This is an optimization exercise on Yosys and OpenROAD, whose aim is small area, not a production implementation. RTL that was checked went through simulation tests only; none was proved equivalent to the original. Not every run is shown, and edits may drop behaviour that the tests do not exercise. No functional check of the RTL was part of runs 3 and 4. The clock port is modelled as an ideal driver, which makes a skipped or thinned clock tree look cheaper than it is; a real chip needs a root buffer or a tree.

==> flow/run.sh <==
#!/bin/bash
# synth_recipe.tcl (not shown) runs the flow's synth.tcl, then flattens the netlist and writes it again
# the make line also repeats each setting of config.mk as NAME=value (left out here)
make -C /OpenROAD-flow-scripts/flow DESIGN_CONFIG=/design/flow/config.mk WORK_HOME=/design/flow/orfs CLKGATE_MAP_FILE= SYNTH_SCRIPT=/design/flow/synth_recipe.tcl finish
==> flow/config.mk <==
export PLATFORM = sky130hd
export DESIGN_NAME = smoothing
export DESIGN_NICKNAME = smoothing
export VERILOG_FILES = /design/flow/design.v
export SDC_FILE = /design/flow/constraint.sdc
export NUM_CORES = 4
export LEC_CHECK = 0
export ABC_AREA = 1
export CAP_MARGIN = 20
export CORE_MARGIN = 2
export CORE_UTILIZATION = 25
export SLEW_MARGIN = 20
==> flow/constraint.sdc <==
create_clock -name core_clock -period 20.0 [get_ports {clk}]
set_input_delay 4.0000 -clock core_clock [delete_from_list [all_inputs] [get_ports {clk}]]
set_output_delay 4.0000 -clock core_clock [all_outputs]
set_load 0.01 [all_outputs]
==> flow/design.v <==
module smoothing (clk, reset, data, smooth);
	input logic clk, reset;
	input logic [11:0] data;
	output logic [11:0] smooth;
	logic [1535:0] hist;
	logic [6:0] count;
	logic full;
	logic [18:0] sum;
	logic [11:0] oldest;
	assign oldest = full ? hist[1535:1524] : 12'd0;
	assign smooth = sum[18:7];
	always_ff @(posedge clk) begin
		hist <= {hist[1523:0], data};
	end
	always_ff @(posedge clk) begin
		if (reset) begin
			count <= 0;
			full <= 0;
			sum <= 0;
		end
		else begin
			count <= count + 1'b1;
			if (&count) full <= 1'b1;
			sum <= sum + {7'd0, data} - {7'd0, oldest};
		end
	end
endmodule
### Signal wires on met1, run 1

Supply wires on this layer in grey.
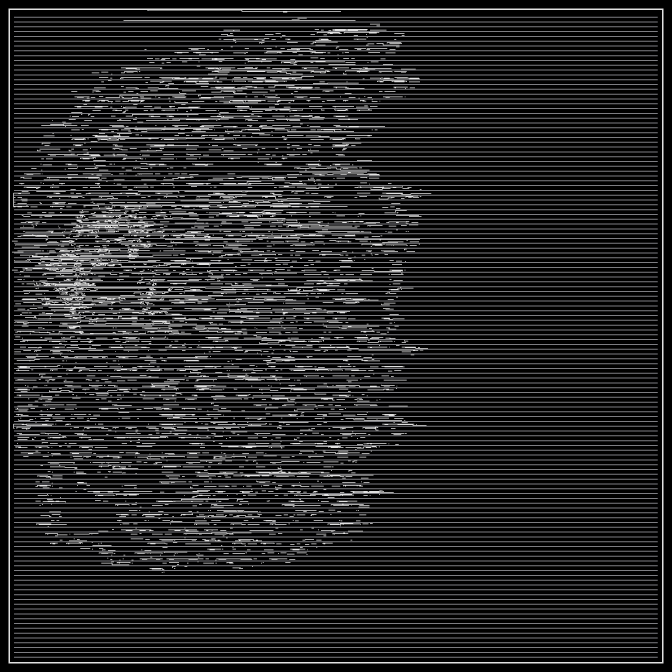
The wires run mostly horizontal. The longest straight run is 131 µm. The layer holds 56% of the routed length.
M1 GR Usage: 0.0770
DRT Wirelength: 35.0 mm
Vias: 12000

### The metal 2 layer, run 1

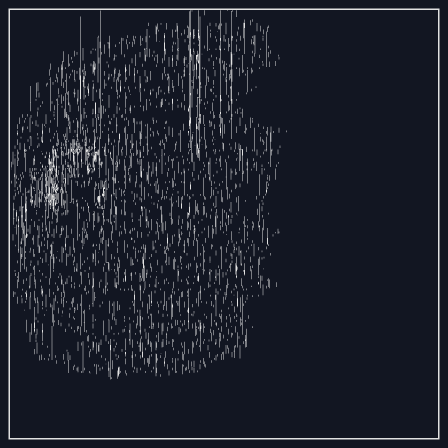
The layer holds 36% of the routed length. The longest straight run is 111 µm. The layer carries 12700 µm of wire. 1815 nets have wire on it.
met2 Use GR: 0.0678

### Signal wires on met3, run 1

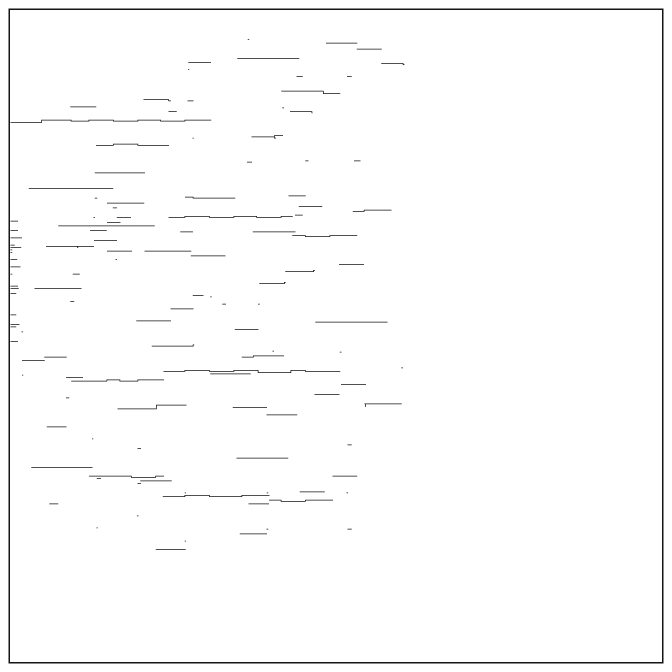
The wires run mostly horizontal. The layer holds 5.2% of the routed length. The longest straight run is 54.3 µm. 44 nets have wire on it. The layer carries 1820 µm of wire.
grt met3 use: 0.0200

==> notes.md, run 1 <==
Fmax 171 MHz; Period Utilization, post-route 0.293; count of multi-input gates 232; Synth Instances roughly 1900; Post-CTS Setup Bufs 0; top flop regs hist x1536, sum x19, count x7; # rows 133; Initial Util 0.252; Port Buffers 25; Multi-input gate area 0.00143 mm²; EDFF count, synth 0; commonest cells after routing, fill and taps aside dfxtp_1, clkbuf_16, inv_1, nand2_1, nor2_1; layout net count 2107; vias in the first global route 12000; Remaining Overflow, GRT 0; post-synth top area share 0.942; Clock Sinks 1563; CP Max Fanout 3; Top class by area flip-flops and latches; Critical Path, Cell by Cell clkdlybuf4s50_1; CTS root buf clkbuf_16; Hold Crit Class reg2reg; die area 0.136 mm²; largest family of logic cells by synthesized area simple AND/OR/NAND/NOR gates; Tightest Pin Transition 0.617 ns; count of routing violations after the opening detailed-route iteration 485; R2R cell count 13; startpoint types register; synth cell count leaders dfxtp_1, inv_1, nand2_1; Core ar. ~0.13 mm²; Worst R2R Setup Slack ~17 ns; Final Util 0.305; Final Max Slew Viols 0; Final setup viols 0; Post-Syn Area 0.0332 mm²; CTS tree done; most instantiated library cell after synthesis dfxtp_1; Avg Cell Area, Syn 17.3 µm²; cell taking the most area after synthesis dfxtp_1; initial antenna violation count 0; Compound-Gate Fraction of Synth Area 0.00750; signal buffers share of area 0.00623; routed vias/inst around 3.1; final antenna-violating net count 0; max reg flops 1536; Pre-antenna DRT Iters 4; Setup WS pre-CTS 13.55 ns; Non-clk bufs 25; Final Hold Vio Count 0; largest net degree at the start of global routing 19; status no timing/DRC/antenna violations; H-tree lvl count 4; xor-xnor portion of the synthesized cell area 0.000264; Final Instance Area ~0.04 mm²; gr usage total 0.0536; fraction of area in registers 0.779; # hold bufs at CTS 0; max incr delay on CP 0.77 ns; Rel. slew slack 0.588; Setup TNS 0 ns; register area 0.0313 mm²; synthesized flop and latch total approximately 1600; share of cells above drive strength 1 0.111; worst r2r dst sum[14]; Seq/Total Area, Yosys 0.942; Non-Clock Inverter Count 105; Longest Clk Path Bufs 3; CP required 16.00 ns; Worst setup EP type output port; CLK BUF ~190; Fill cells 12800; Synth area leaders dfxtp_1, inv_1, nand2_1, ha_1, fa_1; Post-synth top flop dfxtp_1; Hold EP hist[1168]; setup slack after layout between 10 and 15 ns; post-synth cell types 24; Crit Path Category reg2out; Simple-Gate Fraction of Synth Area 0.0204; synthesis-to-finish area growth 21.0%; synth warn 1; seq_cells 1563; worst hold stages 0; I/O pin count 26; Clock Latency Late Sink ~0.7 ns; clk cell area share 0.115; Chip Width 369 µm; clk slew on worst S/H paths 0.07 ns; crit path DAT approximately 1.9 ns; RSZ-0062 raised after global routing false; fraction of area in multi-input gates 0.0355; Max Cap Viol 0; Async S/R FF share, synth 0; Hold WS 0.308 ns; antenna cell count 0; clk_skew 0.0184 ns; HPWL after DPL 17.3 mm; Residual DRC 0; Syn Nets between 1500 and 2000; post-CTS resize count 0; Reg-to-Reg Start full; Num CTS Buffers 134; # Taps 1755; first-pass GRT wire length about 60 mm; synthesized-area fraction occupied by adder cells 0.0148; fin crit period 5.85 ns; Finished Layout Cells 3922; Placed Cells 3680; dpl cell area approximately 0.036 mm²; CP Buf/Inv Count 1; Hold Crit Start hist[1156]; CP max-delay cell clkdlybuf4s50_1; post-synthesis mux area share 0; routability cong. 0.694; commonest non-fill, non-tap cell in the layout dfxtp_1; Worst path top cell family by delay buffers and inverters; Top reg by flops hist; DR WL/cell 8.92 µm; height of the chip 369 µm
-- run 1: per-layer routing --
| layer | share of wire | up-vias | routed length, µm | GRT usage |
|---|---|---|---|---|
| li1 | - | 6165 | - | - |
| met1 | 0.56 | 5552 | 19400 | 0.0770 |
| met2 | 0.36 | 191 | 12700 | 0.0678 |
| met3 | 0.052 | 87 | 1820 | 0.0200 |
| met4 | 0.030 | 0 | 1050 | 0.0293 |
| met5 | 0 | - | 0 | 0 |
-- run 1: worst max path at each step --
stage,start,endpoint,slack [ns],depth (start not counted)
floorplan,data[1],sum[12],14.20,14
global placement,data[1],sum[12],13.55,16
detailed placement,data[8],sum[17],13.55,13
CTS,sum[12],smooth[5],14.03,1
global route,sum[12],smooth[5],14.06,1
finish,sum[12],smooth[5],14.15,1
-- run 1: worst register-to-register path, cell delays in order, from the launching register on --
cell     delay, ns
dfxtp_1       0.59
nand2_1       0.20
inv_1         0.10
fa_1          0.40
inv_1         0.07
ha_1          0.27
nand2_1       0.12
inv_1         0.06
a21oi_1       0.17
nand3_2       0.17
nand2_2       0.11
nand3_2       0.06
nand2_1       0.06
nor2_1        0.05
==> inputs of run 2 (changes only) <==
--- a/flow/config.mk
+++ b/flow/config.mk
@@ -8,5 +8,5 @@
 export ABC_AREA = 1
 export CAP_MARGIN = 20
 export CORE_MARGIN = 2
-export CORE_UTILIZATION = 25
+export CORE_UTILIZATION = 70
 export SLEW_MARGIN = 20
### Metal 4, run 2

Bar = 50 µm. Supply wires on this layer in grey.
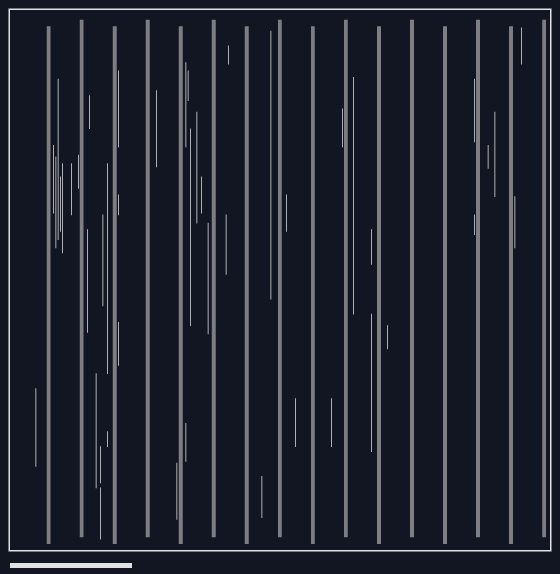
The longest straight run is 110 µm. The wires run mostly vertical.
Vias: 12700
DRT Wirelength: 52.7 mm

==> notes.md, run 2 <==
status no timing/DRC/antenna violations; vias in the first global route 14600 (+22%); max reg flops 1536 (unchanged); Max Cap Viol 0 (unchanged); fin crit period 5.89 ns (+0.0391 ns); Rel. slew slack 0.532 (-0.0565); dpl cell area 0.0341 mm² (-4.0%); Final Instance Area 0.0387 mm² (-3.8%); Clock Latency Late Sink 0.73 ns (+0.03 ns); # hold bufs at CTS 0 (unchanged); metal3 WL 1.69 mm (-6.8%); commonest cells after routing, fill and taps aside dfxtp_1, clkbuf_16, inv_1, nand2_1, clkbuf_8; die area 0.0492 mm² (-64%); I/O pin count 26 (unchanged); setup slack after layout 14.11 ns (-0.0391 ns); synth cell count leaders dfxtp_1, inv_1, nand2_1; Worst setup EP type register; first-pass GRT wire length 84.5 mm (+42%); commonest non-fill, non-tap cell in the layout dfxtp_1; CP Max Fanout 5 (+2); Core ar. 0.0467 mm² (-65%); height of the chip 222 µm (-40%); DR WL/cell 19.0 µm (+110%); Longest Clk Path Bufs 3 (unchanged); Final Hold Vio Count 0 (unchanged); antenna cell count 0 (unchanged); Port Buffers 25 (unchanged); Clock Sinks 1563 (unchanged); startpoint types input port; post-synth cell types 24 (unchanged); CP required 20.59 ns (+4.59 ns); met2 WL 26.6 mm (+110%); Avg Cell Area, Syn 17.3 µm² (unchanged); CP max-delay cell fa_1; Period Utilization, post-route 0.294 (+0.00196); CTS root buf clkbuf_16; Final Util 0.829 (+0.523); Initial Util 0.712 (+0.460); Synth Instances 1915 (unchanged); Chip Width 222 µm (-40%); Residual DRC 0 (unchanged); crit path DAT 6.48 ns (+4.63 ns); H-tree lvl count 4 (unchanged); Num CTS Buffers 133 (-0.75%); CP Buf/Inv Count 4 (+3); Fill cells 1987 (-84%); Post-synth top flop dfxtp_1; synth warn 1 (unchanged); EDFF count, synth 0 (unchanged); Setup TNS 0 ns (unchanged); Seq/Total Area, Yosys 0.942 (unchanged); Async S/R FF share, synth 0 (unchanged); clk_skew 0.0395 ns (+0.0211 ns); count of routing violations after the opening detailed-route iteration 731 (+51%); Remaining Overflow, GRT 0 (unchanged); cell taking the most area after synthesis dfxtp_1; Tightest Pin Transition 0.702 ns (+0.0847 ns); Post-Syn Area 0.0332 mm² (unchanged); RSZ-0062 raised after global routing false; post-synth top area share 0.942 (unchanged); Worst path top cell family by delay adder cells; Crit Path Category in2reg; met1 wire length 23.0 mm (+18%); met2 Use GR 0.386 (+0.318); Final setup viols 0 (unchanged); Hold Crit Class reg2reg; routed vias/inst 4.57 (+49%); Synth area leaders dfxtp_1, inv_1, nand2_1, ha_1, fa_1; max incr delay on CP 0.58 ns (-0.19 ns); routability cong. 0.755 (+8.8%); synthesized flop and latch total 1563 (unchanged); Syn Nets 1961 (unchanged); Placed Cells 2532 (-31%); final antenna-violating net count 0 (unchanged); M1 GR Usage 0.287 (+0.210); Pre-antenna DRT Iters 4 (unchanged); Finished Layout Cells 2770 (-29%); gr usage total 0.229 (+0.175); top flop regs hist x1536, sum x19, count x7; Final Max Slew Viols 0 (unchanged); DR top layer met4; Setup WS pre-CTS 13.55 ns (-0.00260 ns); Top reg by flops hist; synthesis-to-finish area growth 16.4%; Hold WS 0.293 ns (-0.0146 ns); Critical Path, Cell by Cell clkdlybuf4s50_1 -> inv_1 -> fa_1 -> inv_1 -> ha_1 -> nand2_1 -> inv_1 -> nand2_1 -> nand2_1 -> nand2_1 -> nand3_2 -> nand2_2 -> nand3_2 -> nand2_1 -> nor2_1; largest net degree at the start of global routing 19 (unchanged); post-CTS resize count 0 (unchanged); initial antenna violation count 1 (+1); CTS tree done; Top Usage Layer GRT met2; layout net count 2106 (-0.047%); # rows 79 (-41%)
### Signal wires on met3, run 2

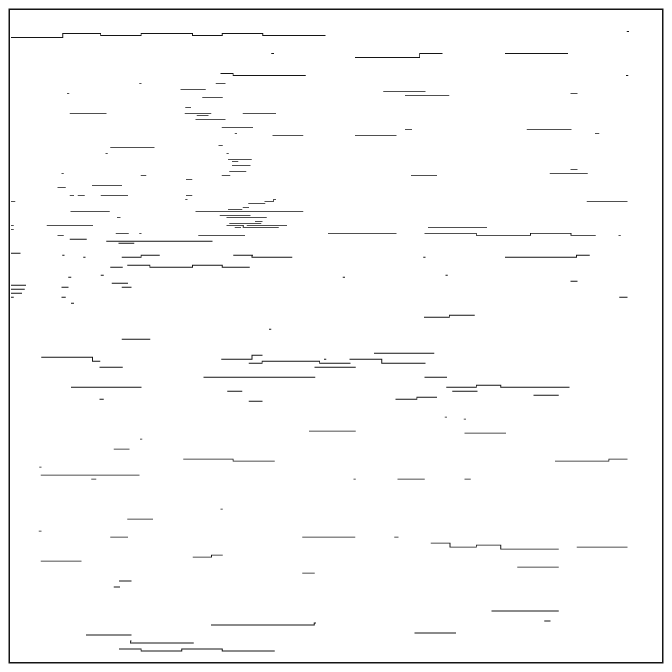
The layer holds 3.2% of the routed length. The wires run mostly horizontal.
grt met3 use: 0.0489

[run 2: area by class of cell]
| class | instances | area, µm² | share of cell area |
|---|---|---|---|
| timing repair buffer | 25 | 250 | 0.00647 |
| clock inverter | 33 | 420 | 0.0109 |
| inverter | 105 | 394 | 0.0102 |
| tap | 607 | 759 | 0.0196 |
| multi-input combinational | 232 | 1430 | 0.0369 |
| clock buffer | 205 | 4120 | 0.107 |
| sequential | 1563 | 31300 | 0.809 |
[run 2: path summary, 6_finish.rpt]
kind	start	to	slack [ns]	cells after the start
worst min register to register	hist[662]	hist[674]	0.29	0
worst max-delay path	data[4]	sum[18]	14.11	15
worst max register to register	full	sum[18]	17.19	15
worst min-delay path	hist[662]	hist[674]	0.29	0
[run 2: cell families (layout without fill, tap and decap cells)]
logic type                 Yosys count  in the layout  share of synthesized area
DFF                               1563           1563                      0.942
and+or+nand+nor                    153            153                     0.0204
buffers and inverters              120            368                     0.0152
AOI/OAI and AO/OA                   46             46                    0.00750
adders and majority gates           32             32                     0.0148
xor gates and xnor gates             1              1                   0.000264
==> inputs of run 3 (changes only) <==
==> flow/design.v (replaced) <==
module smoothing (clk, reset, data, smooth);
	input logic clk, reset;
	input logic [11:0] data;
	output logic [11:0] smooth;
	logic [1523:0] hist;
	logic [11:0] nold;
	logic [6:0] count;
	logic full;
	logic full_next;
	logic [18:0] sum;
	assign smooth = sum[18:7];
	logic [7:0] cc;
	logic [6:0] count_inc;
	assign cc[0] = 1'b1;
	genvar g;
	generate
		for (g = 0; g < 7; g++) begin : inc
			assign count_inc[g] = count[g] ^ cc[g];
			assign cc[g+1] = count[g] & cc[g];
		end
	endgenerate
	assign full_next = ~reset & (full | cc[7]);
	logic [11:0] cs_s;
	logic [12:0] cs_c;
	logic [12:0] rc;
	logic [11:0] lo;
	assign cs_c[0] = 1'b1;
	assign rc[0] = 1'b0;
	generate
		for (g = 0; g < 12; g++) begin : csa
			assign cs_s[g] = sum[g] ^ data[g] ^ nold[g];
			assign cs_c[g+1] = (sum[g] & data[g]) | (sum[g] & nold[g]) | (data[g] & nold[g]);
			assign lo[g] = cs_s[g] ^ cs_c[g] ^ rc[g];
			assign rc[g+1] = (cs_s[g] & cs_c[g]) | (cs_s[g] & rc[g]) | (cs_c[g] & rc[g]);
		end
	endgenerate
	logic up, down;
	logic [7:0] uc;
	logic [6:0] hi;
	assign up = cs_c[12] & rc[12];
	assign down = ~(cs_c[12] | rc[12]);
	assign uc[0] = up;
	generate
		for (g = 0; g < 7; g++) begin : upd
			assign hi[g] = sum[12+g] ^ down ^ uc[g];
			assign uc[g+1] = (sum[12+g] & down) | (sum[12+g] & uc[g]) | (down & uc[g]);
		end
	endgenerate
	always_ff @(posedge clk) begin
		hist <= {hist[1511:0], data};
		nold <= ~(hist[1523:1512] & {12{full_next}});
		full <= full_next;
		if (reset) begin
			count <= 0;
			sum <= 0;
		end
		else begin
			count <= count_inc;
			sum <= {hi, lo};
		end
	end
endmodule
==> flow/flow/run.sh (new file) <==
#!/bin/bash
# Standard layout, with the clock tree built without dummy loads and with
# smaller port buffers. Each make step's log is under orfs/logs; make's own
# output goes to make.log here.
set -euo pipefail
export CTS_ARGS="-sink_clustering_enable -repair_clock_nets -dont_use_dummy_load -root_buf sky130_fd_sc_hd__clkbuf_16 -buf_list {sky130_fd_sc_hd__clkbuf_8 sky130_fd_sc_hd__clkbuf_16} -sink_clustering_size 20 -sink_clustering_max_diameter 50"
export BUFFER_PORTS_ARGS="-buffer_cell sky130_fd_sc_hd__buf_1"
bash standard.sh > make.log 2>&1
==> flow/standard.sh (new file) <==
#!/bin/bash
# synth_recipe.tcl (not shown) runs the flow's synth.tcl, then flattens the netlist and writes it again
# the make line also repeats each setting of config.mk as NAME=value (left out here)
make -C /OpenROAD-flow-scripts/flow DESIGN_CONFIG=/design/flow/config.mk WORK_HOME=/design/flow/orfs CLKGATE_MAP_FILE= SYNTH_SCRIPT=/design/flow/synth_recipe.tcl "${@:-finish}"
--- a/flow/config.mk
+++ b/flow/config.mk
@@ -8,5 +8,5 @@
 export ABC_AREA = 1
 export CAP_MARGIN = 20
 export CORE_MARGIN = 2
-export CORE_UTILIZATION = 70
+export CORE_UTILIZATION = 50
 export SLEW_MARGIN = 20
removed: flow/run.sh
### Metal 4, run 3

Bar = 100 µm. Supply wires on this layer in grey.
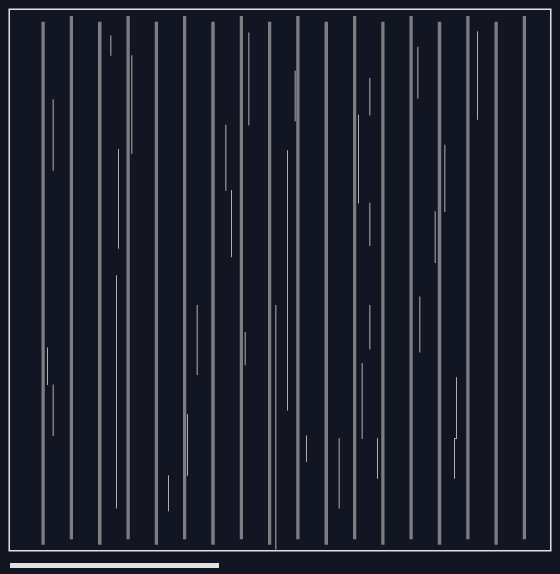
The layer holds 3.7% of the routed length. The wires run mostly vertical.
DRT Wirelength: 31.2 mm
Vias: 10600

==> notes.md, run 3 <==
Final Util 0.561 (-0.268); Fill cells 4865 (+140%); met2 WL 11.1 mm (-58%); Period Utilization, post-route 0.489 (+0.195); status no timing/DRC/antenna violations; # rows 93 (+18%); Final Instance Area 0.0361 mm² (-6.6%); Simple-Gate Fraction of Synth Area 0.00990 (-0.0105); Syn Nets 1767 (-9.9%); Tightest Pin Transition 0.877 ns (+0.175 ns); worst hold stages 0 (unchanged); post-synth top area share 0.964 (+0.0219); synth warn 1 (unchanged); Max Cap Viol 0 (unchanged); Longest Clk Path Bufs 3 (unchanged); Port Buffers 25 (unchanged); Initial Util 0.505 (-0.208); final antenna-violating net count 0 (unchanged); DR top layer met4; RSZ-0062 raised after global routing false; Hold EP hist[1241]; Synth Instances 1724 (-10%); Rel. slew slack 0.413 (-0.118); gr usage total 0.0993 (-0.129); routed vias/inst 3.94 (-14%); post-CTS resize count 0 (unchanged); cell taking the most area after synthesis dfxtp_1; Top reg by flops hist; Worst setup EP type register; register area 0.0313 mm² (unchanged); Crit Path Category in2reg; H-tree lvl count 3 (-1); CP Max Fanout 9 (+4); DR WL/cell 11.6 µm (-39%); first-pass GRT wire length 54.6 mm (-35%); CP startpoint data[1]; Chip Width 259 µm (+17%); Post-Syn Area 0.0325 mm² (-2.3%); R2R cell count 26 (+11); I/O pin count 26 (unchanged); clk_skew 0.0540 ns (+0.0145 ns); Hold Crit Start hist[1229]; antenna cell count 0 (unchanged); commonest non-fill, non-tap cell in the layout dfxtp_1; largest family of logic cells by synthesized area adder cells; EDFF count, synth 0 (unchanged); Final setup viols 0 (unchanged); max incr delay on CP 0.46 ns (-0.12 ns); Pre-antenna DRT Iters 4 (unchanged); max reg flops 1524 (-0.78%); largest net degree at the start of global routing 24 (+5); fin crit period 9.79 ns (+3.90 ns); Synth area leaders dfxtp_1, fa_1, inv_1, nor2_1, buf_4; grt met3 use 0.0322 (-0.0167); Final Hold Vio Count 0 (unchanged); Clock Sinks 1563 (unchanged); Finished Layout Cells 2692 (-2.8%); post-synthesis mux area share 0 (unchanged); CP max-delay cell fa_1; layout net count 1882 (-11%); synth cell count leaders dfxtp_1, inv_1, nor2_1; top flop regs hist x1524, sum x19, nold x12; Final Max Slew Viols 0 (unchanged); crit path DAT 10.29 ns (+3.81 ns); setup slack after layout 10.21 ns (-3.90 ns); Worst R2R Setup Slack 13.55 ns (-3.64 ns); synthesized flop and latch total 1563 (unchanged); synthesized-area fraction occupied by adder cells 0.0165 (+0.00173); CTS root buf clkbuf_16; Residual DRC 0 (unchanged); Compound-Gate Fraction of Synth Area 0.00173 (-0.00576); initial antenna violation count 0 (-1); metal3 WL 1.50 mm (-11%); Remaining Overflow, GRT 0 (unchanged); met2 Use GR 0.123 (-0.263); synthesis-to-finish area growth 11.2%; Reg-to-Reg Start nold[0]; Hold Crit Class reg2reg; count of routing violations after the opening detailed-route iteration 469 (-36%); die area 0.0670 mm² (+36%); height of the chip 259 µm (+17%); routability cong. 0.722 (-4.3%); Placed Cells 2590 (+2.3%); post-synth cell types 22 (-8.3%); Avg Cell Area, Syn 18.8 µm² (+8.6%)
### Signal wires on met1, run 3

Supply wires on this layer in grey.
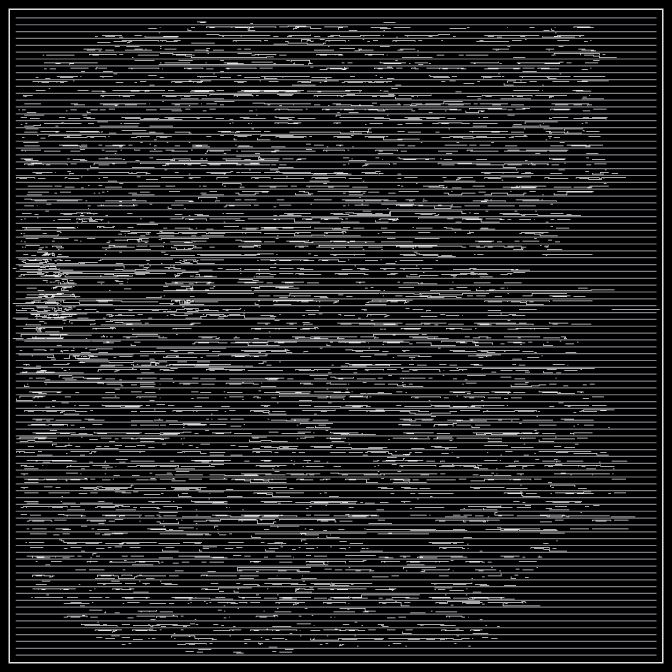
The longest straight run is 57.5 µm. The wires run mostly horizontal. The layer carries 17400 µm of wire.
M1 GR Usage: 0.154

==> run 3: cell types whose count changed after synthesis, moves of 3 or more <==
cell and change:
nand3_1 -9, ha_1 -14, fa_1 +11, nand2_4 +5
o21ai_0 -9, nand3_2 -6, nand2_1 -67, a21oi_1 -24
inv_1 -69, o21a_1 -3, nand2_2 -5, o21ai_1 +4
==> run 3: final cells by class <==
type                            count  area share
Clock buffer                      102      0.0707
Multi-Input combinational cell    108      0.0258
Inverter                           38     0.00395
Tap cell                          855      0.0296
Timing Repair Buffer               26     0.00281
Sequential cell                  1563       0.867
==> run 3: worst max-delay path, delay by kind of cell <==
kind	cells	cell delay, ns
adders and majority gates	12	4.62
AOI/OAI and AO/OA	1	0.16
buffers and inverters	4	0.59
and+or+nand+nor	10	0.90
==> run 3: worst max-delay path by stage <==
stage	slack [ns]	endpoint	depth (start not counted)
after global routing	9.88	sum[18]	25
after floorplan	10.23	sum[18]	26
after global placement	9.69	sum[18]	27
after detailed placement	9.56	sum[18]	27
after CTS	10.21	sum[18]	27
final	10.21	sum[18]	27
==> inputs of run 4 (changes only) <==
==> flow/flow/run.sh (replaced) <==
#!/bin/bash
# Standard layout, with the clock tree built without dummy loads and with
# smaller port buffers. Each make step's log is under orfs/logs; make's own
# output goes to make.log here.
set -euo pipefail
export CTS_ARGS="-sink_clustering_enable -repair_clock_nets -dont_use_dummy_load -buf_list {sky130_fd_sc_hd__clkbuf_16} -sink_clustering_size 30 -sink_clustering_max_diameter 60"
export BUFFER_PORTS_ARGS="-buffer_cell sky130_fd_sc_hd__buf_1"
bash standard.sh > make.log 2>&1
### The metal 2 layer, run 4

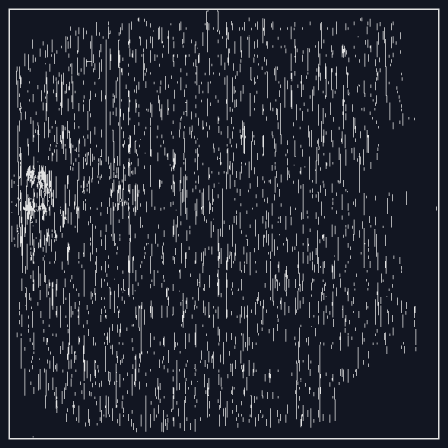
The wires run mostly vertical. The longest straight run is 73.8 µm. 1634 nets have wire on it. The layer holds 35% of the routed length. The layer carries 10700 µm of wire.
met2 Use GR: 0.120
DRT Wirelength: 30.6 mm
Vias: 10400

==> notes.md, run 4 <==
height of the chip 259 µm (unchanged); initial antenna violation count 0 (unchanged); CP Buf/Inv Count 4 (unchanged); Rel. slew slack 0.426 (+0.0121); Hold WS 0.282 ns; Initial Util 0.505 (unchanged); R2R cell count 26 (unchanged); final antenna-violating net count 0 (unchanged); synthesis-to-finish area growth 8.38%; synth warn 1 (unchanged); Reg-to-Reg Start nold[0]; CTS root buf clkbuf_16; max reg flops 1524 (unchanged); Port Buffers 25 (unchanged); crit path DAT 10.26 ns (-0.03 ns); Clock Latency Late Sink 0.61 ns; top flop regs hist x1524, sum x19, nold x12; Final Max Slew Viols 0 (unchanged); first-pass GRT wire length 53.4 mm (-2.2%); Tightest Pin Transition 0.858 ns (-0.0181 ns); Max Cap Viol 0 (unchanged); Period Utilization, post-route 0.489 (about the same); Finished Layout Cells 2656 (-1.3%); Hold Crit Start hist[1190]; # hold bufs at CTS 0; Worst Setup EP sum[18]; HPWL after DPL 14.7 mm; CP max-delay cell fa_1; post-CTS resize count 0 (unchanged); Worst R2R Setup Slack 13.59 ns (+0.04 ns); Fill cells 4942 (+1.6%); layout net count 1846 (-1.9%); fin crit period 9.78 ns (-0.00730 ns); Longest Clk Path Bufs 3 (unchanged); H-tree lvl count 3 (unchanged); vias in the first global route 10600; EDFF count, synth 0 (unchanged); Worst path depth 27 (unchanged); I/O pin count 26 (unchanged); Num CTS Buffers 66; Residual DRC 0 (unchanged); synth cell count leaders dfxtp_1, inv_1, nor2_1; Seq/Total Area, Yosys 0.964; register area 0.0313 mm² (unchanged); largest net degree at the start of global routing 31 (+29%); Worst setup EP type register; Final setup viols 0 (unchanged); Syn Nets 1767 (unchanged); max incr delay on CP 0.47 ns (about the same); Final Instance Area 0.0352 mm² (-2.5%); Hold Crit Class reg2reg; commonest non-fill, non-tap cell in the layout dfxtp_1; Chip Width 259 µm (unchanged); CP required 20.48 ns; Avg Cell Area, Syn 18.8 µm² (unchanged); Final Hold Vio Count 0 (unchanged); Synth area leaders dfxtp_1, fa_1, inv_1, nor2_1, buf_4; gr usage total 0.0969 (-0.00236); share of cells above drive strength 1 0.0444; DR WL/cell 11.5 µm (-0.65%); post-synth top area share 0.964 (unchanged); Async S/R FF share, synth 0; Setup WS pre-CTS between 9 and 10 ns; most instantiated library cell after synthesis dfxtp_1; Pre-antenna DRT Iters 4 (unchanged); Clock Sinks 1563 (unchanged); Top reg by flops hist; routability cong. 0.722 (unchanged); Post-Syn Area 0.0325 mm² (unchanged); worst r2r dst sum[18]; Remaining Overflow, GRT 0 (unchanged); cell taking the most area after synthesis dfxtp_1; post-synth cell types 22 (unchanged); antenna cell count 0 (unchanged); CTS tree done; status no timing/DRC/antenna violations; Post-synth top flop dfxtp_1; clk_skew 0.0425 ns (-0.0116 ns); RSZ-0062 raised after global routing false; worst hold stages 0 (unchanged); Core ar. 0.0643 mm²; startpoint types input port; count of routing violations after the opening detailed-route iteration 521 (+11%); synthesized flop and latch total 1563 (unchanged); dpl cell area ~0.034 mm²; most frequent CP cell fa_1; Worst path top cell family by delay adder cells; setup slack after layout 10.22 ns (+0.00730 ns); CP Max Fanout 9 (unchanged); Setup TNS 0 ns; clk slew on worst S/H paths 0.10 ns; Fmax 102 MHz; Placed Cells 2590 (unchanged); routed vias/inst 3.92 (-0.53%); die area 0.0670 mm² (unchanged); commonest cells after routing, fill and taps aside dfxtp_1, clkbuf_16, inv_1, nor2_1, buf_1; Synth Instances 1724 (unchanged); CP startpoint data[1]; Hold EP hist[1202]; Crit Path Category in2reg; Multi-input gate area 931 µm²; Post-CTS Setup Bufs 0
### Placed standard cells, run 4

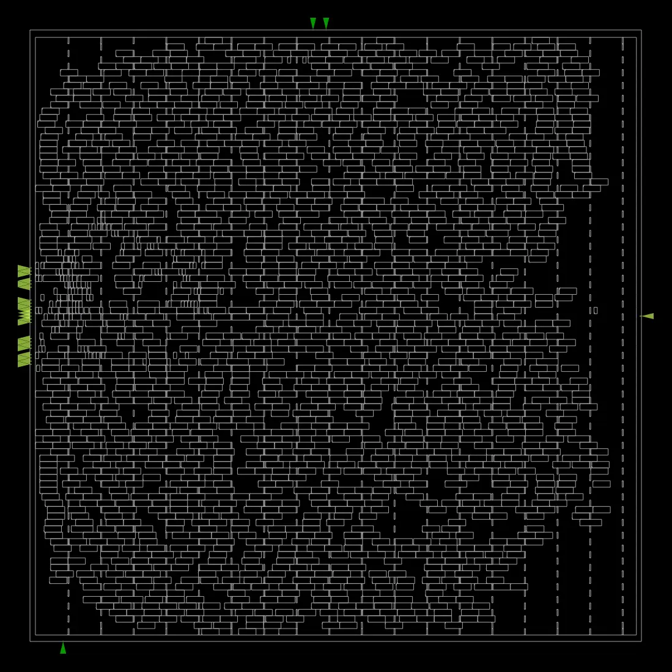
fraction of area in registers: 0.889
# rows: 93
Final Util: 0.547
seq_cells: 1563

==> run 4: changes by cell type in the layout (fill, tap and decap cells not counted) <==
cell       previous run  this run
clkbuf_16           102        66
==> run 4: cells by family (layout without fill, tap and decap cells) <==
| group | after synthesis | after routing | synth area share |
|---|---|---|---|
| fa+ha+maj | 29 | 29 | 0.0165 |
| xor+xnor | 2 | 2 | 0.000540 |
| flops | 1563 | 1563 | 0.964 |
| buf+inv | 53 | 130 | 0.00752 |
| simple gates | 66 | 66 | 0.00990 |
| compound gates | 11 | 11 | 0.00173 |
==> run 4: routing by layer <==
| metal | vias up | global-route usage | wire length (µm) |
|---|---|---|---|
| li1 | 5328 | - | - |
| met1 | 4892 | 0.154 | 17600 |
| met2 | 129 | 0.120 | 10700 |
| met3 | 72 | 0.0243 | 1340 |
| met4 | 0 | 0.0470 | 993 |
| met5 | - | 0 | 0 |
==> run 4: cell type report <==
type                    instances  share of cell area
flip-flops and latches       1563               0.889
well taps                     855              0.0304
clock buffers                  66              0.0469
inverters                      38             0.00405
multi-input cells             108              0.0265
repair buffers                 26             0.00288
==> inputs of run 5 (changes only) <==
--- a/flow/design.v
+++ b/flow/design.v
@@ -20,26 +20,25 @@
 		end
 	endgenerate
 	assign full_next = ~reset & (full | cc[7]);
-	logic [11:0] cs_s;
-	logic [12:0] cs_c;
+	logic [12:0] tc;
+	logic [11:0] t;
 	logic [12:0] rc;
 	logic [11:0] lo;
-	assign cs_c[0] = 1'b1;
+	assign tc[0] = 1'b1;
 	assign rc[0] = 1'b0;
 	generate
-		for (g = 0; g < 12; g++) begin : csa
-			assign cs_s[g] = sum[g] ^ data[g] ^ nold[g];
-			assign cs_c[g+1] = (sum[g] & data[g]) | (sum[g] & nold[g]) | (data[g] & nold[g]);
-			assign lo[g] = cs_s[g] ^ cs_c[g] ^ rc[g];
-			assign rc[g+1] = (cs_s[g] & cs_c[g]) | (cs_s[g] & rc[g]) | (cs_c[g] & rc[g]);
+		for (g = 0; g < 12; g++) begin : sub
+			assign t[g] = data[g] ^ nold[g] ^ tc[g];
+			assign tc[g+1] = (data[g] & nold[g]) | (data[g] & tc[g]) | (nold[g] & tc[g]);
+			assign lo[g] = sum[g] ^ t[g] ^ rc[g];
+			assign rc[g+1] = (sum[g] & t[g]) | (sum[g] & rc[g]) | (t[g] & rc[g]);
 		end
 	endgenerate
-	logic up, down;
+	logic down;
 	logic [7:0] uc;
 	logic [6:0] hi;
-	assign up = cs_c[12] & rc[12];
-	assign down = ~(cs_c[12] | rc[12]);
-	assign uc[0] = up;
+	assign down = ~tc[12];
+	assign uc[0] = rc[12];
 	generate
 		for (g = 0; g < 7; g++) begin : upd
 			assign hi[g] = sum[12+g] ^ down ^ uc[g];
==> flow/flow/run.sh (replaced) <==
#!/bin/bash
# Standard layout, with the clock tree built without dummy loads and with
# smaller port buffers. Each make step's log is under orfs/logs; make's own
# output goes to make.log here.
set -euo pipefail
export CTS_ARGS="-sink_clustering_enable -repair_clock_nets -dont_use_dummy_load -buf_list {sky130_fd_sc_hd__clkbuf_16} -sink_clustering_size 40 -sink_clustering_max_diameter 50"
export BUFFER_PORTS_ARGS="-buffer_cell sky130_fd_sc_hd__buf_1"
bash standard.sh > make.log 2>&1
--- a/flow/config.mk
+++ b/flow/config.mk
@@ -8,5 +8,5 @@
 export ABC_AREA = 1
 export CAP_MARGIN = 20
 export CORE_MARGIN = 2
-export CORE_UTILIZATION = 50
+export CORE_UTILIZATION = 60
 export SLEW_MARGIN = 20
### The metal 2 layer, run 5

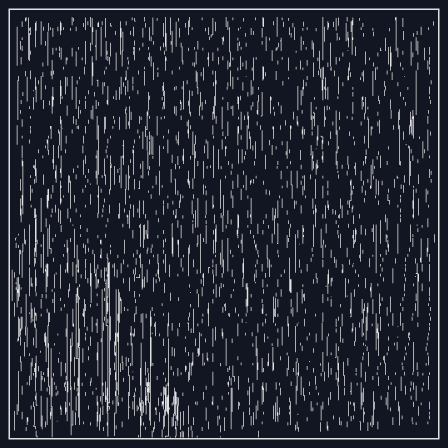
1607 nets have wire on it. The longest straight run is 77.7 µm. The wires run mostly vertical. The layer holds 35% of the routed length.
met2 Use GR: 0.146
DRT Wirelength: 30.7 mm
Vias: 10200

==> notes.md, run 5 <==
status no timing/DRC/antenna violations; synthesized-area fraction occupied by adder cells 0.0204 (+0.00391); dpl cell area 0.0332 mm² (-0.94%); Initial Util 0.604 (+0.0994); top flop regs hist x1524, sum x19, nold x12; cell taking the most area after synthesis dfxtp_1; share of cells above drive strength 1 0.0460 (+0.00162); crit path DAT 11.96 ns (+1.70 ns); commonest cells after routing, fill and taps aside dfxtp_1, clkbuf_16, inv_1, fa_1, nor2_1; fin crit period 11.45 ns (+1.67 ns); # hold bufs at CTS 0 (unchanged); largest net degree at the start of global routing 34 (+9.7%); Seq/Total Area, Yosys 0.967 (+0.00287); Worst path top cell family by delay adder cells; HPWL after DPL 15.0 mm (+2.3%); commonest non-fill, non-tap cell in the layout dfxtp_1; antenna cell count 0 (unchanged); height of the chip 236 µm (-8.7%); CP startpoint data[0]; clk_skew 0.0530 ns (+0.0105 ns); CP Max Fanout 2 (-7); Clock Latency Late Sink 0.62 ns (about the same); clk slew on worst S/H paths 0.11 ns (about the same); first-pass GRT wire length 52.3 mm (-2.0%); gr usage total 0.117 (+0.0200); count of routing violations after the opening detailed-route iteration 411 (-21%); Worst R2R Setup Slack 11.74 ns (-1.85 ns); grt met3 use 0.0293 (+0.00500); Post-synth top flop dfxtp_1; Pre-antenna DRT Iters 4 (unchanged); Crit Path Category in2reg; vias in the first global route 10200 (-3.6%); Core ar. 0.0536 mm² (-17%); post-synthesis mux area share 0 (unchanged); routed vias/inst 4.12 (+5.1%); Post-Syn Area 0.0324 mm² (-0.30%); register area 0.0313 mm² (unchanged); Final Max Slew Viols 0 (unchanged); met1 wire length 17.5 mm (-0.31%); Worst setup EP type register; synth warn 1 (unchanged); layout net count 1833 (-0.70%); startpoint types input port; metal3 WL 1.28 mm (-4.0%); max reg flops 1524 (unchanged); Final setup viols 0 (unchanged); I/O pin count 26 (unchanged); most frequent CP cell fa_1; Final Hold Vio Count 0 (unchanged); post-CTS resize count 0 (unchanged); Remaining Overflow, GRT 0 (unchanged); Synth Instances 1691 (-1.9%); M1 GR Usage 0.187 (+0.0331); R2R cell count 25 (-3.8%); synth cell count leaders dfxtp_1, inv_1, fa_1; Final Instance Area 0.0352 mm² (about the same); CP Buf/Inv Count 4 (unchanged); Simple-Gate Fraction of Synth Area 0.00537 (-0.00453); DR top layer met4; Setup TNS 0 ns (unchanged); Post-CTS Setup Bufs 0 (unchanged); Top reg by flops hist; Async S/R FF share, synth 0 (unchanged); Port Buffers 25 (unchanged); worst r2r dst sum[18]; Hold Crit Class reg2reg; max incr delay on CP 0.45 ns (-0.02 ns); CP max-delay cell fa_1; xor-xnor portion of the synthesized cell area 0 (-0.000540); synthesized flop and latch total 1563 (unchanged); Compound-Gate Fraction of Synth Area 0.000155 (-0.00158); Fmax 87.3 MHz (-15%); Top Usage Layer GRT met1; Syn Nets 1741 (-1.5%); largest family of logic cells by synthesized area adder cells; # rows 85 (-8.6%); Period Utilization, post-route 0.573 (+0.0835); Worst Setup EP sum[18]; Longest Clk Path Bufs 3 (unchanged); Avg Cell Area, Syn 19.1 µm² (+1.6%); Rel. slew slack 0.741 (+0.316); RSZ-0062 raised after global routing false; Tightest Pin Transition 0.390 ns (-0.469 ns); final antenna-violating net count 0 (unchanged); CP required 20.51 ns (+0.03 ns); Worst path depth 26 (-3.7%); Residual DRC 0 (unchanged); Max Cap Viol 0 (unchanged); Chip Width 236 µm (-8.7%); die area 0.0558 mm² (-17%); post-synth cell types 12 (-45%); initial antenna violation count 0 (unchanged); Synth area leaders dfxtp_1, fa_1, inv_1, nor2_1, ha_1; CTS tree done; EDFF count, synth 0 (unchanged); most instantiated library cell after synthesis dfxtp_1
### Clock tree branches, run 5

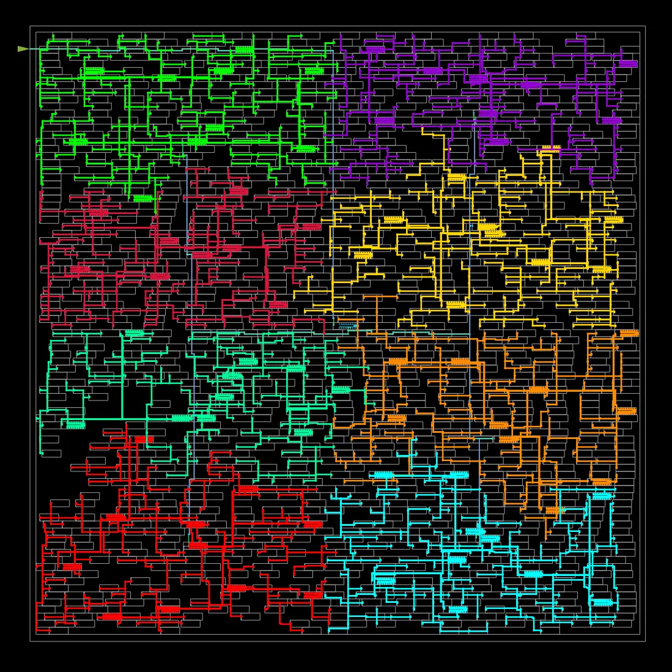
CTS root buf: clkbuf_16
Clock Sinks: 1563
Num CTS Buffers: 80
H-tree lvl count: 3

-- run 5: worst min path at each step --
stage                       endpoint  startpoint  slack [ns]  cells after the start
final                     hist[1091]  hist[1079]        0.27                      0
after floorplan           hist[1000]   hist[988]        0.31                      0
after detailed placement  hist[1121]  hist[1109]        0.31                      0
after global placement     hist[702]   hist[690]        0.31                      0
after global routing      hist[1091]  hist[1079]        0.27                      0
after CTS                 hist[1091]  hist[1079]        0.28                      0
-- run 5: metrics by stage --
stage                     cells  hold slack (ns)  worst slack [ns]
after global routing       2477            0.271              8.19
final                      2477            0.273              8.55
after global placement     2397            0.310              7.97
after detailed placement   2397            0.312              7.81
after floorplan            1691            0.310              8.40
after CTS                  2477            0.277              8.49
-- run 5: layout make-up --
| cell class | count | share of cell area |
|---|---|---|
| flip-flops and latches | 1563 | 0.888 |
| multi-input cells | 81 | 0.0238 |
| clock buffers | 80 | 0.0568 |
| repair buffers | 26 | 0.00288 |
| well taps | 696 | 0.0247 |
| inverters | 31 | 0.00330 |
==> inputs of run 6 (changes only) <==
==> flow/flow/run.sh (replaced) <==
#!/bin/bash
# Standard layout, with the clock tree built without dummy loads and with
# smaller port buffers. Each make step's log is under orfs/logs; make's own
# output goes to make.log here.
set -euo pipefail
export CTS_ARGS="-sink_clustering_enable -repair_clock_nets -dont_use_dummy_load -buf_list {sky130_fd_sc_hd__clkbuf_16} -sink_clustering_size 36 -sink_clustering_max_diameter 60"
export BUFFER_PORTS_ARGS="-buffer_cell sky130_fd_sc_hd__buf_1"
bash standard.sh > make.log 2>&1
--- a/flow/config.mk
+++ b/flow/config.mk
@@ -8,5 +8,5 @@
 export ABC_AREA = 1
 export CAP_MARGIN = 20
 export CORE_MARGIN = 2
-export CORE_UTILIZATION = 60
+export CORE_UTILIZATION = 50
 export SLEW_MARGIN = 20
### Clock tree branches, run 6

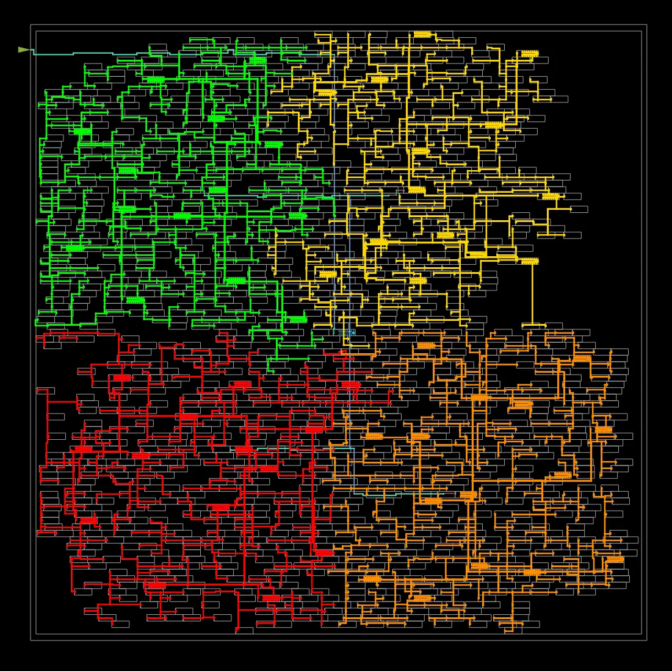
Num CTS Buffers: 58
H-tree lvl count: 2

==> notes.md, run 6 <==
status no timing/DRC/antenna violations; Synth Instances 1691 (unchanged); most instantiated library cell after synthesis dfxtp_1; Reg-to-Reg Start nold[0]; M1 GR Usage 0.150 (-0.0369); metal3 WL 1.30 mm (+1.2%); Seq/Total Area, Yosys 0.967 (unchanged); Pre-antenna DRT Iters 3 (-1); CTS root buf clkbuf_16; commonest non-fill, non-tap cell in the layout dfxtp_1; share of cells above drive strength 1 0.0341 (-0.0119); Rel. slew slack 0.749 (+0.00765); RSZ-0062 raised after global routing false; Top reg by flops hist; Hold Crit Start hist[843]; Crit Path Category in2reg; crit path DAT 11.99 ns (+0.03 ns); Synth area leaders dfxtp_1, fa_1, inv_1, nor2_1, ha_1; Final Max Slew Viols 0 (unchanged); R2R cell count 25 (unchanged); Core ar. 0.0642 mm² (+20%); synth warn 1 (unchanged); Clock Sinks 1563 (unchanged); final antenna-violating net count 0 (unchanged); HPWL after DPL 14.4 mm (-4.0%); post-synth top area share 0.967; met1 wire length 17.4 mm (-0.52%); vias in the first global route 10100 (-1.3%); Worst R2R Setup Slack 11.68 ns (-0.06 ns); fin crit period 11.50 ns (+0.0447 ns); count of routing violations after the opening detailed-route iteration 428 (+4.1%); Period Utilization, post-route 0.575 (+0.00223); Clock Latency Late Sink 0.63 ns (about the same); # rows 93 (+9.4%); post-CTS resize count 0 (unchanged); top flop regs hist x1524, sum x19, nold x12; I/O pin count 26 (unchanged); Max Cap Viol 0 (unchanged); Post-Syn Area 0.0324 mm² (unchanged); Avg Cell Area, Syn 19.1 µm² (unchanged); routed vias/inst 3.87 (-6.1%); synthesis-to-finish area growth 7.72%; commonest cells after routing, fill and taps aside dfxtp_1, clkbuf_16, inv_1, fa_1, nor2_1; initial antenna violation count 0 (unchanged); Final Hold Vio Count 0 (unchanged); clk slew on worst S/H paths 0.10 ns (about the same); grt met3 use 0.0257 (-0.00353); met2 WL between 10 and 15 mm; Port Buffers 25 (unchanged); Worst path top cell family by delay adder cells; Final setup viols 0 (unchanged); clk_skew 0.0550 ns (+0.00206 ns); Vias 10100 (-0.93%); max reg flops 1524 (unchanged); Remaining Overflow, GRT 0 (unchanged); setup slack after layout 8.50 ns (-0.0447 ns); DR WL/cell between 10 and 15 µm; CP required 20.50 ns (about the same); EDFF count, synth 0 (unchanged); CP Max Fanout 2 (unchanged); Chip Width 258 µm (+9.4%); CP max-delay cell fa_1; most frequent CP cell fa_1; worst r2r dst sum[18]; Setup WS pre-CTS 7.81 ns (-0.00575 ns); Final Util 0.543; Longest Clk Path Bufs 3 (unchanged); # hold bufs at CTS 0 (unchanged); dpl cell area 0.0334 mm² (+0.60%); routability cong. 0.687; post-synth cell types 12 (unchanged); Worst setup EP type register; CP Buf/Inv Count 4 (unchanged); CTS tree done; first-pass GRT wire length 51.5 mm (-1.5%); Fill cells 5014; largest net degree at the start of global routing 37 (+8.8%); gr usage total 0.0938 (-0.0232); synthesized flop and latch total 1563 (unchanged); Hold Crit Class reg2reg; max incr delay on CP 0.47 ns (+0.02 ns); synth cell count leaders dfxtp_1, inv_1, fa_1; Async S/R FF share, synth 0 (unchanged); Post-synth top flop dfxtp_1; Post-CTS Setup Bufs 0 (unchanged); worst hold stages 0 (unchanged); Hold WS 0.267 ns (-0.00664 ns); Top Usage Layer GRT met1; Initial Util 0.504 (-0.0999); Final Instance Area 0.0349 mm² (-1.0%); startpoint types input port; Placed Cells 2556 (+6.6%); antenna cell count 0 (unchanged); layout net count 1811 (-1.2%); Hold EP hist[855]; Fmax 87.0 MHz (-0.39%); cell taking the most area after synthesis dfxtp_1; Syn Nets 1741 (unchanged); Finished Layout Cells 2614 (+5.5%); Tightest Pin Transition 0.376 ns (-0.0139 ns); die area 0.0668 mm² (+20%); height of the chip 258 µm (+9.4%); Residual DRC 0 (unchanged); DR top layer met4; Setup TNS 0 ns (unchanged)
### The metal 2 layer, run 6

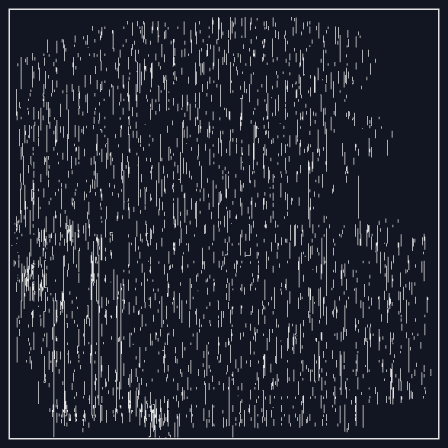
The layer holds 35% of the routed length. The wires run mostly vertical. The layer carries 10600 µm of wire.
met2 Use GR: 0.118
DRT Wirelength: 30.3 mm

[run 6: cell counts after synthesis]
No cell type changed its count.
[run 6: final cells by class]
class,count,area [µm²],share of cell area
clock buffers,58,1450,0.0416
flip-flops and latches,1563,31300,0.897
inverters,31,116,0.00334
repair buffers,26,101,0.00291
well taps,855,1070,0.0307
multi-input cells,81,840,0.0241
[run 6: worst max path at each step]
stage / cells after the start / start / slack [ns] / endpoint
floorplan: 25 / data[0] / 8.40 / sum[18]
global placement: 26 / data[0] / 7.91 / sum[18]
detailed placement: 26 / data[0] / 7.81 / sum[18]
CTS: 26 / data[0] / 8.48 / sum[18]
global route: 26 / data[0] / 8.19 / sum[18]
finish: 26 / data[0] / 8.50 / sum[18]
[run 6: cells by family (layout without fill, tap and decap cells)]
family / Yosys count / in the layout / synth area share
AO/OA/AOI/OAI: 1 / 1 / 0.000154
adder cells (fa/ha/maj): 36 / 36 / 0.0204
AND/OR/NAND/NOR: 44 / 44 / 0.00537
buffers and inverters: 47 / 115 / 0.00738
flip-flops: 1563 / 1563 / 0.967
==> inputs of run 7 (changes only) <==
==> flow/flow/run.sh (replaced) <==
#!/bin/bash
# Standard layout, with the clock tree built without dummy loads, leaf clock
# buffers downsized where slew allows (post_cts.tcl), power recovery sizing
# down non-critical gates, and smaller port buffers. Each make step's log is
# under orfs/logs; make's own output goes to make.log here.
set -euo pipefail
here=$(cd "$(dirname "$0")" && pwd)
export CTS_ARGS="-sink_clustering_enable -repair_clock_nets -dont_use_dummy_load -buf_list {sky130_fd_sc_hd__clkbuf_16} -sink_clustering_size 36 -sink_clustering_max_diameter 60"
export POST_CTS_TCL="$here/post_cts.tcl"
export BUFFER_PORTS_ARGS="-buffer_cell sky130_fd_sc_hd__buf_1"
export RECOVER_POWER=100
bash standard.sh > make.log 2>&1
==> flow/flow/post_cts.tcl (new file) <==
set limit 0.112
set sizes {sky130_fd_sc_hd__clkbuf_2 sky130_fd_sc_hd__clkbuf_4 sky130_fd_sc_hd__clkbuf_8}
estimate_parasitics -placement
proc sink_slew {net} {
  set worst 0
  foreach p [get_pins -of_objects $net -filter "direction==input"] {
    set s [get_property $p slew_max]
    if {$s > $worst} { set worst $s }
  }
  return $worst
}
set saved 0
foreach inst [get_cells -hier *] {
  set master [get_property $inst ref_name]
  if {![string match "sky130_fd_sc_hd__clkbuf_16" $master]} continue
  set out [get_pins -of_objects $inst -filter "direction==output"]
  set net [get_nets -of_objects $out]
  if {![string match "clknet_leaf*" [get_name $net]]} continue
  foreach cand $sizes {
    replace_cell $inst $cand
    if {[sink_slew $net] <= $limit} {
      puts "post_cts: [get_name $inst] $master -> $cand ([llength [get_pins -of_objects $net -filter direction==input]] sinks)"
      incr saved
      break
    }
    replace_cell $inst $master
  }
}
puts "post_cts: downsized $saved leaf clock buffers"
detailed_placement
check_placement -verbose
--- a/flow/config.mk
+++ b/flow/config.mk
@@ -8,5 +8,5 @@
 export ABC_AREA = 1
 export CAP_MARGIN = 20
 export CORE_MARGIN = 2
-export CORE_UTILIZATION = 50
+export CORE_UTILIZATION = 70
 export SLEW_MARGIN = 20
### Placed standard cells, run 7

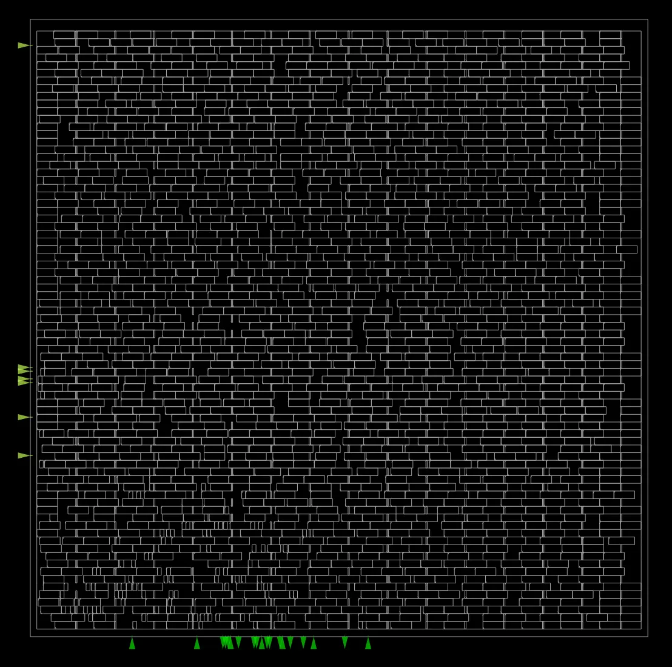
Core ar.: 0.0455 mm²
fraction of area in registers: 0.910
# rows: 78
# Taps: 600

==> notes.md, run 7 <==
seq_cells 1563 (unchanged); Hold WS 0.302 ns (+0.0356 ns); synth cell count leaders dfxtp_1, inv_1, fa_1; initial antenna violation count 1 (+1); Final Max Slew Viols 0 (unchanged); Fmax 87.3 MHz (+0.39%); Initial Util 0.712 (+0.208); Synth area leaders dfxtp_1, fa_1, inv_1, nor2_1, ha_1; I/O pin count 26 (unchanged); first-pass GRT wire length 56.8 mm (+10%); Max Cap Viol 0 (unchanged); HPWL after DPL 15.3 mm (+6.3%); Final Instance Area 0.0344 mm² (-1.4%); fraction of area in multi-input gates 0.0242 (+0.000121); Clock Latency Late Sink 0.63 ns (about the same); worst hold stages 0 (unchanged); largest net degree at the start of global routing 37 (unchanged); synthesis-to-finish area growth 6.23%; Hold EP hist[457]; Worst R2R Setup Slack 11.76 ns (+0.08 ns); final antenna-violating net count 0 (unchanged); Hold Crit Class reg2reg; Post-synth top flop dfxtp_1; RSZ-0062 raised after global routing false; CLK BUF 53 (-8.6%); Residual DRC 0 (unchanged); dpl cell area 0.0331 mm² (-0.95%); Port Buffers 25 (unchanged); status no timing/DRC/antenna violations; register area 0.0313 mm² (unchanged); Pre-antenna DRT Iters 4 (+1); EDFF count, synth 0 (unchanged); Post-Syn Area 0.0324 mm² (unchanged); max reg flops 1524 (unchanged); clk slew on worst S/H paths 0.13 ns (+0.03 ns); Top class by area flip-flops and latches; fin crit period 11.45 ns (-0.0445 ns); clk_skew 0.0342 ns (-0.0208 ns); Avg Cell Area, Syn 19.1 µm² (unchanged); Non-clk bufs 26 (unchanged); Rel. slew slack 0.219 (-0.530); Top reg by flops hist; crit path DAT 11.95 ns (-0.04 ns); top flop regs hist x1524, sum x19, nold x12; R2R cell count 25 (unchanged); Async S/R FF share, synth 0 (unchanged); count of routing violations after the opening detailed-route iteration 528 (+23%); Final setup viols 0 (unchanged); post-synth top area share 0.967 (unchanged); routed vias/inst 4.32 (+12%); Period Utilization, post-route 0.573 (-0.00223); Remaining Overflow, GRT 0 (unchanged); commonest cells after routing, fill and taps aside dfxtp_1, clkbuf_16, inv_1, nor2_1, fa_1; share of cells above drive strength 1 0.0302 (-0.00389); gr usage total 0.152 (+0.0579); signal buffers share of area 0.00284 (-0.0000682); CP Max Fanout 2 (unchanged); most frequent CP cell fa_1; count of multi-input gates 81 (unchanged); Syn Nets 1741 (unchanged)
### Signal wires on met1, run 7

Supply wires on this layer in grey.
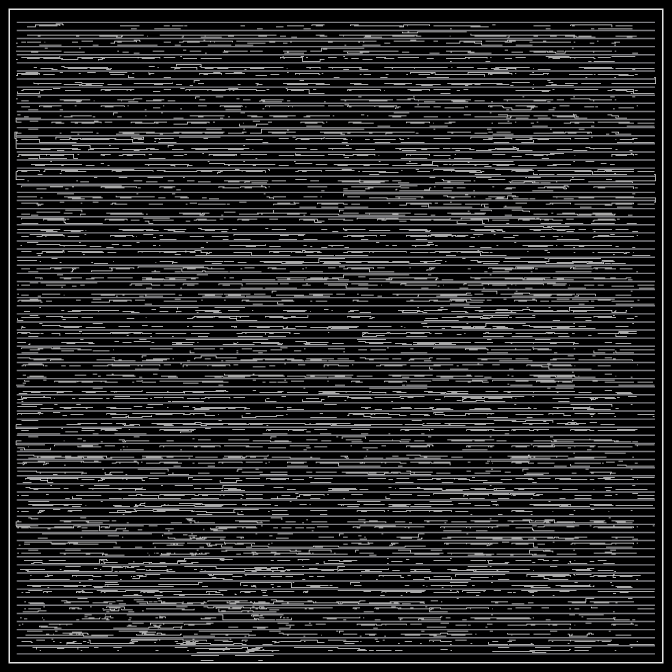
The wires run mostly horizontal. The layer carries 18100 µm of wire. The layer holds 53% of the routed length. 1790 nets have wire on it. The longest straight run is 56.6 µm.
DRT Wirelength: 34.1 mm
M1 GR Usage: 0.238
Vias: 10200

-- run 7: logic make-up (layout without fill, tap and decap cells) --
| family | after synthesis | count (layout) | share of synthesized area |
|---|---|---|---|
| buf+inv | 47 | 110 | 0.00738 |
| compound gates | 1 | 1 | 0.000154 |
| flops | 1563 | 1563 | 0.967 |
| fa+ha+maj | 36 | 36 | 0.0204 |
| simple gates | 44 | 44 | 0.00537 |
-- run 7: how the worst max path moves through the flow --
stage,start,slack [ns],to
after detailed placement,data[0],7.93,sum[18]
final,data[0],8.55,sum[18]
after floorplan,data[0],8.40,sum[18]
after global routing,data[0],8.25,sum[18]
after global placement,data[0],8.05,sum[18]
-- run 7: layer usage --
layer,vias to the layer above,track usage,routed length [µm]
li1,5196,-,-
met1,4835,0.238,18100
met2,67,0.216,14000
met3,68,0.0308,1100
met4,0,0.0455,873
met5,-,0,0
==> inputs of run 8 (changes only) <==
--- a/flow/config.mk
+++ b/flow/config.mk
@@ -8,5 +8,5 @@
 export ABC_AREA = 1
 export CAP_MARGIN = 20
 export CORE_MARGIN = 2
-export CORE_UTILIZATION = 70
+export CORE_UTILIZATION = 50
 export SLEW_MARGIN = 20
### Signal wires on met1, run 8

Supply wires on this layer in grey.
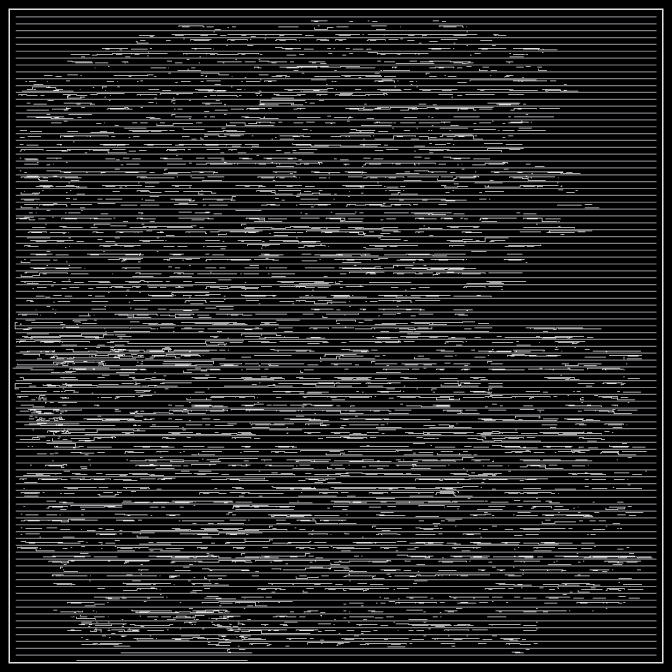
The longest straight run is 67.6 µm. The layer carries 17400 µm of wire.
M1 GR Usage: 0.150
DRT Wirelength: 30.2 mm

==> notes.md, run 8 <==
Hold Crit Start hist[1256]; Top reg by flops hist; Async S/R FF share, synth 0 (unchanged); max reg flops 1524 (unchanged); gr usage total 0.0938 (-0.0580); met1 wire length 17.4 mm (-3.7%); grt met3 use 0.0257 (-0.00505); first-pass GRT wire length 51.5 mm (-9.3%); Rel. slew slack 0.150 (-0.0693); vias in the first global route 10100; Setup TNS 0 ns; Reg-to-Reg Start nold[0]; metal3 WL 1.30 mm (+19%); commonest non-fill, non-tap cell in the layout dfxtp_1; Worst path depth 26; Seq/Total Area, Yosys 0.967; synthesized flop and latch total 1563; CP max-delay cell fa_1; I/O pin count 26 (unchanged); Crit Path Category in2reg; Post-synth top flop dfxtp_1; CP Max Fanout 2 (unchanged); Final Hold Vio Count 0; routed vias/inst 3.86 (-11%); count of routing violations after the opening detailed-route iteration 419 (-21%); layout net count approximately 1800; Pre-antenna DRT Iters 3 (-1); R2R cell count 25 (unchanged); met2 Use GR 0.117 (-0.0983); CP Buf/Inv Count 4; met2 WL 10.6 mm (-25%); synth warn 1; antenna cell count 0; Worst R2R Setup Slack 11.71 ns (-0.05 ns); Period Utilization, post-route 0.574 (+0.00113); Core ar. 0.0642 mm² (+41%); post-synth top area share 0.967 (unchanged); CTS tree done; RSZ-0062 raised after global routing false; Hold Crit Class reg2reg; DR WL/cell between 10 and 15 µm; CP required just over 20 ns; routability cong. 0.687; Max Cap Viol 0 (unchanged); Avg Cell Area, Syn 19.1 µm² (unchanged); Syn Nets 1741 (unchanged); setup slack after layout between 8 and 9 ns; DR top layer met4; commonest cells after routing, fill and taps aside dfxtp_1, clkbuf_16, inv_1, nor2_1, fa_1; max incr delay on CP 0.47 ns; clk_skew 0.0320 ns (-0.00217 ns); synthesis-to-finish area growth 7.50%; Clock Latency Late Sink 0.62 ns (about the same); Post-Syn Area 0.0324 mm² (unchanged); Fill cells 5025; # rows 93 (+19%); Worst setup EP type register; die area ~0.067 mm²; worst hold stages 0 (unchanged); Final setup viols 0 (unchanged); synth cell count leaders dfxtp_1, inv_1, fa_1; Tightest Pin Transition approximately 1.3 ns; height of the chip roughly 260 µm; Fmax 87.1 MHz (-0.20%); final antenna-violating net count 0 (unchanged); initial antenna violation count 0 (-1); startpoint types input port; post-synth cell types 12; status no timing/DRC/antenna violations; dpl cell area 0.0334 mm² (+0.96%); Remaining Overflow, GRT 0 (unchanged); worst r2r dst sum[18]; fin crit period 11.47 ns (+0.0226 ns); largest net degree at the start of global routing 37 (unchanged); Synth Instances about 1700; Initial Util 0.504 (-0.208); share of cells above drive strength 1 0.0330 (+0.00276); Top Usage Layer GRT met1; Final Max Slew Viols 0 (unchanged); Hold WS 0.305 ns (+0.00266 ns); Worst Setup EP sum[18]; clk slew on worst S/H paths 0.12 ns (about the same); EDFF count, synth 0 (unchanged); Clock Sinks between 1500 and 2000; Synth area leaders dfxtp_1, fa_1, inv_1, nor2_1, ha_1; most frequent CP cell fa_1; Final Instance Area 0.0348 mm² (+1.2%); crit path DAT 12.00 ns (+0.05 ns); cell taking the most area after synthesis dfxtp_1; Residual DRC 0 (unchanged); most instantiated library cell after synthesis dfxtp_1; Setup WS pre-CTS 7.81 ns; top flop regs hist x1524, sum x19, nold x12; HPWL after DPL 14.4 mm (-5.9%); Port Buffers 25 (unchanged); CP startpoint data[0]; Worst path top cell family by delay adder cells; Chip Width 258 µm; Hold EP hist[1268]
### Metal 4, run 8

Bar = 100 µm. Supply wires on this layer in grey.
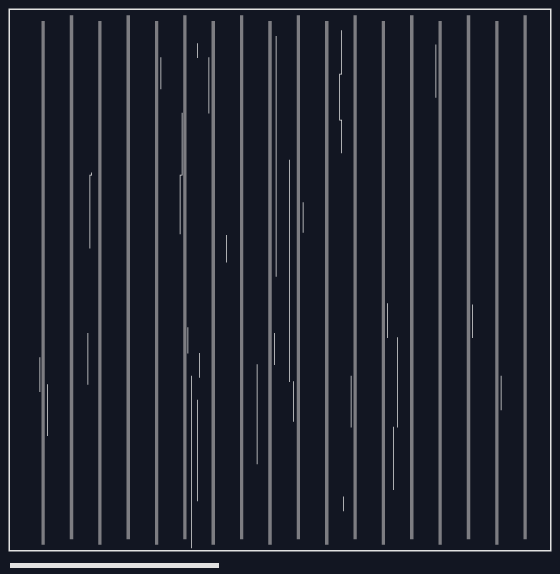
The layer holds 3.1% of the routed length. The wires run mostly vertical. The longest straight run is 115 µm. 8 nets have wire on it.
Vias: 10100

[run 8: cell counts after synthesis]
Identical to the previous run, type by type.
[run 8: logic make-up (layout without fill, tap and decap cells)]
logic type / Yosys count / count (layout) / synth area share
adder cells (fa/ha/maj): 36 / 36 / 0.0204
buffers and inverters: 47 / 115 / 0.00738
AND/OR/NAND/NOR: 44 / 44 / 0.00537
flip-flops: 1563 / 1563 / 0.967
AO/OA/AOI/OAI: 1 / 1 / 0.000154
[run 8: final cells by class]
cell class | count | area, µm² | area share
Clock buffer | 58 | 1390 | 0.0399
Multi-Input combinational cell | 81 | 832 | 0.0239
Tap cell | 855 | 1070 | 0.0307
Inverter | 31 | 116 | 0.00334
Timing Repair Buffer | 26 | 97.6 | 0.00280
Sequential cell | 1563 | 31300 | 0.899
[run 8: metrics by stage]
stage	util	std cells
2_1_floorplan	-	1691
3_3_place_gp	0.520	2556
3_5_place_dp	0.520	2556
5_1_grt	0.542	2614
6_report	0.542	2614
==> inputs of run 9 (changes only) <==
--- a/flow/config.mk
+++ b/flow/config.mk
@@ -5,7 +5,7 @@
 export SDC_FILE = /design/flow/constraint.sdc
 export NUM_CORES = 4
 export LEC_CHECK = 0
-export ABC_AREA = 1
+export ABC_AREA = 0
 export CAP_MARGIN = 20
 export CORE_MARGIN = 2
 export CORE_UTILIZATION = 50
### Signal wires on met3, run 9

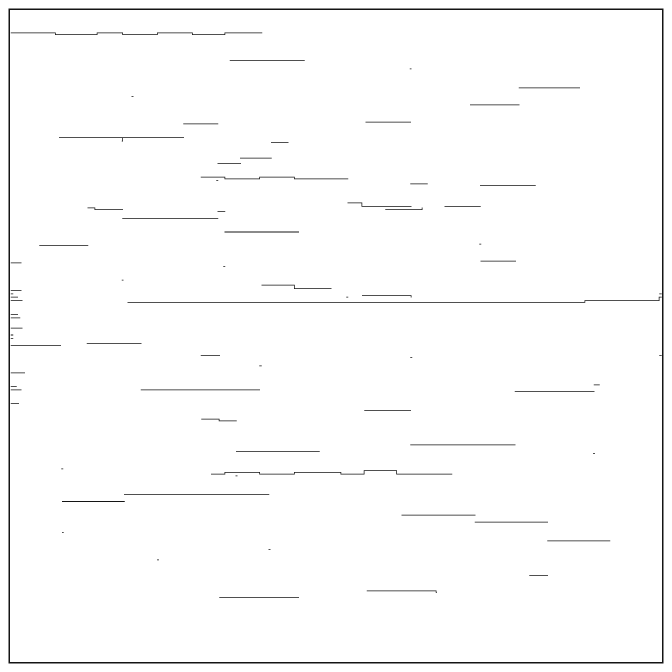
The wires run mostly horizontal. The layer holds 4.6% of the routed length. 24 nets have wire on it. The layer carries 1420 µm of wire. The longest straight run is 181 µm.
grt met3 use: 0.0280
Vias: 9936
DRT Wirelength: 30.8 mm

==> notes.md, run 9 <==
final antenna-violating net count 0 (unchanged); commonest cells after routing, fill and taps aside dfxtp_1, clkbuf_16, fa_1, nor2b_1, buf_1; gr usage total 0.0956 (+0.00180); Fmax 86.8 MHz (-0.45%); CTS tree done; share of cells above drive strength 1 0.0341 (+0.00117); setup slack after layout 8.47 ns (-0.0517 ns); most instantiated library cell after synthesis dfxtp_1; first-pass GRT wire length 51.9 mm (+0.68%); Initial Util 0.503 (-0.000584); Final Instance Area 0.0348 mm² (-0.11%); Clock Sinks 1563 (unchanged); Simple-Gate Fraction of Synth Area 0.00650 (+0.00113); commonest non-fill, non-tap cell in the layout dfxtp_1; RSZ-0062 raised after global routing false; largest net degree at the start of global routing 37 (unchanged); Hold WS 0.288 ns (-0.0163 ns); M1 GR Usage 0.157 (+0.00693); Synth Instances 1659 (-1.9%); Placed Cells 2524 (-1.3%); Max Cap Viol 0 (unchanged); height of the chip 258 µm (about the same); Seq/Total Area, Yosys 0.968 (+0.00112); Port Buffers 25 (unchanged); routed vias/inst 3.85 (-0.46%); post-synthesis mux area share 0 (unchanged); I/O pin count 26 (unchanged); synthesized-area fraction occupied by adder cells 0.0204 (+0.0000237); Rel. slew slack 0.257 (+0.108); EDFF count, synth 0 (unchanged); clk slew on worst S/H paths 0.10 ns (-0.02 ns); Top Usage Layer GRT met1; post-synth cell types 13 (+1); initial antenna violation count 1 (+1); layout net count 1780 (-1.7%); synthesis-to-finish area growth 7.50% (about the same); synthesized flop and latch total 1563 (unchanged); # rows 93 (unchanged); Synth area leaders dfxtp_1, fa_1, nor2b_1, ha_1, buf_4; Remaining Overflow, GRT 0 (unchanged); crit path DAT 12.01 ns (about the same); Pre-antenna DRT Iters 3 (unchanged); Syn Nets 1709 (-1.8%); largest family of logic cells by synthesized area adder cells; status no timing/DRC/antenna violations; CP Max Fanout 2 (unchanged); synth warn 1 (unchanged); max reg flops 1524 (unchanged); clk_skew 0.0461 ns (+0.0140 ns); Setup TNS 0 ns (unchanged); fin crit period 11.53 ns (+0.0517 ns); Period Utilization, post-route 0.576 (+0.00259); Fill cells 5016 (-0.18%); Final setup viols 0 (unchanged); xor-xnor portion of the synthesized cell area 0.000735 (+0.000735); Chip Width 258 µm (about the same); Core ar. 0.0642 mm² (unchanged); Avg Cell Area, Syn 19.5 µm² (+1.8%); Final Hold Vio Count 0 (unchanged); Post-Syn Area 0.0323 mm² (-0.12%); Worst setup EP type register; vias in the first global route 10000 (-0.64%); Hold Crit Class reg2reg; Final Util 0.541 (-0.000585); DR WL/cell 11.9 µm (+3.1%); Async S/R FF share, synth 0 (unchanged); dpl cell area 0.0334 mm² (about the same); synth cell count leaders dfxtp_1, fa_1, nor2b_1; top flop regs hist x1524, sum x19, nold x12; Post-synth top flop dfxtp_1; Clock Latency Late Sink 0.64 ns (+0.02 ns); startpoint types input port; Tightest Pin Transition 1.11 ns (-0.161 ns)
### The metal 2 layer, run 9

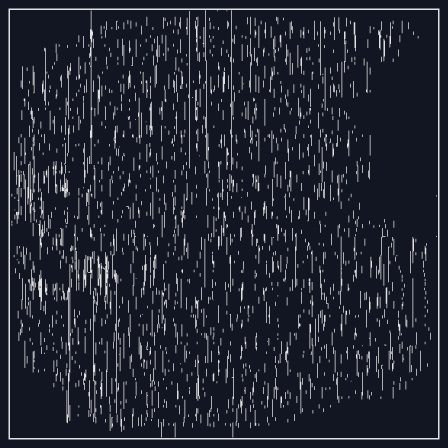
The layer carries 10500 µm of wire. The layer holds 34% of the routed length. 1557 nets have wire on it. The wires run mostly vertical. The longest straight run is 96.4 µm.
met2 Use GR: 0.117

## run 9: path summary, 6_finish.rpt
kind / startpoint / to / slack [ns] / depth (start not counted)
max: data[0] / sum[18] / 8.47 / 24
min: hist[912] / hist[924] / 0.29 / 0
max reg2reg: nold[0] / sum[18] / 11.69 / 23
min reg2reg: hist[912] / hist[924] / 0.29 / 0
## run 9: layout make-up
cell class	count	area, µm²	area share
inverter	5	18.8	0.000540
multi-input combinational	76	905	0.0260
clock buffer	59	1380	0.0397
tap	855	1070	0.0308
timing repair buffer	25	93.8	0.00270
sequential	1563	31300	0.900
## run 9: worst max-delay path: stages
cell and delay, ns:
buf_1 0.09, inv_1 0.07, ha_1 0.20, inv_1 0.07, fa_1 0.42, fa_1 0.40
fa_1 0.45, fa_1 0.42, fa_1 0.39, fa_1 0.39, fa_1 0.38, fa_1 0.39
fa_1 0.39, fa_1 0.39, fa_1 0.39, fa_1 0.42, fa_1 0.39, fa_1 0.39
fa_1 0.40, fa_1 0.39, fa_1 0.39, fa_1 0.37, xor3_1 0.39, nor2_1 0.04
## run 9: metal layers
metal  routed length, µm  up-vias
met5                   0        -
met1               18100     4644
met4                 805        0
met3                1420       65
met2               10500       89
li1                    -     5138
==> inputs of run 10 (changes only) <==
==> flow/flow/post_cts.tcl (replaced) <==
set limit 0.114
set max_sinks 44
set sizes {sky130_fd_sc_hd__clkbuf_2 sky130_fd_sc_hd__clkbuf_4 sky130_fd_sc_hd__clkbuf_8}
set block [ord::get_db_block]

proc net_sink_slew {net} {
  set worst 0
  foreach p [get_pins -of_objects $net -filter "direction==input"] {
    set s [get_property $p slew_max]
    if {$s > $worst} { set worst $s }
  }
  return $worst
}
proc leaf_nets {} {
  set r {}
  foreach n [[ord::get_db_block] getNets] {
    if {[string match "clknet_leaf*" [$n getName]]} { lappend r $n }
  }
  return $r
}
proc sinks_of {dbnet} {
  set r {}
  foreach it [$dbnet getITerms] { if {[$it isInputSignal]} { lappend r $it } }
  return $r
}
proc driver_inst {dbnet} {
  foreach it [$dbnet getITerms] { if {[$it isOutputSignal]} { return [$it getInst] } }
  return ""
}
proc inst_xy {inst} {
  set b [$inst getBBox]
  return [list [expr {([$b xMin] + [$b xMax]) / 2}] [expr {([$b yMin] + [$b yMax]) / 2}]]
}

estimate_parasitics -placement
set merged 0
set changed 1
while {$changed} {
  set changed 0
  # smallest leaf first
  set leaves {}
  foreach n [leaf_nets] { lappend leaves [list [llength [sinks_of $n]] [$n getName]] }
  set leaves [lsort -integer -index 0 $leaves]
  foreach entry $leaves {
    lassign $entry cnt name
    set net [$block findNet $name]
    if {$net eq "NULL" || $net eq ""} continue
    set drv [driver_inst $net]
    lassign [inst_xy $drv] x y
    # candidate targets by distance
    set cands {}
    foreach n2 [leaf_nets] {
      if {[$n2 getName] eq $name} continue
      set c2 [llength [sinks_of $n2]]
      if {$c2 + $cnt > $::max_sinks} continue
      lassign [inst_xy [driver_inst $n2]] x2 y2
      lappend cands [list [expr {abs($x2 - $x) + abs($y2 - $y)}] [$n2 getName]]
    }
    set cands [lsort -integer -index 0 $cands]
    foreach c [lrange $cands 0 2] {
      set target [$block findNet [lindex $c 1]]
      set moved [sinks_of $net]
      foreach it $moved { $it disconnect; $it connect $target }
      estimate_parasitics -placement
      set s [net_sink_slew [get_nets [$target getName]]]
      if {$s <= $limit} {
        puts "post_cts: merged $name ($cnt sinks) into [$target getName], slew [format %.3f $s]"
        set inpin [$drv findITerm A]
        $inpin disconnect
        odb::dbInst_destroy $drv
        odb::dbNet_destroy $net
        incr merged
        set changed 1
        break
      }
      foreach it $moved { $it disconnect; $it connect $net }
    }
    if {$changed} break
  }
}
estimate_parasitics -placement
puts "post_cts: merged $merged leaf clusters"

set saved 0
foreach net [leaf_nets] {
  set inst [driver_inst $net]
  set master [[$inst getMaster] getName]
  set sinst [get_cells [$inst getName]]
  foreach cand $sizes {
    replace_cell $sinst $cand
    if {[net_sink_slew [get_nets [$net getName]]] <= $limit} {
      puts "post_cts: [$inst getName] $master -> $cand ([llength [sinks_of $net]] sinks)"
      incr saved
      break
    }
    replace_cell $sinst $master
  }
}
puts "post_cts: downsized $saved leaf clock buffers"
detailed_placement
check_placement -verbose
estimate_parasitics -placement
report_clock_skew
--- a/flow/config.mk
+++ b/flow/config.mk
@@ -5,7 +5,7 @@
 export SDC_FILE = /design/flow/constraint.sdc
 export NUM_CORES = 4
 export LEC_CHECK = 0
-export ABC_AREA = 0
+export ABC_AREA = 1
 export CAP_MARGIN = 20
 export CORE_MARGIN = 2
 export CORE_UTILIZATION = 50
==> notes.md, run 10 <==
status stopped before the end; Fail Step clock tree synthesis; Error Error: cts.tcl, 90 can't read "::max_sinks": no such variable; EDFF count, synth 0 (unchanged); synth cell count leaders dfxtp_1, inv_1, fa_1; Seq/Total Area, Yosys 0.967 (-0.00112); Synth Instances 1691 (+1.9%); # rows 93 (unchanged); height of the chip 258 µm (about the same); post-synth top area share 0.967; synthesized flop and latch total 1563 (unchanged); Avg Cell Area, Syn 19.1 µm² (-1.8%); Post-Syn Area 0.0324 mm² (+0.12%); Synth area leaders dfxtp_1, fa_1, inv_1, nor2_1, ha_1; Async S/R FF share, synth 0 (unchanged); synth warn 1 (unchanged); routability cong. 0.687; cell taking the most area after synthesis dfxtp_1; Clock Sinks 1563 (unchanged); Syn Nets 1741 (+1.9%); Post-synth top flop dfxtp_1; I/O pin count 26 (unchanged); most instantiated library cell after synthesis dfxtp_1; HPWL after DPL 14.4 mm; Chip Width 258 µm (about the same); Port Buffers 25 (unchanged); post-synth cell types 12 (-1); Initial Util 0.504 (+0.000584)
-- run 10: cell count changes after synthesis, sizes merged, moves of 3 or more --
cell   before  now
and2b       6    0
inv         5   31
nand2      12   15
nor2        2   28
nor2b      18    0
-- run 10: how the worst max path moves through the flow --
stage / slack, ns / to / startpoint
floorplan: 8.40 / sum[18] / data[0]
global placement: 7.91 / sum[18] / data[0]
detailed placement: 7.81 / sum[18] / data[0]
-- run 10: stage by stage --
step	cell area [µm²]	setup WS [ns]	hold WS, ns	cells
floorplan	32400	8.40	0.310	1691
global placement	33400	7.91	0.310	2556
detailed placement	33400	7.81	0.312	2556
-- run 10: logic make-up after synthesis --
family | Yosys count | share of synthesized area
AND/OR/NAND/NOR | 44 | 0.00537
flip-flops | 1563 | 0.967
AO/OA/AOI/OAI | 1 | 0.000154
adder cells (fa/ha/maj) | 36 | 0.0204
buffers and inverters | 47 | 0.00738
==> inputs of run 11 (changes only) <==
--- a/flow/flow/run.sh
+++ b/flow/flow/run.sh
@@ -5,7 +5,7 @@
 # under orfs/logs; make's own output goes to make.log here.
 set -euo pipefail
 here=$(cd "$(dirname "$0")" && pwd)
-export CTS_ARGS="-sink_clustering_enable -repair_clock_nets -dont_use_dummy_load -buf_list {sky130_fd_sc_hd__clkbuf_16} -sink_clustering_size 36 -sink_clustering_max_diameter 60"
+export CTS_ARGS="-sink_clustering_enable -repair_clock_nets -dont_use_dummy_load -buf_list {sky130_fd_sc_hd__clkbuf_16} -sink_clustering_size 36 -sink_clustering_max_diameter 50"
 export POST_CTS_TCL="$here/post_cts.tcl"
 export BUFFER_PORTS_ARGS="-buffer_cell sky130_fd_sc_hd__buf_1"
 export RECOVER_POWER=100
==> flow/flow/post_cts.tcl (replaced) <==
set limit 0.120
set max_sinks 44
set sizes {sky130_fd_sc_hd__clkbuf_2 sky130_fd_sc_hd__clkbuf_4 sky130_fd_sc_hd__clkbuf_8}
set block [ord::get_db_block]

proc net_sink_slew {net} {
  set worst 0
  foreach p [get_pins -of_objects $net -filter "direction==input"] {
    set s [get_property $p slew_max]
    if {$s > $worst} { set worst $s }
  }
  return $worst
}
proc leaf_nets {} {
  set r {}
  foreach n [[ord::get_db_block] getNets] {
    if {[string match "clknet_leaf*" [$n getName]]} { lappend r $n }
  }
  return $r
}
proc sinks_of {dbnet} {
  set r {}
  foreach it [$dbnet getITerms] { if {[$it isInputSignal]} { lappend r $it } }
  return $r
}
proc driver_inst {dbnet} {
  foreach it [$dbnet getITerms] { if {[$it isOutputSignal]} { return [$it getInst] } }
  return ""
}
proc inst_xy {inst} {
  set b [$inst getBBox]
  return [list [expr {([$b xMin] + [$b xMax]) / 2}] [expr {([$b yMin] + [$b yMax]) / 2}]]
}

estimate_parasitics -placement
# Dissolve leaf clusters, smallest first: hand each of its flip-flops to the
# nearest other leaf buffer that has room, and keep the change only if every
# leaf that took some stays under the slew limit.
set merged 0
set tried {}
while {1} {
  set leaves {}
  foreach n [leaf_nets] {
    if {[lsearch -exact $tried [$n getName]] >= 0} continue
    lappend leaves [list [llength [sinks_of $n]] [$n getName]]
  }
  if {[llength $leaves] == 0} break
  set leaves [lsort -integer -index 0 $leaves]
  lassign [lindex $leaves 0] cnt name
  lappend tried $name
  set net [$block findNet $name]
  set drv [driver_inst $net]
  set others {}
  foreach n2 [leaf_nets] {
    if {[$n2 getName] eq $name} continue
    lassign [inst_xy [driver_inst $n2]] x2 y2
    dict set others [$n2 getName] [list $x2 $y2 [llength [sinks_of $n2]]]
  }
  set moves {}
  set ok 1
  foreach it [sinks_of $net] {
    lassign [inst_xy [$it getInst]] x y
    set best ""; set bd 1e18
    dict for {n2 v} $others {
      lassign $v x2 y2 c2
      if {$c2 >= $max_sinks} continue
      set d [expr {abs($x2 - $x) + abs($y2 - $y)}]
      if {$d < $bd} { set bd $d; set best $n2 }
    }
    if {$best eq ""} { set ok 0; break }
    set v [dict get $others $best]
    dict set others $best [list [lindex $v 0] [lindex $v 1] [expr {[lindex $v 2] + 1}]]
    lappend moves [list $it $best]
  }
  if {!$ok} continue
  set touched {}
  foreach m $moves {
    lassign $m it t
    $it disconnect
    $it connect [$block findNet $t]
    if {[lsearch -exact $touched $t] < 0} { lappend touched $t }
  }
  estimate_parasitics -placement
  set worst 0
  foreach t $touched {
    set s [net_sink_slew [get_nets $t]]
    if {$s > $worst} { set worst $s }
  }
  if {$worst <= $limit} {
    puts "post_cts: dissolved $name ($cnt sinks) into [llength $touched] leaves, slew [format %.3f $worst]"
    set inpin [$drv findITerm A]
    $inpin disconnect
    odb::dbInst_destroy $drv
    odb::dbNet_destroy $net
    incr merged
    set tried {}
  } else {
    foreach m $moves {
      lassign $m it t
      $it disconnect
      $it connect $net
    }
    estimate_parasitics -placement
  }
}
estimate_parasitics -placement
puts "post_cts: merged $merged leaf clusters"

set saved 0
foreach net [leaf_nets] {
  set inst [driver_inst $net]
  set master [[$inst getMaster] getName]
  set sinst [get_cells [$inst getName]]
  foreach cand $sizes {
    replace_cell $sinst $cand
    if {[net_sink_slew [get_nets [$net getName]]] <= $limit} {
      puts "post_cts: [$inst getName] $master -> $cand ([llength [sinks_of $net]] sinks)"
      incr saved
      break
    }
    replace_cell $sinst $master
  }
}
puts "post_cts: downsized $saved leaf clock buffers"
detailed_placement
check_placement -verbose
estimate_parasitics -placement
report_clock_skew
--- a/flow/config.mk
+++ b/flow/config.mk
@@ -9,4 +9,5 @@
 export CAP_MARGIN = 20
 export CORE_MARGIN = 2
 export CORE_UTILIZATION = 50
+export PLACE_DENSITY = 0.85
 export SLEW_MARGIN = 20
### Signal wires on met3, run 11

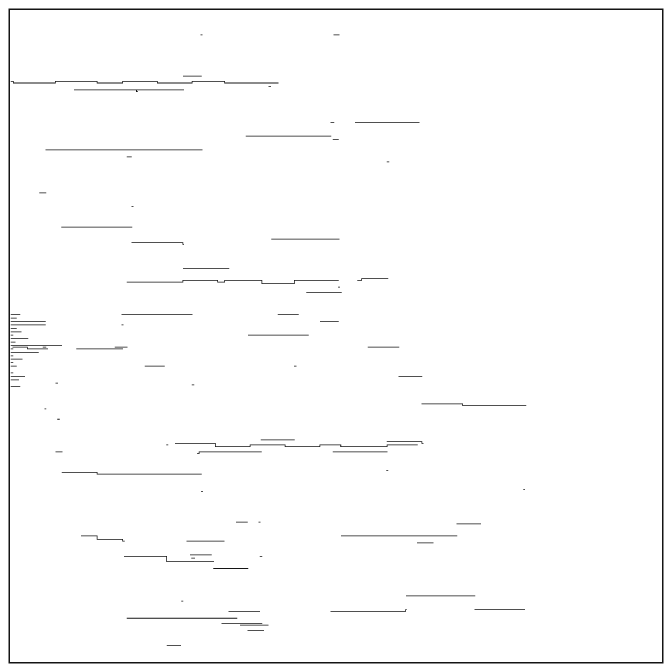
The layer carries 1350 µm of wire. The layer holds 3.6% of the routed length. 38 nets have wire on it. The longest straight run is 61.9 µm.
DRT Wirelength: 37.4 mm
grt met3 use: 0.0266
Vias: 10300

==> notes.md, run 11 <==
status no timing/DRC/antenna violations; routability cong. 0.719 (+4.7%); post-synth top area share 0.967 (unchanged); Worst R2R Setup Slack 11.48 ns; Residual DRC 0; cell taking the most area after synthesis dfxtp_1; synthesized flop and latch total 1563 (unchanged); final antenna-violating net count 0; routed vias/inst 3.92; Hold EP hist[36]; CP required 20.50 ns; Fmax 84.9 MHz; Hold Crit Start hist[24]; Async S/R FF share, synth 0 (unchanged); layout net count 1814; Clock Sinks 1563 (unchanged); Worst setup EP type register; share of cells above drive strength 1 0.0346; worst hold stages 0; Avg Cell Area, Syn 19.1 µm² (unchanged); Hold Crit Class reg2reg; met1 wire length 18.3 mm; Core ar. 0.0642 mm²; met2 Use GR 0.181; initial antenna violation count 0; gr usage total 0.117; synthesis-to-finish area growth 7.62%; height of the chip 258 µm (unchanged); Placed Cells 2556 (unchanged); Synth Instances 1691 (unchanged); Port Buffers 25 (unchanged); Period Utilization, post-route 0.589; most instantiated library cell after synthesis dfxtp_1; clk slew on worst S/H paths roughly 0.11 ns; startpoint types input port; met2 WL between 15 and 20 mm; Finished Layout Cells 2617; Seq/Total Area, Yosys 0.967 (unchanged); crit path DAT 12.29 ns; synth warn 1 (unchanged); HPWL after DPL 17.4 mm (+20%); largest net degree at the start of global routing 38; I/O pin count 26 (unchanged); commonest cells after routing, fill and taps aside dfxtp_1, clkbuf_16, inv_1, nor2_1, fa_1; Max Cap Viol 0; Setup TNS 0 ns; Initial Util 0.504 (unchanged); synth cell count leaders dfxtp_1, inv_1, fa_1; Post-synth top flop dfxtp_1; Crit Path Category in2reg; post-synth cell types 12 (unchanged); EDFF count, synth 0 (unchanged); most frequent CP cell fa_1; count of routing violations after the opening detailed-route iteration around 510; metal3 WL 1.35 mm; Syn Nets 1741 (unchanged); CP Max Fanout 2; Final Max Slew Viols 0; Chip Width 258 µm (unchanged); worst r2r dst sum[18]; max incr delay on CP 0.56 ns; Post-Syn Area 0.0324 mm² (unchanged); Top Usage Layer GRT met2; Hold WS 0.294 ns; Final setup viols 0; Final Hold Vio Count 0; max reg flops 1524; Synth area leaders dfxtp_1, fa_1, inv_1, nor2_1, ha_1; top flop regs hist x1524, sum x19, nold x12; CP Buf/Inv Count 4; # rows 93 (unchanged)
### Signal wires on met1, run 11

Supply wires on this layer in grey.
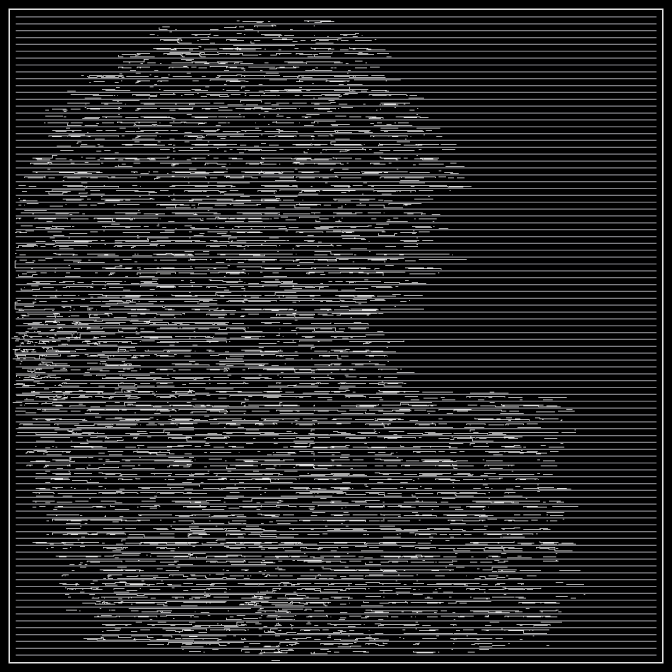
1798 nets have wire on it. The longest straight run is 48.3 µm. The wires run mostly horizontal. The layer holds 49% of the routed length.
M1 GR Usage: 0.160

-- run 11: cell counts after synthesis --
Identical to the previous run, type by type.
-- run 11: final cells by class --
type	count	area, µm²
Sequential cell	1563	31300
Timing Repair Buffer	26	97.6
Multi-Input combinational cell	81	832
Clock buffer	61	1430
Fill cell	4718	29400
Inverter	31	116
Tap cell	855	1070
-- run 11: logic make-up (layout without fill, tap and decap cells) --
family / Yosys count / after routing / synth area share
AO/OA/AOI/OAI: 1 / 1 / 0.000154
adder cells (fa/ha/maj): 36 / 36 / 0.0204
buffers and inverters: 47 / 118 / 0.00738
flip-flops: 1563 / 1563 / 0.967
AND/OR/NAND/NOR: 44 / 44 / 0.00537
-- run 11: through the flow --
step	cell area [µm²]	setup slack, ns	util
6_report	34800	8.22	0.542
5_1_grt	34800	7.96	0.542
3_5_place_dp	33400	7.69	0.520
3_3_place_gp	33400	7.93	0.520
2_1_floorplan	32400	8.40	-
==> inputs of run 12 (changes only) <==
==> flow/flow/run.sh (replaced) <==
#!/bin/bash
# Standard layout, with the clock tree built without dummy loads, its leaves
# adjusted to the clock-pin slew limit (post_cts.tcl), power recovery sizing
# down non-critical gates, and smaller port buffers. Each make step's log is
# under orfs/logs; make's own output goes to make.log here.
set -euo pipefail
here=$(cd "$(dirname "$0")" && pwd)
export CTS_ARGS="-sink_clustering_enable -repair_clock_nets -dont_use_dummy_load -buf_list {sky130_fd_sc_hd__clkbuf_16} -sink_clustering_size 36 -sink_clustering_max_diameter 60"
export POST_CTS_TCL="$here/post_cts.tcl"
export BUFFER_PORTS_ARGS="-buffer_cell sky130_fd_sc_hd__buf_1"
export RECOVER_POWER=100
bash standard.sh > make.log 2>&1
==> flow/flow/post_cts.tcl (replaced) <==
set limit 0.121
set down_limit 0.112
set sizes {sky130_fd_sc_hd__clkbuf_2 sky130_fd_sc_hd__clkbuf_4 sky130_fd_sc_hd__clkbuf_8}
set block [ord::get_db_block]

proc net_sink_slew {net} {
  set worst 0
  foreach p [get_pins -of_objects $net -filter "direction==input"] {
    set s [get_property $p slew_max]
    if {$s > $worst} { set worst $s }
  }
  return $worst
}
proc leaf_nets {} {
  set r {}
  foreach n [[ord::get_db_block] getNets] {
    if {[string match "clknet_leaf*" [$n getName]]} { lappend r $n }
  }
  return $r
}
proc sinks_of {dbnet} {
  set r {}
  foreach it [$dbnet getITerms] { if {[$it isInputSignal]} { lappend r $it } }
  return $r
}
proc driver_inst {dbnet} {
  foreach it [$dbnet getITerms] { if {[$it isOutputSignal]} { return [$it getInst] } }
  return ""
}
proc inst_xy {inst} {
  set b [$inst getBBox]
  return [list [expr {([$b xMin] + [$b xMax]) / 2.0}] [expr {([$b yMin] + [$b yMax]) / 2.0}]]
}

set saved 0
foreach net [leaf_nets] {
  set inst [driver_inst $net]
  set master [[$inst getMaster] getName]
  set sinst [get_cells [$inst getName]]
  foreach cand $sizes {
    replace_cell $sinst $cand
    if {[net_sink_slew [get_nets [$net getName]]] <= $down_limit} {
      puts "post_cts: [$inst getName] $master -> $cand ([llength [sinks_of $net]] sinks)"
      incr saved
      break
    }
    replace_cell $sinst $master
  }
}
puts "post_cts: downsized $saved leaf clock buffers"
detailed_placement
estimate_parasitics -placement
# Offload: while a leaf's worst clock-pin slew is over the limit, hand its
# flip-flop farthest from its buffer to the nearest other leaf buffer whose
# slew stays under the limit with it.
proc leaf_slew {name} { return [net_sink_slew [get_nets $name]] }
set moves 0
set fails 0
set over 1
while {$over && $moves < 400} {
  set over 0
  foreach n [leaf_nets] {
    set name [$n getName]
    if {[leaf_slew $name] <= $limit} continue
    set over 1
    lassign [inst_xy [driver_inst $n]] bx by
    set far ""; set fd -1
    foreach it [sinks_of $n] {
      lassign [inst_xy [$it getInst]] x y
      set d [expr {abs($x - $bx) + abs($y - $by)}]
      if {$d > $fd} { set fd $d; set far $it }
    }
    lassign [inst_xy [$far getInst]] x y
    set cands {}
    foreach n2 [leaf_nets] {
      if {[$n2 getName] eq $name} continue
      lassign [inst_xy [driver_inst $n2]] x2 y2
      lappend cands [list [expr {abs($x2 - $x) + abs($y2 - $y)}] [$n2 getName]]
    }
    set done 0
    foreach c [lrange [lsort -real -index 0 $cands] 0 3] {
      set t [lindex $c 1]
      $far disconnect
      $far connect [$block findNet $t]
      estimate_parasitics -placement
      if {[leaf_slew $t] <= $limit} { set done 1; incr moves; break }
      $far disconnect
      $far connect $n
    }
    if {!$done} { incr fails; estimate_parasitics -placement }
    if {$fails > 50} { set over 0; break }
  }
}
set worst 0
foreach n [leaf_nets] { set s [leaf_slew [$n getName]]; if {$s > $worst} { set worst $s } }
puts "post_cts: moved $moves flip-flops between leaves ($fails failed tries), worst slew [format %.3f $worst]"
check_placement -verbose
--- a/flow/config.mk
+++ b/flow/config.mk
@@ -8,6 +8,5 @@
 export ABC_AREA = 1
 export CAP_MARGIN = 20
 export CORE_MARGIN = 2
-export CORE_UTILIZATION = 50
-export PLACE_DENSITY = 0.85
+export CORE_UTILIZATION = 70
 export SLEW_MARGIN = 20
### The metal 2 layer, run 12

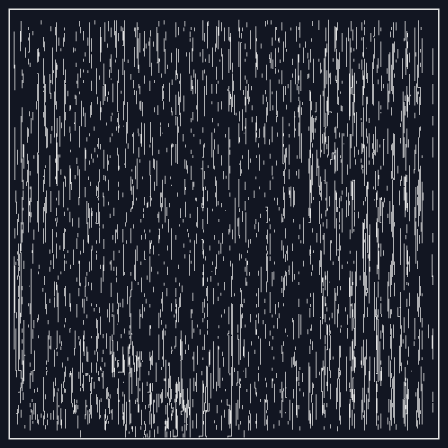
The longest straight run is 48.6 µm. 1630 nets have wire on it. The layer carries 14000 µm of wire.
met2 Use GR: 0.215
Vias: 10200
DRT Wirelength: 34.0 mm

==> notes.md, run 12 <==
Setup TNS 0 ns (unchanged); CP Buf/Inv Count 4 (unchanged); synthesized-area fraction occupied by adder cells 0.0204 (unchanged); Pre-antenna DRT Iters 4; Hold Crit Start hist[470]; xor-xnor portion of the synthesized cell area 0 (unchanged); Compound-Gate Fraction of Synth Area 0.000155 (unchanged); Worst path depth 26; Hold EP hist[482]; Synth Instances 1691 (unchanged); Post-synth top flop dfxtp_1; Top reg by flops hist; Max Cap Viol 0 (unchanged); cell taking the most area after synthesis dfxtp_1; Seq/Total Area, Yosys 0.967 (unchanged); Fmax 87.3 MHz (+2.9%); Remaining Overflow, GRT 0; R2R cell count 25; share of cells above drive strength 1 0.0302 (-0.00440); worst hold stages 0 (unchanged); max reg flops 1524 (unchanged); post-synthesis mux area share 0 (unchanged); clk slew on worst S/H paths 0.12 ns (about the same); max incr delay on CP 0.43 ns (-0.13 ns); CP Max Fanout 2 (unchanged); Final Hold Vio Count 0 (unchanged); largest family of logic cells by synthesized area adder cells; startpoint types input port; count of routing violations after the opening detailed-route iteration 513 (-0.19%); Worst Setup EP sum[18]; Port Buffers 25 (unchanged); Tightest Pin Transition 1.17 ns; Rel. slew slack 0.219; worst r2r dst sum[18]; Hold Crit Class reg2reg; CP required 20.49 ns (about the same); first-pass GRT wire length ~57 mm; Clock Latency Late Sink around 0.63 ns; largest net degree at the start of global routing 38 (unchanged); CTS tree done; most frequent CP cell fa_1; height of the chip 219 µm (-15%); CP max-delay cell fa_1; EDFF count, synth 0 (unchanged); routed vias/inst 4.32 (+10%); Async S/R FF share, synth 0 (unchanged); Residual DRC 0 (unchanged); clk_skew 0.0313 ns; Final setup viols 0 (unchanged); Worst R2R Setup Slack 11.76 ns (+0.28 ns); RSZ-0062 raised after global routing false; Final Util 0.756 (+0.214); layout net count 1806 (-0.44%); status no timing/DRC/antenna violations; commonest cells after routing, fill and taps aside dfxtp_1, clkbuf_16, inv_1, nor2_1, fa_1; synth cell count leaders dfxtp_1, inv_1, fa_1; routability cong. 0.714 (-0.71%); fin crit period 11.45 ns; Syn Nets 1741 (unchanged); Simple-Gate Fraction of Synth Area 0.00537 (unchanged); synth warn 1 (unchanged); Hold WS 0.303 ns (+0.00873 ns); post-synth cell types 12 (unchanged); DR WL/cell 14.4 µm; # rows 78 (-16%); synthesized flop and latch total 1563 (unchanged); commonest non-fill, non-tap cell in the layout dfxtp_1; Reg-to-Reg Start nold[0]; HPWL after DPL 15.3 mm (-12%); gr usage total 0.151 (+0.0347); vias in the first global route between 10000 and 15000; I/O pin count 26 (unchanged); Worst setup EP type register; synthesis-to-finish area growth 6.23%; CP startpoint data[0]; Final Max Slew Viols 0 (unchanged); Period Utilization, post-route 0.573 (-0.0166); Avg Cell Area, Syn 19.1 µm² (unchanged); Worst path top cell family by delay adder cells; Crit Path Category in2reg; Core ar. 0.0455 mm² (-29%); final antenna-violating net count 0 (unchanged); Post-Syn Area 0.0324 mm² (unchanged); Clock Sinks 1563 (unchanged); die area approximately 0.048 mm²; Synth area leaders dfxtp_1, fa_1, inv_1, nor2_1, ha_1; initial antenna violation count 1 (+1); top flop regs hist x1524, sum x19, nold x12; antenna cell count 0; post-synth top area share 0.967 (unchanged); crit path DAT 11.95 ns (-0.34 ns); Chip Width 219 µm (-15%); Initial Util 0.712 (+0.208); most instantiated library cell after synthesis dfxtp_1
### Signal wires on met3, run 12

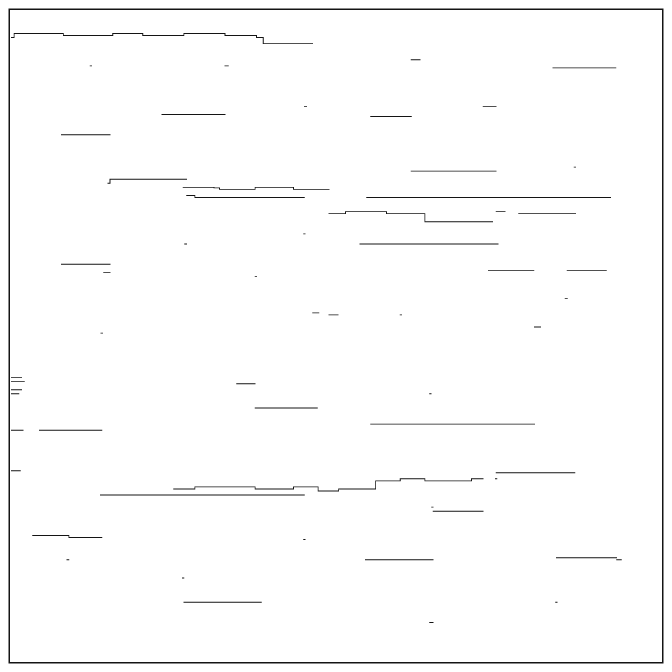
14 nets have wire on it. The wires run mostly horizontal. The longest straight run is 81.9 µm.
grt met3 use: 0.0308

run 12: cell count changes in the layout (fill, tap and decap cells not counted), sizes merged:
cell and change:
clkbuf -5, buf -3
run 12: per-layer routing:
metal | share of wire | up-vias | track usage
li1 | - | 5197 | -
met1 | 0.53 | 4840 | 0.237
met2 | 0.41 | 68 | 0.215
met3 | 0.031 | 68 | 0.0308
met4 | 0.026 | 0 | 0.0455
met5 | 0 | - | 0
run 12: cell families after synthesis:
family,Yosys count
flops,1563
buf+inv,47
simple gates,44
fa+ha+maj,36
compound gates,1
run 12: per-stage QoR:
step	area [µm²]	cells	worst slack (ns)
finish	34400	2354	8.55
detailed placement	33100	2301	7.93
floorplan	32400	1691	8.40
global route	34400	2354	8.25
global placement	33100	2301	8.05
run 12: cell type report:
type                    instances  area (µm²)
flip-flops and latches       1563       31300
fillers                      2550       11100
clock buffers                  53        1300
multi-input cells              81         832
well taps                     600         751
inverters                      31         116
repair buffers                 26        97.6
==> inputs of run 13 (changes only) <==
--- a/flow/config.mk
+++ b/flow/config.mk
@@ -5,8 +5,8 @@
 export SDC_FILE = /design/flow/constraint.sdc
 export NUM_CORES = 4
 export LEC_CHECK = 0
-export ABC_AREA = 1
+export ABC_AREA = 0
 export CAP_MARGIN = 20
 export CORE_MARGIN = 2
-export CORE_UTILIZATION = 70
+export CORE_UTILIZATION = 85
 export SLEW_MARGIN = 20
==> notes.md, run 13 <==
most instantiated library cell after synthesis dfxtp_1; Post-Syn Area 0.0323 mm² (-0.12%); Synth area leaders dfxtp_1, fa_1, nor2b_1, ha_1, buf_4; Initial Util 0.860 (+0.149); Port Buffers 25 (unchanged); Avg Cell Area, Syn 19.5 µm² (+1.8%); synthesized flop and latch total 1563 (unchanged); Post-synth top flop dfxtp_1; post-synth top area share 0.968 (+0.00112); Chip Width 199 µm (-9.1%); synth warn 1 (unchanged); cell taking the most area after synthesis dfxtp_1; largest family of logic cells by synthesized area adder cells; Simple-Gate Fraction of Synth Area 0.00650 (+0.00113); Fail Step detailed placement; synth cell count leaders dfxtp_1, fa_1, nor2b_1; Syn Nets 1709 (-1.8%); I/O pin count 26 (unchanged); Error Error: detail_place.tcl, 38 bad optional access; status stopped before the end; height of the chip 199 µm (-9.1%); synthesized-area fraction occupied by adder cells 0.0204 (+0.0000237); Compound-Gate Fraction of Synth Area 0.000503 (+0.000348); Async S/R FF share, synth 0 (unchanged); EDFF count, synth 0 (unchanged); routability cong. 0.723 (+1.3%); post-synthesis mux area share 0 (unchanged); post-synth cell types 13 (+1); # rows 71 (-9.0%); Seq/Total Area, Yosys 0.968 (+0.00112); xor-xnor portion of the synthesized cell area 0.000735 (+0.000735); Synth Instances 1659 (-1.9%)
-- run 13: cell types whose count changed after synthesis --
| cell | previous run | this run |
|---|---|---|
| nor2_1 | 27 | 2 |
| nand3_1 | 1 | 0 |
| o21ba_4 | 0 | 1 |
| buf_6 | 2 | 1 |
| a21oi_1 | 1 | 0 |
| and2b_1 | 0 | 6 |
| nand2_1 | 15 | 12 |
| xor3_1 | 0 | 1 |
| nor2_4 | 1 | 0 |
| inv_1 | 31 | 5 |
| nor2b_1 | 0 | 18 |
-- run 13: how the worst max path moves through the flow --
stage | end | slack (ns) | startpoint
after global placement | sum[18] | 7.80 | data[0]
after floorplan | sum[18] | 8.31 | data[0]
-- run 13: logic make-up after synthesis --
| kind of cell | count (synthesis) |
|---|---|
| AO/OA/AOI/OAI | 1 |
| XOR/XNOR | 1 |
| adder cells (fa/ha/maj) | 36 |
| buffers and inverters | 20 |
| flip-flops | 1563 |
| AND/OR/NAND/NOR | 38 |
==> inputs of run 14 (changes only) <==
--- a/flow/design.v
+++ b/flow/design.v
@@ -4,28 +4,19 @@
 	output logic [11:0] smooth;
 	logic [1523:0] hist;
 	logic [11:0] nold;
-	logic [6:0] count;
-	logic full;
-	logic full_next;
 	logic [18:0] sum;
 	assign smooth = sum[18:7];
-	logic [7:0] cc;
-	logic [6:0] count_inc;
-	assign cc[0] = 1'b1;
-	genvar g;
-	generate
-		for (g = 0; g < 7; g++) begin : inc
-			assign count_inc[g] = count[g] ^ cc[g];
-			assign cc[g+1] = count[g] & cc[g];
-		end
-	endgenerate
-	assign full_next = ~reset & (full | cc[7]);
+	logic [6:0] lfsr;
+	logic late;
+	logic full_next;
+	assign full_next = late & ~reset;
 	logic [12:0] tc;
 	logic [11:0] t;
 	logic [12:0] rc;
 	logic [11:0] lo;
 	assign tc[0] = 1'b1;
 	assign rc[0] = 1'b0;
+	genvar g;
 	generate
 		for (g = 0; g < 12; g++) begin : sub
 			assign t[g] = data[g] ^ nold[g] ^ tc[g];
@@ -48,13 +39,14 @@
 	always_ff @(posedge clk) begin
 		hist <= {hist[1511:0], data};
 		nold <= ~(hist[1523:1512] & {12{full_next}});
-		full <= full_next;
 		if (reset) begin
-			count <= 0;
+			lfsr <= 0;
+			late <= 0;
 			sum <= 0;
 		end
 		else begin
-			count <= count_inc;
+			lfsr <= {lfsr[5:0], ~(lfsr[6] ^ lfsr[5])};
+			if (lfsr == 7'b1000000) late <= 1'b1;
 			sum <= {hi, lo};
 		end
 	end
==> flow/flow/run.sh (replaced) <==
#!/bin/bash
# Standard layout, with the clock tree built without dummy loads, its leaves
# adjusted to the clock-pin slew limit (post_cts.tcl), and smaller port
# buffers. Each make step's log is
# under orfs/logs; make's own output goes to make.log here.
set -euo pipefail
here=$(cd "$(dirname "$0")" && pwd)
export CTS_ARGS="-sink_clustering_enable -repair_clock_nets -dont_use_dummy_load -buf_list {sky130_fd_sc_hd__clkbuf_16} -sink_clustering_size 36 -sink_clustering_max_diameter 60"
export POST_CTS_TCL="$here/post_cts.tcl"
export BUFFER_PORTS_ARGS="-buffer_cell sky130_fd_sc_hd__buf_1"
bash standard.sh > make.log 2>&1
--- a/flow/config.mk
+++ b/flow/config.mk
@@ -8,5 +8,5 @@
 export ABC_AREA = 0
 export CAP_MARGIN = 20
 export CORE_MARGIN = 2
-export CORE_UTILIZATION = 85
+export CORE_UTILIZATION = 70
 export SLEW_MARGIN = 20
### Placed standard cells, run 14

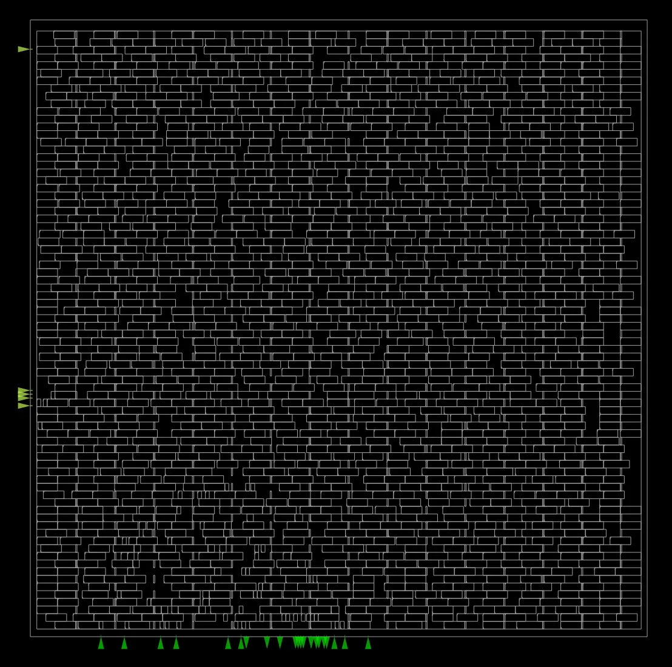
fraction of area in registers: 0.911
Final Util: 0.755
Fill cells: 2585

==> notes.md, run 14 <==
Setup WS pre-CTS 7.92 ns; CP Buf/Inv Count 3; Max Cap Viol 0; Avg Cell Area, Syn 19.5 µm² (about the same); initial antenna violation count 0; most instantiated library cell after synthesis dfxtp_1; Final Max Slew Viols 0; max reg flops 1524; fin crit period 11.45 ns; Final setup viols 0; Async S/R FF share, synth 0 (unchanged); Port Buffers 25 (unchanged); dpl cell area about 0.033 mm²; Rel. slew slack 0.773; Top reg by flops hist; routability cong. 0.728 (+0.61%); Setup TNS 0 ns; height of the chip 219 µm (+9.9%); routed vias/inst 4.26; Post-synth top flop dfxtp_1; first-pass GRT wire length 55.1 mm; EDFF count, synth 0 (unchanged); Final Instance Area 0.0343 mm²; I/O pin count 26 (unchanged); count of routing violations after the opening detailed-route iteration 495; Pre-antenna DRT Iters 4; synth warn 1 (unchanged); commonest non-fill, non-tap cell in the layout dfxtp_1; Worst setup EP type register; RSZ-0062 raised after global routing false; Seq/Total Area, Yosys 0.969 (+0.000975); met2 Use GR 0.212; setup slack after layout between 8 and 9 ns; synthesized flop and latch total 1563 (unchanged); status no timing/DRC/antenna violations; Hold Crit Class reg2reg; Placed Cells 2268; Crit Path Category in2reg; Worst path top cell family by delay adder cells; DR top layer met4; Clock Latency Late Sink about 0.62 ns; M1 GR Usage 0.231; Finished Layout Cells 2320; cell taking the most area after synthesis dfxtp_1; Final Hold Vio Count 0; Period Utilization, post-route 0.572; Synth area leaders dfxtp_1, fa_1, nor2b_1, buf_4, and2b_1; Syn Nets 1702 (-0.41%); Critical Path, Cell by Cell buf_1 -> inv_1 -> ha_1 -> inv_1 -> fa_1 -> fa_1 -> fa_1 -> fa_1 -> fa_1 -> fa_1 -> fa_1 -> fa_1 -> fa_1 -> fa_1 -> fa_1 -> fa_1 -> fa_1 -> fa_1 -> fa_1 -> fa_1 -> fa_1 -> fa_1 -> xor3_1 -> nor2_1; Chip Width 219 µm (+9.9%); share of cells above drive strength 1 0.0320; gr usage total 0.148; CP max-delay cell fa_1; Clock Sinks between 1500 and 2000; largest net degree at the start of global routing 37; most frequent CP cell fa_1; Fmax around 87 MHz; HPWL after DPL between 15 and 20 mm; commonest cells after routing, fill and taps aside dfxtp_1, clkbuf_16, fa_1, buf_1, nor2b_1; Residual DRC 0; synthesis-to-finish area growth 6.30%; layout net count roughly 1800; die area 0.0479 mm²; Tightest Pin Transition 0.341 ns; CP required around 20 ns; Post-Syn Area 0.0323 mm² (-0.10%); CTS tree done; startpoint types input port; met1 wire length 18.3 mm; clk_skew 0.0393 ns; DR WL/cell 14.5 µm; Initial Util 0.710 (-0.150); max incr delay on CP 0.43 ns; crit path DAT 11.92 ns; Core ar. between 0.04 and 0.05 mm²; clk slew on worst S/H paths 0.12 ns; synth cell count leaders dfxtp_1, fa_1, nor2b_1; Top Usage Layer GRT met1; vias in the first global route 10300; # rows 78 (+9.9%); antenna cell count 0; post-synth top area share 0.969 (+0.000975); Remaining Overflow, GRT 0; final antenna-violating net count 0; CP Max Fanout 2; metal3 WL around 900 µm; met2 WL approximately 14 mm; Synth Instances 1658 (-0.060%); top flop regs hist x1524, sum x19, nold x12; post-synth cell types 17 (+4); Hold WS roughly 0.29 ns
### Signal wires on met3, run 14

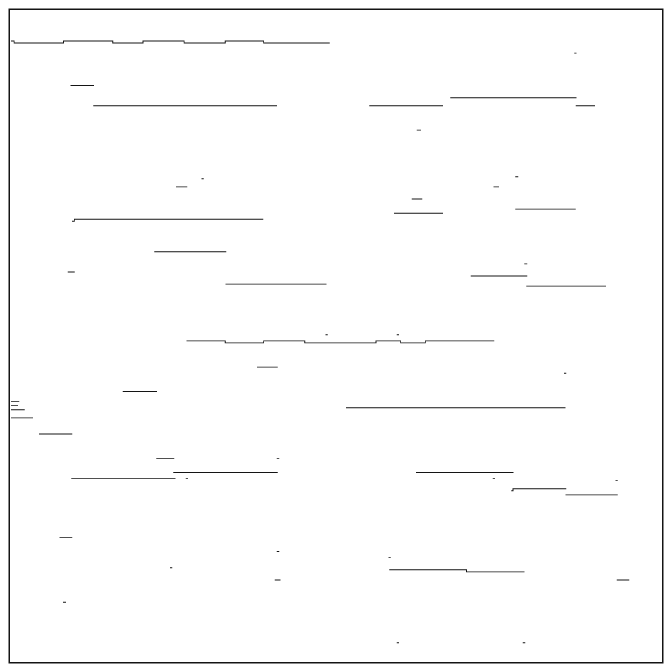
The layer carries 897 µm of wire. 11 nets have wire on it. The wires run mostly horizontal. The layer holds 2.7% of the routed length.
DRT Wirelength: 33.7 mm
Vias: 9891
grt met3 use: 0.0266

run 14: cell types whose count changed after synthesis:
cell,previous run,this run
nor4_1,0,1
xor2_1,0,1
ha_1,8,2
o21ba_4,1,0
nor2b_4,0,1
nor4b_2,0,1
a21o_1,0,1
buf_4,12,13
run 14: kinds of logic (layout without fill, tap and decap cells):
group,after synthesis,after routing,share of synthesized area
AOI/OAI and AO/OA,1,1,0.000233
xor gates and xnor gates,2,2,0.00101
adders and majority gates,30,30,0.0181
buffers and inverters,21,83,0.00426
DFF,1563,1563,0.969
and+or+nand+nor,41,41,0.00759
run 14: cell type report:
class / instances / area [µm²] / share of cell area
Timing Repair Buffer: 26 / 101 / 0.00295
Tap cell: 600 / 751 / 0.0219
Clock buffer: 52 / 1300 / 0.0379
Multi-Input combinational cell: 74 / 871 / 0.0254
Sequential cell: 1563 / 31300 / 0.911
Inverter: 5 / 18.8 / 0.000547
run 14: path summary, 6_finish.rpt:
check | slack (ns) | cells past startpoint | from | to
worst max-delay path | 8.55 | 24 | data[0] | sum[18]
worst min-delay path | 0.29 | 0 | hist[322] | hist[334]
worst max register to register | 11.76 | 23 | nold[0] | sum[18]
worst min register to register | 0.29 | 0 | hist[322] | hist[334]
==> inputs of run 15 (changes only) <==
--- a/flow/config.mk
+++ b/flow/config.mk
@@ -5,7 +5,7 @@
 export SDC_FILE = /design/flow/constraint.sdc
 export NUM_CORES = 4
 export LEC_CHECK = 0
-export ABC_AREA = 0
+export ABC_AREA = 1
 export CAP_MARGIN = 20
 export CORE_MARGIN = 2
 export CORE_UTILIZATION = 70
### The metal 2 layer, run 15

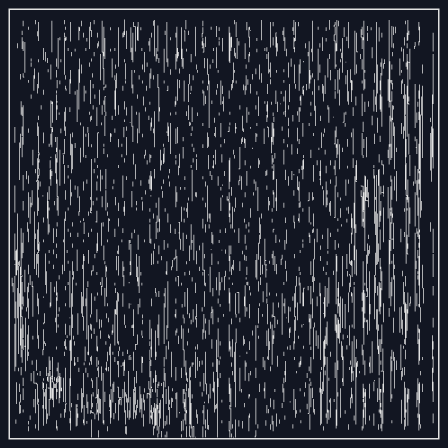
1642 nets have wire on it. The longest straight run is 52.7 µm. The layer holds 40% of the routed length.
met2 Use GR: 0.209
Vias: 10100
DRT Wirelength: 33.6 mm

==> notes.md, run 15 <==
die area 0.0479 mm² (about the same); Hold Crit Class reg2reg; met2 WL 13.4 mm (-2.3%); CP max-delay cell fa_1; Port Buffers 25 (unchanged); Max Cap Viol 0 (unchanged); dpl cell area 0.0331 mm² (about the same); Post-Syn Area 0.0323 mm² (about the same); Remaining Overflow, GRT 0 (unchanged); # rows 78 (unchanged); Initial Util 0.711 (about the same); final antenna-violating net count 0 (unchanged); setup slack after layout 8.49 ns (-0.0645 ns); Clock Sinks 1563 (unchanged); Rel. slew slack 0.778 (+0.00561); gr usage total 0.149 (+0.000787); post-synth cell types 14 (-3); most instantiated library cell after synthesis dfxtp_1; synthesized-area fraction occupied by adder cells 0.0181 (about the same); CTS tree done; Pre-antenna DRT Iters 4 (unchanged); top flop regs hist x1524, sum x19, nold x12; Final Util 0.755 (about the same); EDFF count, synth 0 (unchanged); I/O pin count 26 (unchanged); Clock Latency Late Sink 0.62 ns (about the same); share of cells above drive strength 1 0.0319 (-0.000104); Placed Cells 2305 (+1.6%); status no timing/DRC/antenna violations; metal3 WL 1.09 mm (+22%); crit path DAT 12.02 ns (+0.10 ns); Setup TNS 0 ns (unchanged); RSZ-0062 raised after global routing false; synth cell count leaders dfxtp_1, inv_1, nor2_1; Top reg by flops hist; commonest non-fill, non-tap cell in the layout dfxtp_1; Tightest Pin Transition 0.332 ns (-0.00878 ns); Seq/Total Area, Yosys 0.968 (about the same); commonest cells after routing, fill and taps aside dfxtp_1, clkbuf_16, inv_1, nor2_1, fa_1; startpoint types input port; count of routing violations after the opening detailed-route iteration 502 (+1.4%); Synth area leaders dfxtp_1, fa_1, inv_1, nor2_1, buf_4; DR top layer met4; antenna cell count 0 (unchanged); most frequent CP cell fa_1; CP required 20.51 ns (+0.04 ns); largest net degree at the start of global routing 38 (+2.7%); synthesized flop and latch total 1563 (unchanged); Setup WS pre-CTS 7.83 ns (-0.0922 ns); Core ar. 0.0455 mm² (unchanged); Async S/R FF share, synth 0 (unchanged); grt met3 use 0.0308 (+0.00416); Simple-Gate Fraction of Synth Area 0.00619 (-0.00140); fin crit period 11.51 ns (+0.0645 ns); Final Instance Area 0.0343 mm² (about the same); Crit Path Category in2reg; Post-synth top flop dfxtp_1; vias in the first global route 10500 (+2.3%); Synth Instances 1695 (+2.2%); CP Buf/Inv Count 4 (+1); post-synth top area share 0.968 (about the same); Worst setup EP type register; Fmax 86.8 MHz (-0.56%); Residual DRC 0 (unchanged); initial antenna violation count 1 (+1); cell taking the most area after synthesis dfxtp_1; largest family of logic cells by synthesized area adder cells; clk_skew 0.0267 ns (-0.0127 ns); xor-xnor portion of the synthesized cell area 0 (-0.00101); max incr delay on CP 0.44 ns (about the same); post-synthesis mux area share 0 (unchanged); DR WL/cell 14.2 µm (-2.0%); max reg flops 1524 (unchanged); first-pass GRT wire length 55.8 mm (+1.3%); layout net count 1803 (+2.1%); synth warn 1 (unchanged); Final setup viols 0 (unchanged); Compound-Gate Fraction of Synth Area 0.000155 (-0.0000776); routed vias/inst 4.30 (+0.81%); Syn Nets 1739 (+2.2%); CP Max Fanout 2 (unchanged); clk slew on worst S/H paths 0.11 ns (about the same); Period Utilization, post-route 0.576 (+0.00322); routability cong. 0.732 (+0.63%); M1 GR Usage 0.234 (+0.00298); HPWL after DPL 15.7 mm (+0.81%); Worst path top cell family by delay adder cells; Chip Width 219 µm (about the same); Finished Layout Cells 2357 (+1.6%); Hold WS 0.311 ns (+0.0207 ns); met1 wire length 18.2 mm (-0.62%); Final Max Slew Viols 0 (unchanged); Final Hold Vio Count 0 (unchanged); Top Usage Layer GRT met1; Avg Cell Area, Syn 19.1 µm² (-2.1%); synthesis-to-finish area growth 6.19%; height of the chip 219 µm (about the same)
### Metal 4, run 15

Bar = 50 µm. Supply wires on this layer in grey.
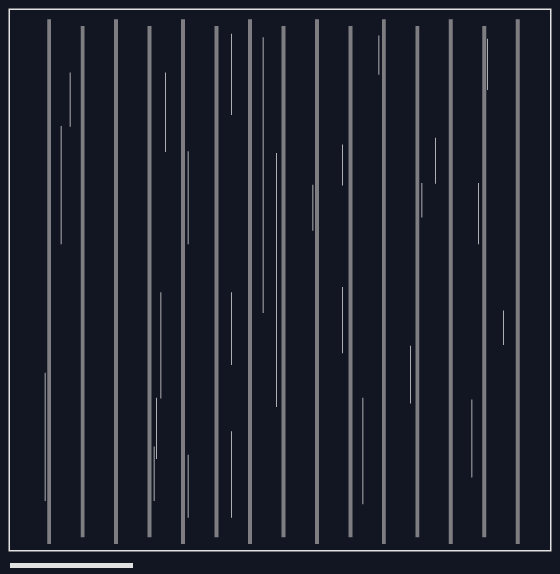
8 nets have wire on it. The layer holds 2.6% of the routed length.

## run 15: cell types whose count changed after synthesis, sizes merged, moves of 2 or more
cell	before	now
nor2	2	30
nand2	12	20
nor2b	19	0
nand3	0	2
inv	5	33
and2b	6	0
## run 15: cell families after synthesis
logic type / Yosys count
AO/OA/AOI/OAI: 1
adder cells (fa/ha/maj): 30
buffers and inverters: 49
flip-flops: 1563
AND/OR/NAND/NOR: 52
## run 15: final timing paths
kind              from         to  slack, ns  depth (start not counted)
min reg2reg  hist[662]  hist[674]       0.31                          0
max            data[0]    sum[18]       8.49                         26
min          hist[662]  hist[674]       0.31                          0
max reg2reg    nold[0]    sum[18]      11.82                         25
## run 15: layout make-up
cell class | count | area, µm²
Inverter | 33 | 126
Multi-Input combinational cell | 83 | 791
Clock buffer | 52 | 1270
Tap cell | 600 | 751
Fill cell | 2620 | 11100
Sequential cell | 1563 | 31300
Timing Repair Buffer | 26 | 101

static timing again, ports no longer ideal:
No port has a modelled driver above. Below, the same layouts with a new extraction and two added sets of constraints. Step 1 assumes that a clkbuf_16 drives the clock port and a buf_2 every other input. Step 2, shift: input delay + t, output delay - t, t = (earliest + latest rising clock arrival at the registers) / 2. This alone moves slack from input paths to output paths. Slacks: ideal ports / drivers / drivers and shift; pairs: ideal ports / drivers.
| run | t, ns | setup WS [ns] | slew at the worst register clock pin (ns) | worst data-port slew with drivers (ns) |
|---|---|---|---|---|
| run 1 | 0.746 | 14.150 / 14.094 / 13.566 | 0.07 / 0.07 | 0.03 |
| run 2 | 0.768 | 14.111 / 14.138 / 13.370 | 0.10 / 0.10 | 0.05 |
| run 3 | 0.653 | 10.211 / 10.232 / 9.578 | 0.08 / 0.08 | 0.04 |
| run 4 | 0.634 | 10.218 / 10.240 / 9.606 | 0.10 / 0.10 | 0.04 |
| run 5 | 0.655 | 8.548 / 8.581 / 7.926 | 0.11 / 0.11 | 0.03 |
| run 6 | 0.668 | 8.503 / 8.537 / 7.869 | 0.12 / 0.12 | 0.06 |
| run 7 | 0.665 | 8.548 / 8.575 / 7.910 | 0.13 / 0.13 | 0.05 |
| run 8 | 0.670 | 8.525 / 8.559 / 7.888 | 0.12 / 0.12 | 0.05 |
| run 9 | 0.666 | 8.474 / 8.509 / 7.842 | 0.12 / 0.12 | 0.18 |
| run 11 | 0.648 | 8.216 / 8.231 / 7.583 | 0.12 / 0.12 | 0.05 |
| run 12 | 0.663 | 8.548 / 8.575 / 7.911 | 0.12 / 0.12 | 0.05 |
| run 14 | 0.657 | 8.550 / 8.583 / 7.925 | 0.12 / 0.12 | 0.04 |
| run 15 | 0.667 | 8.486 / 8.518 / 7.851 | 0.12 / 0.12 | 0.05 |
After both steps every run listed still meets setup and hold. The setup slack of run 2, which loses most, moves by +0.027 ns with the drivers and by -0.741 ns with both steps.
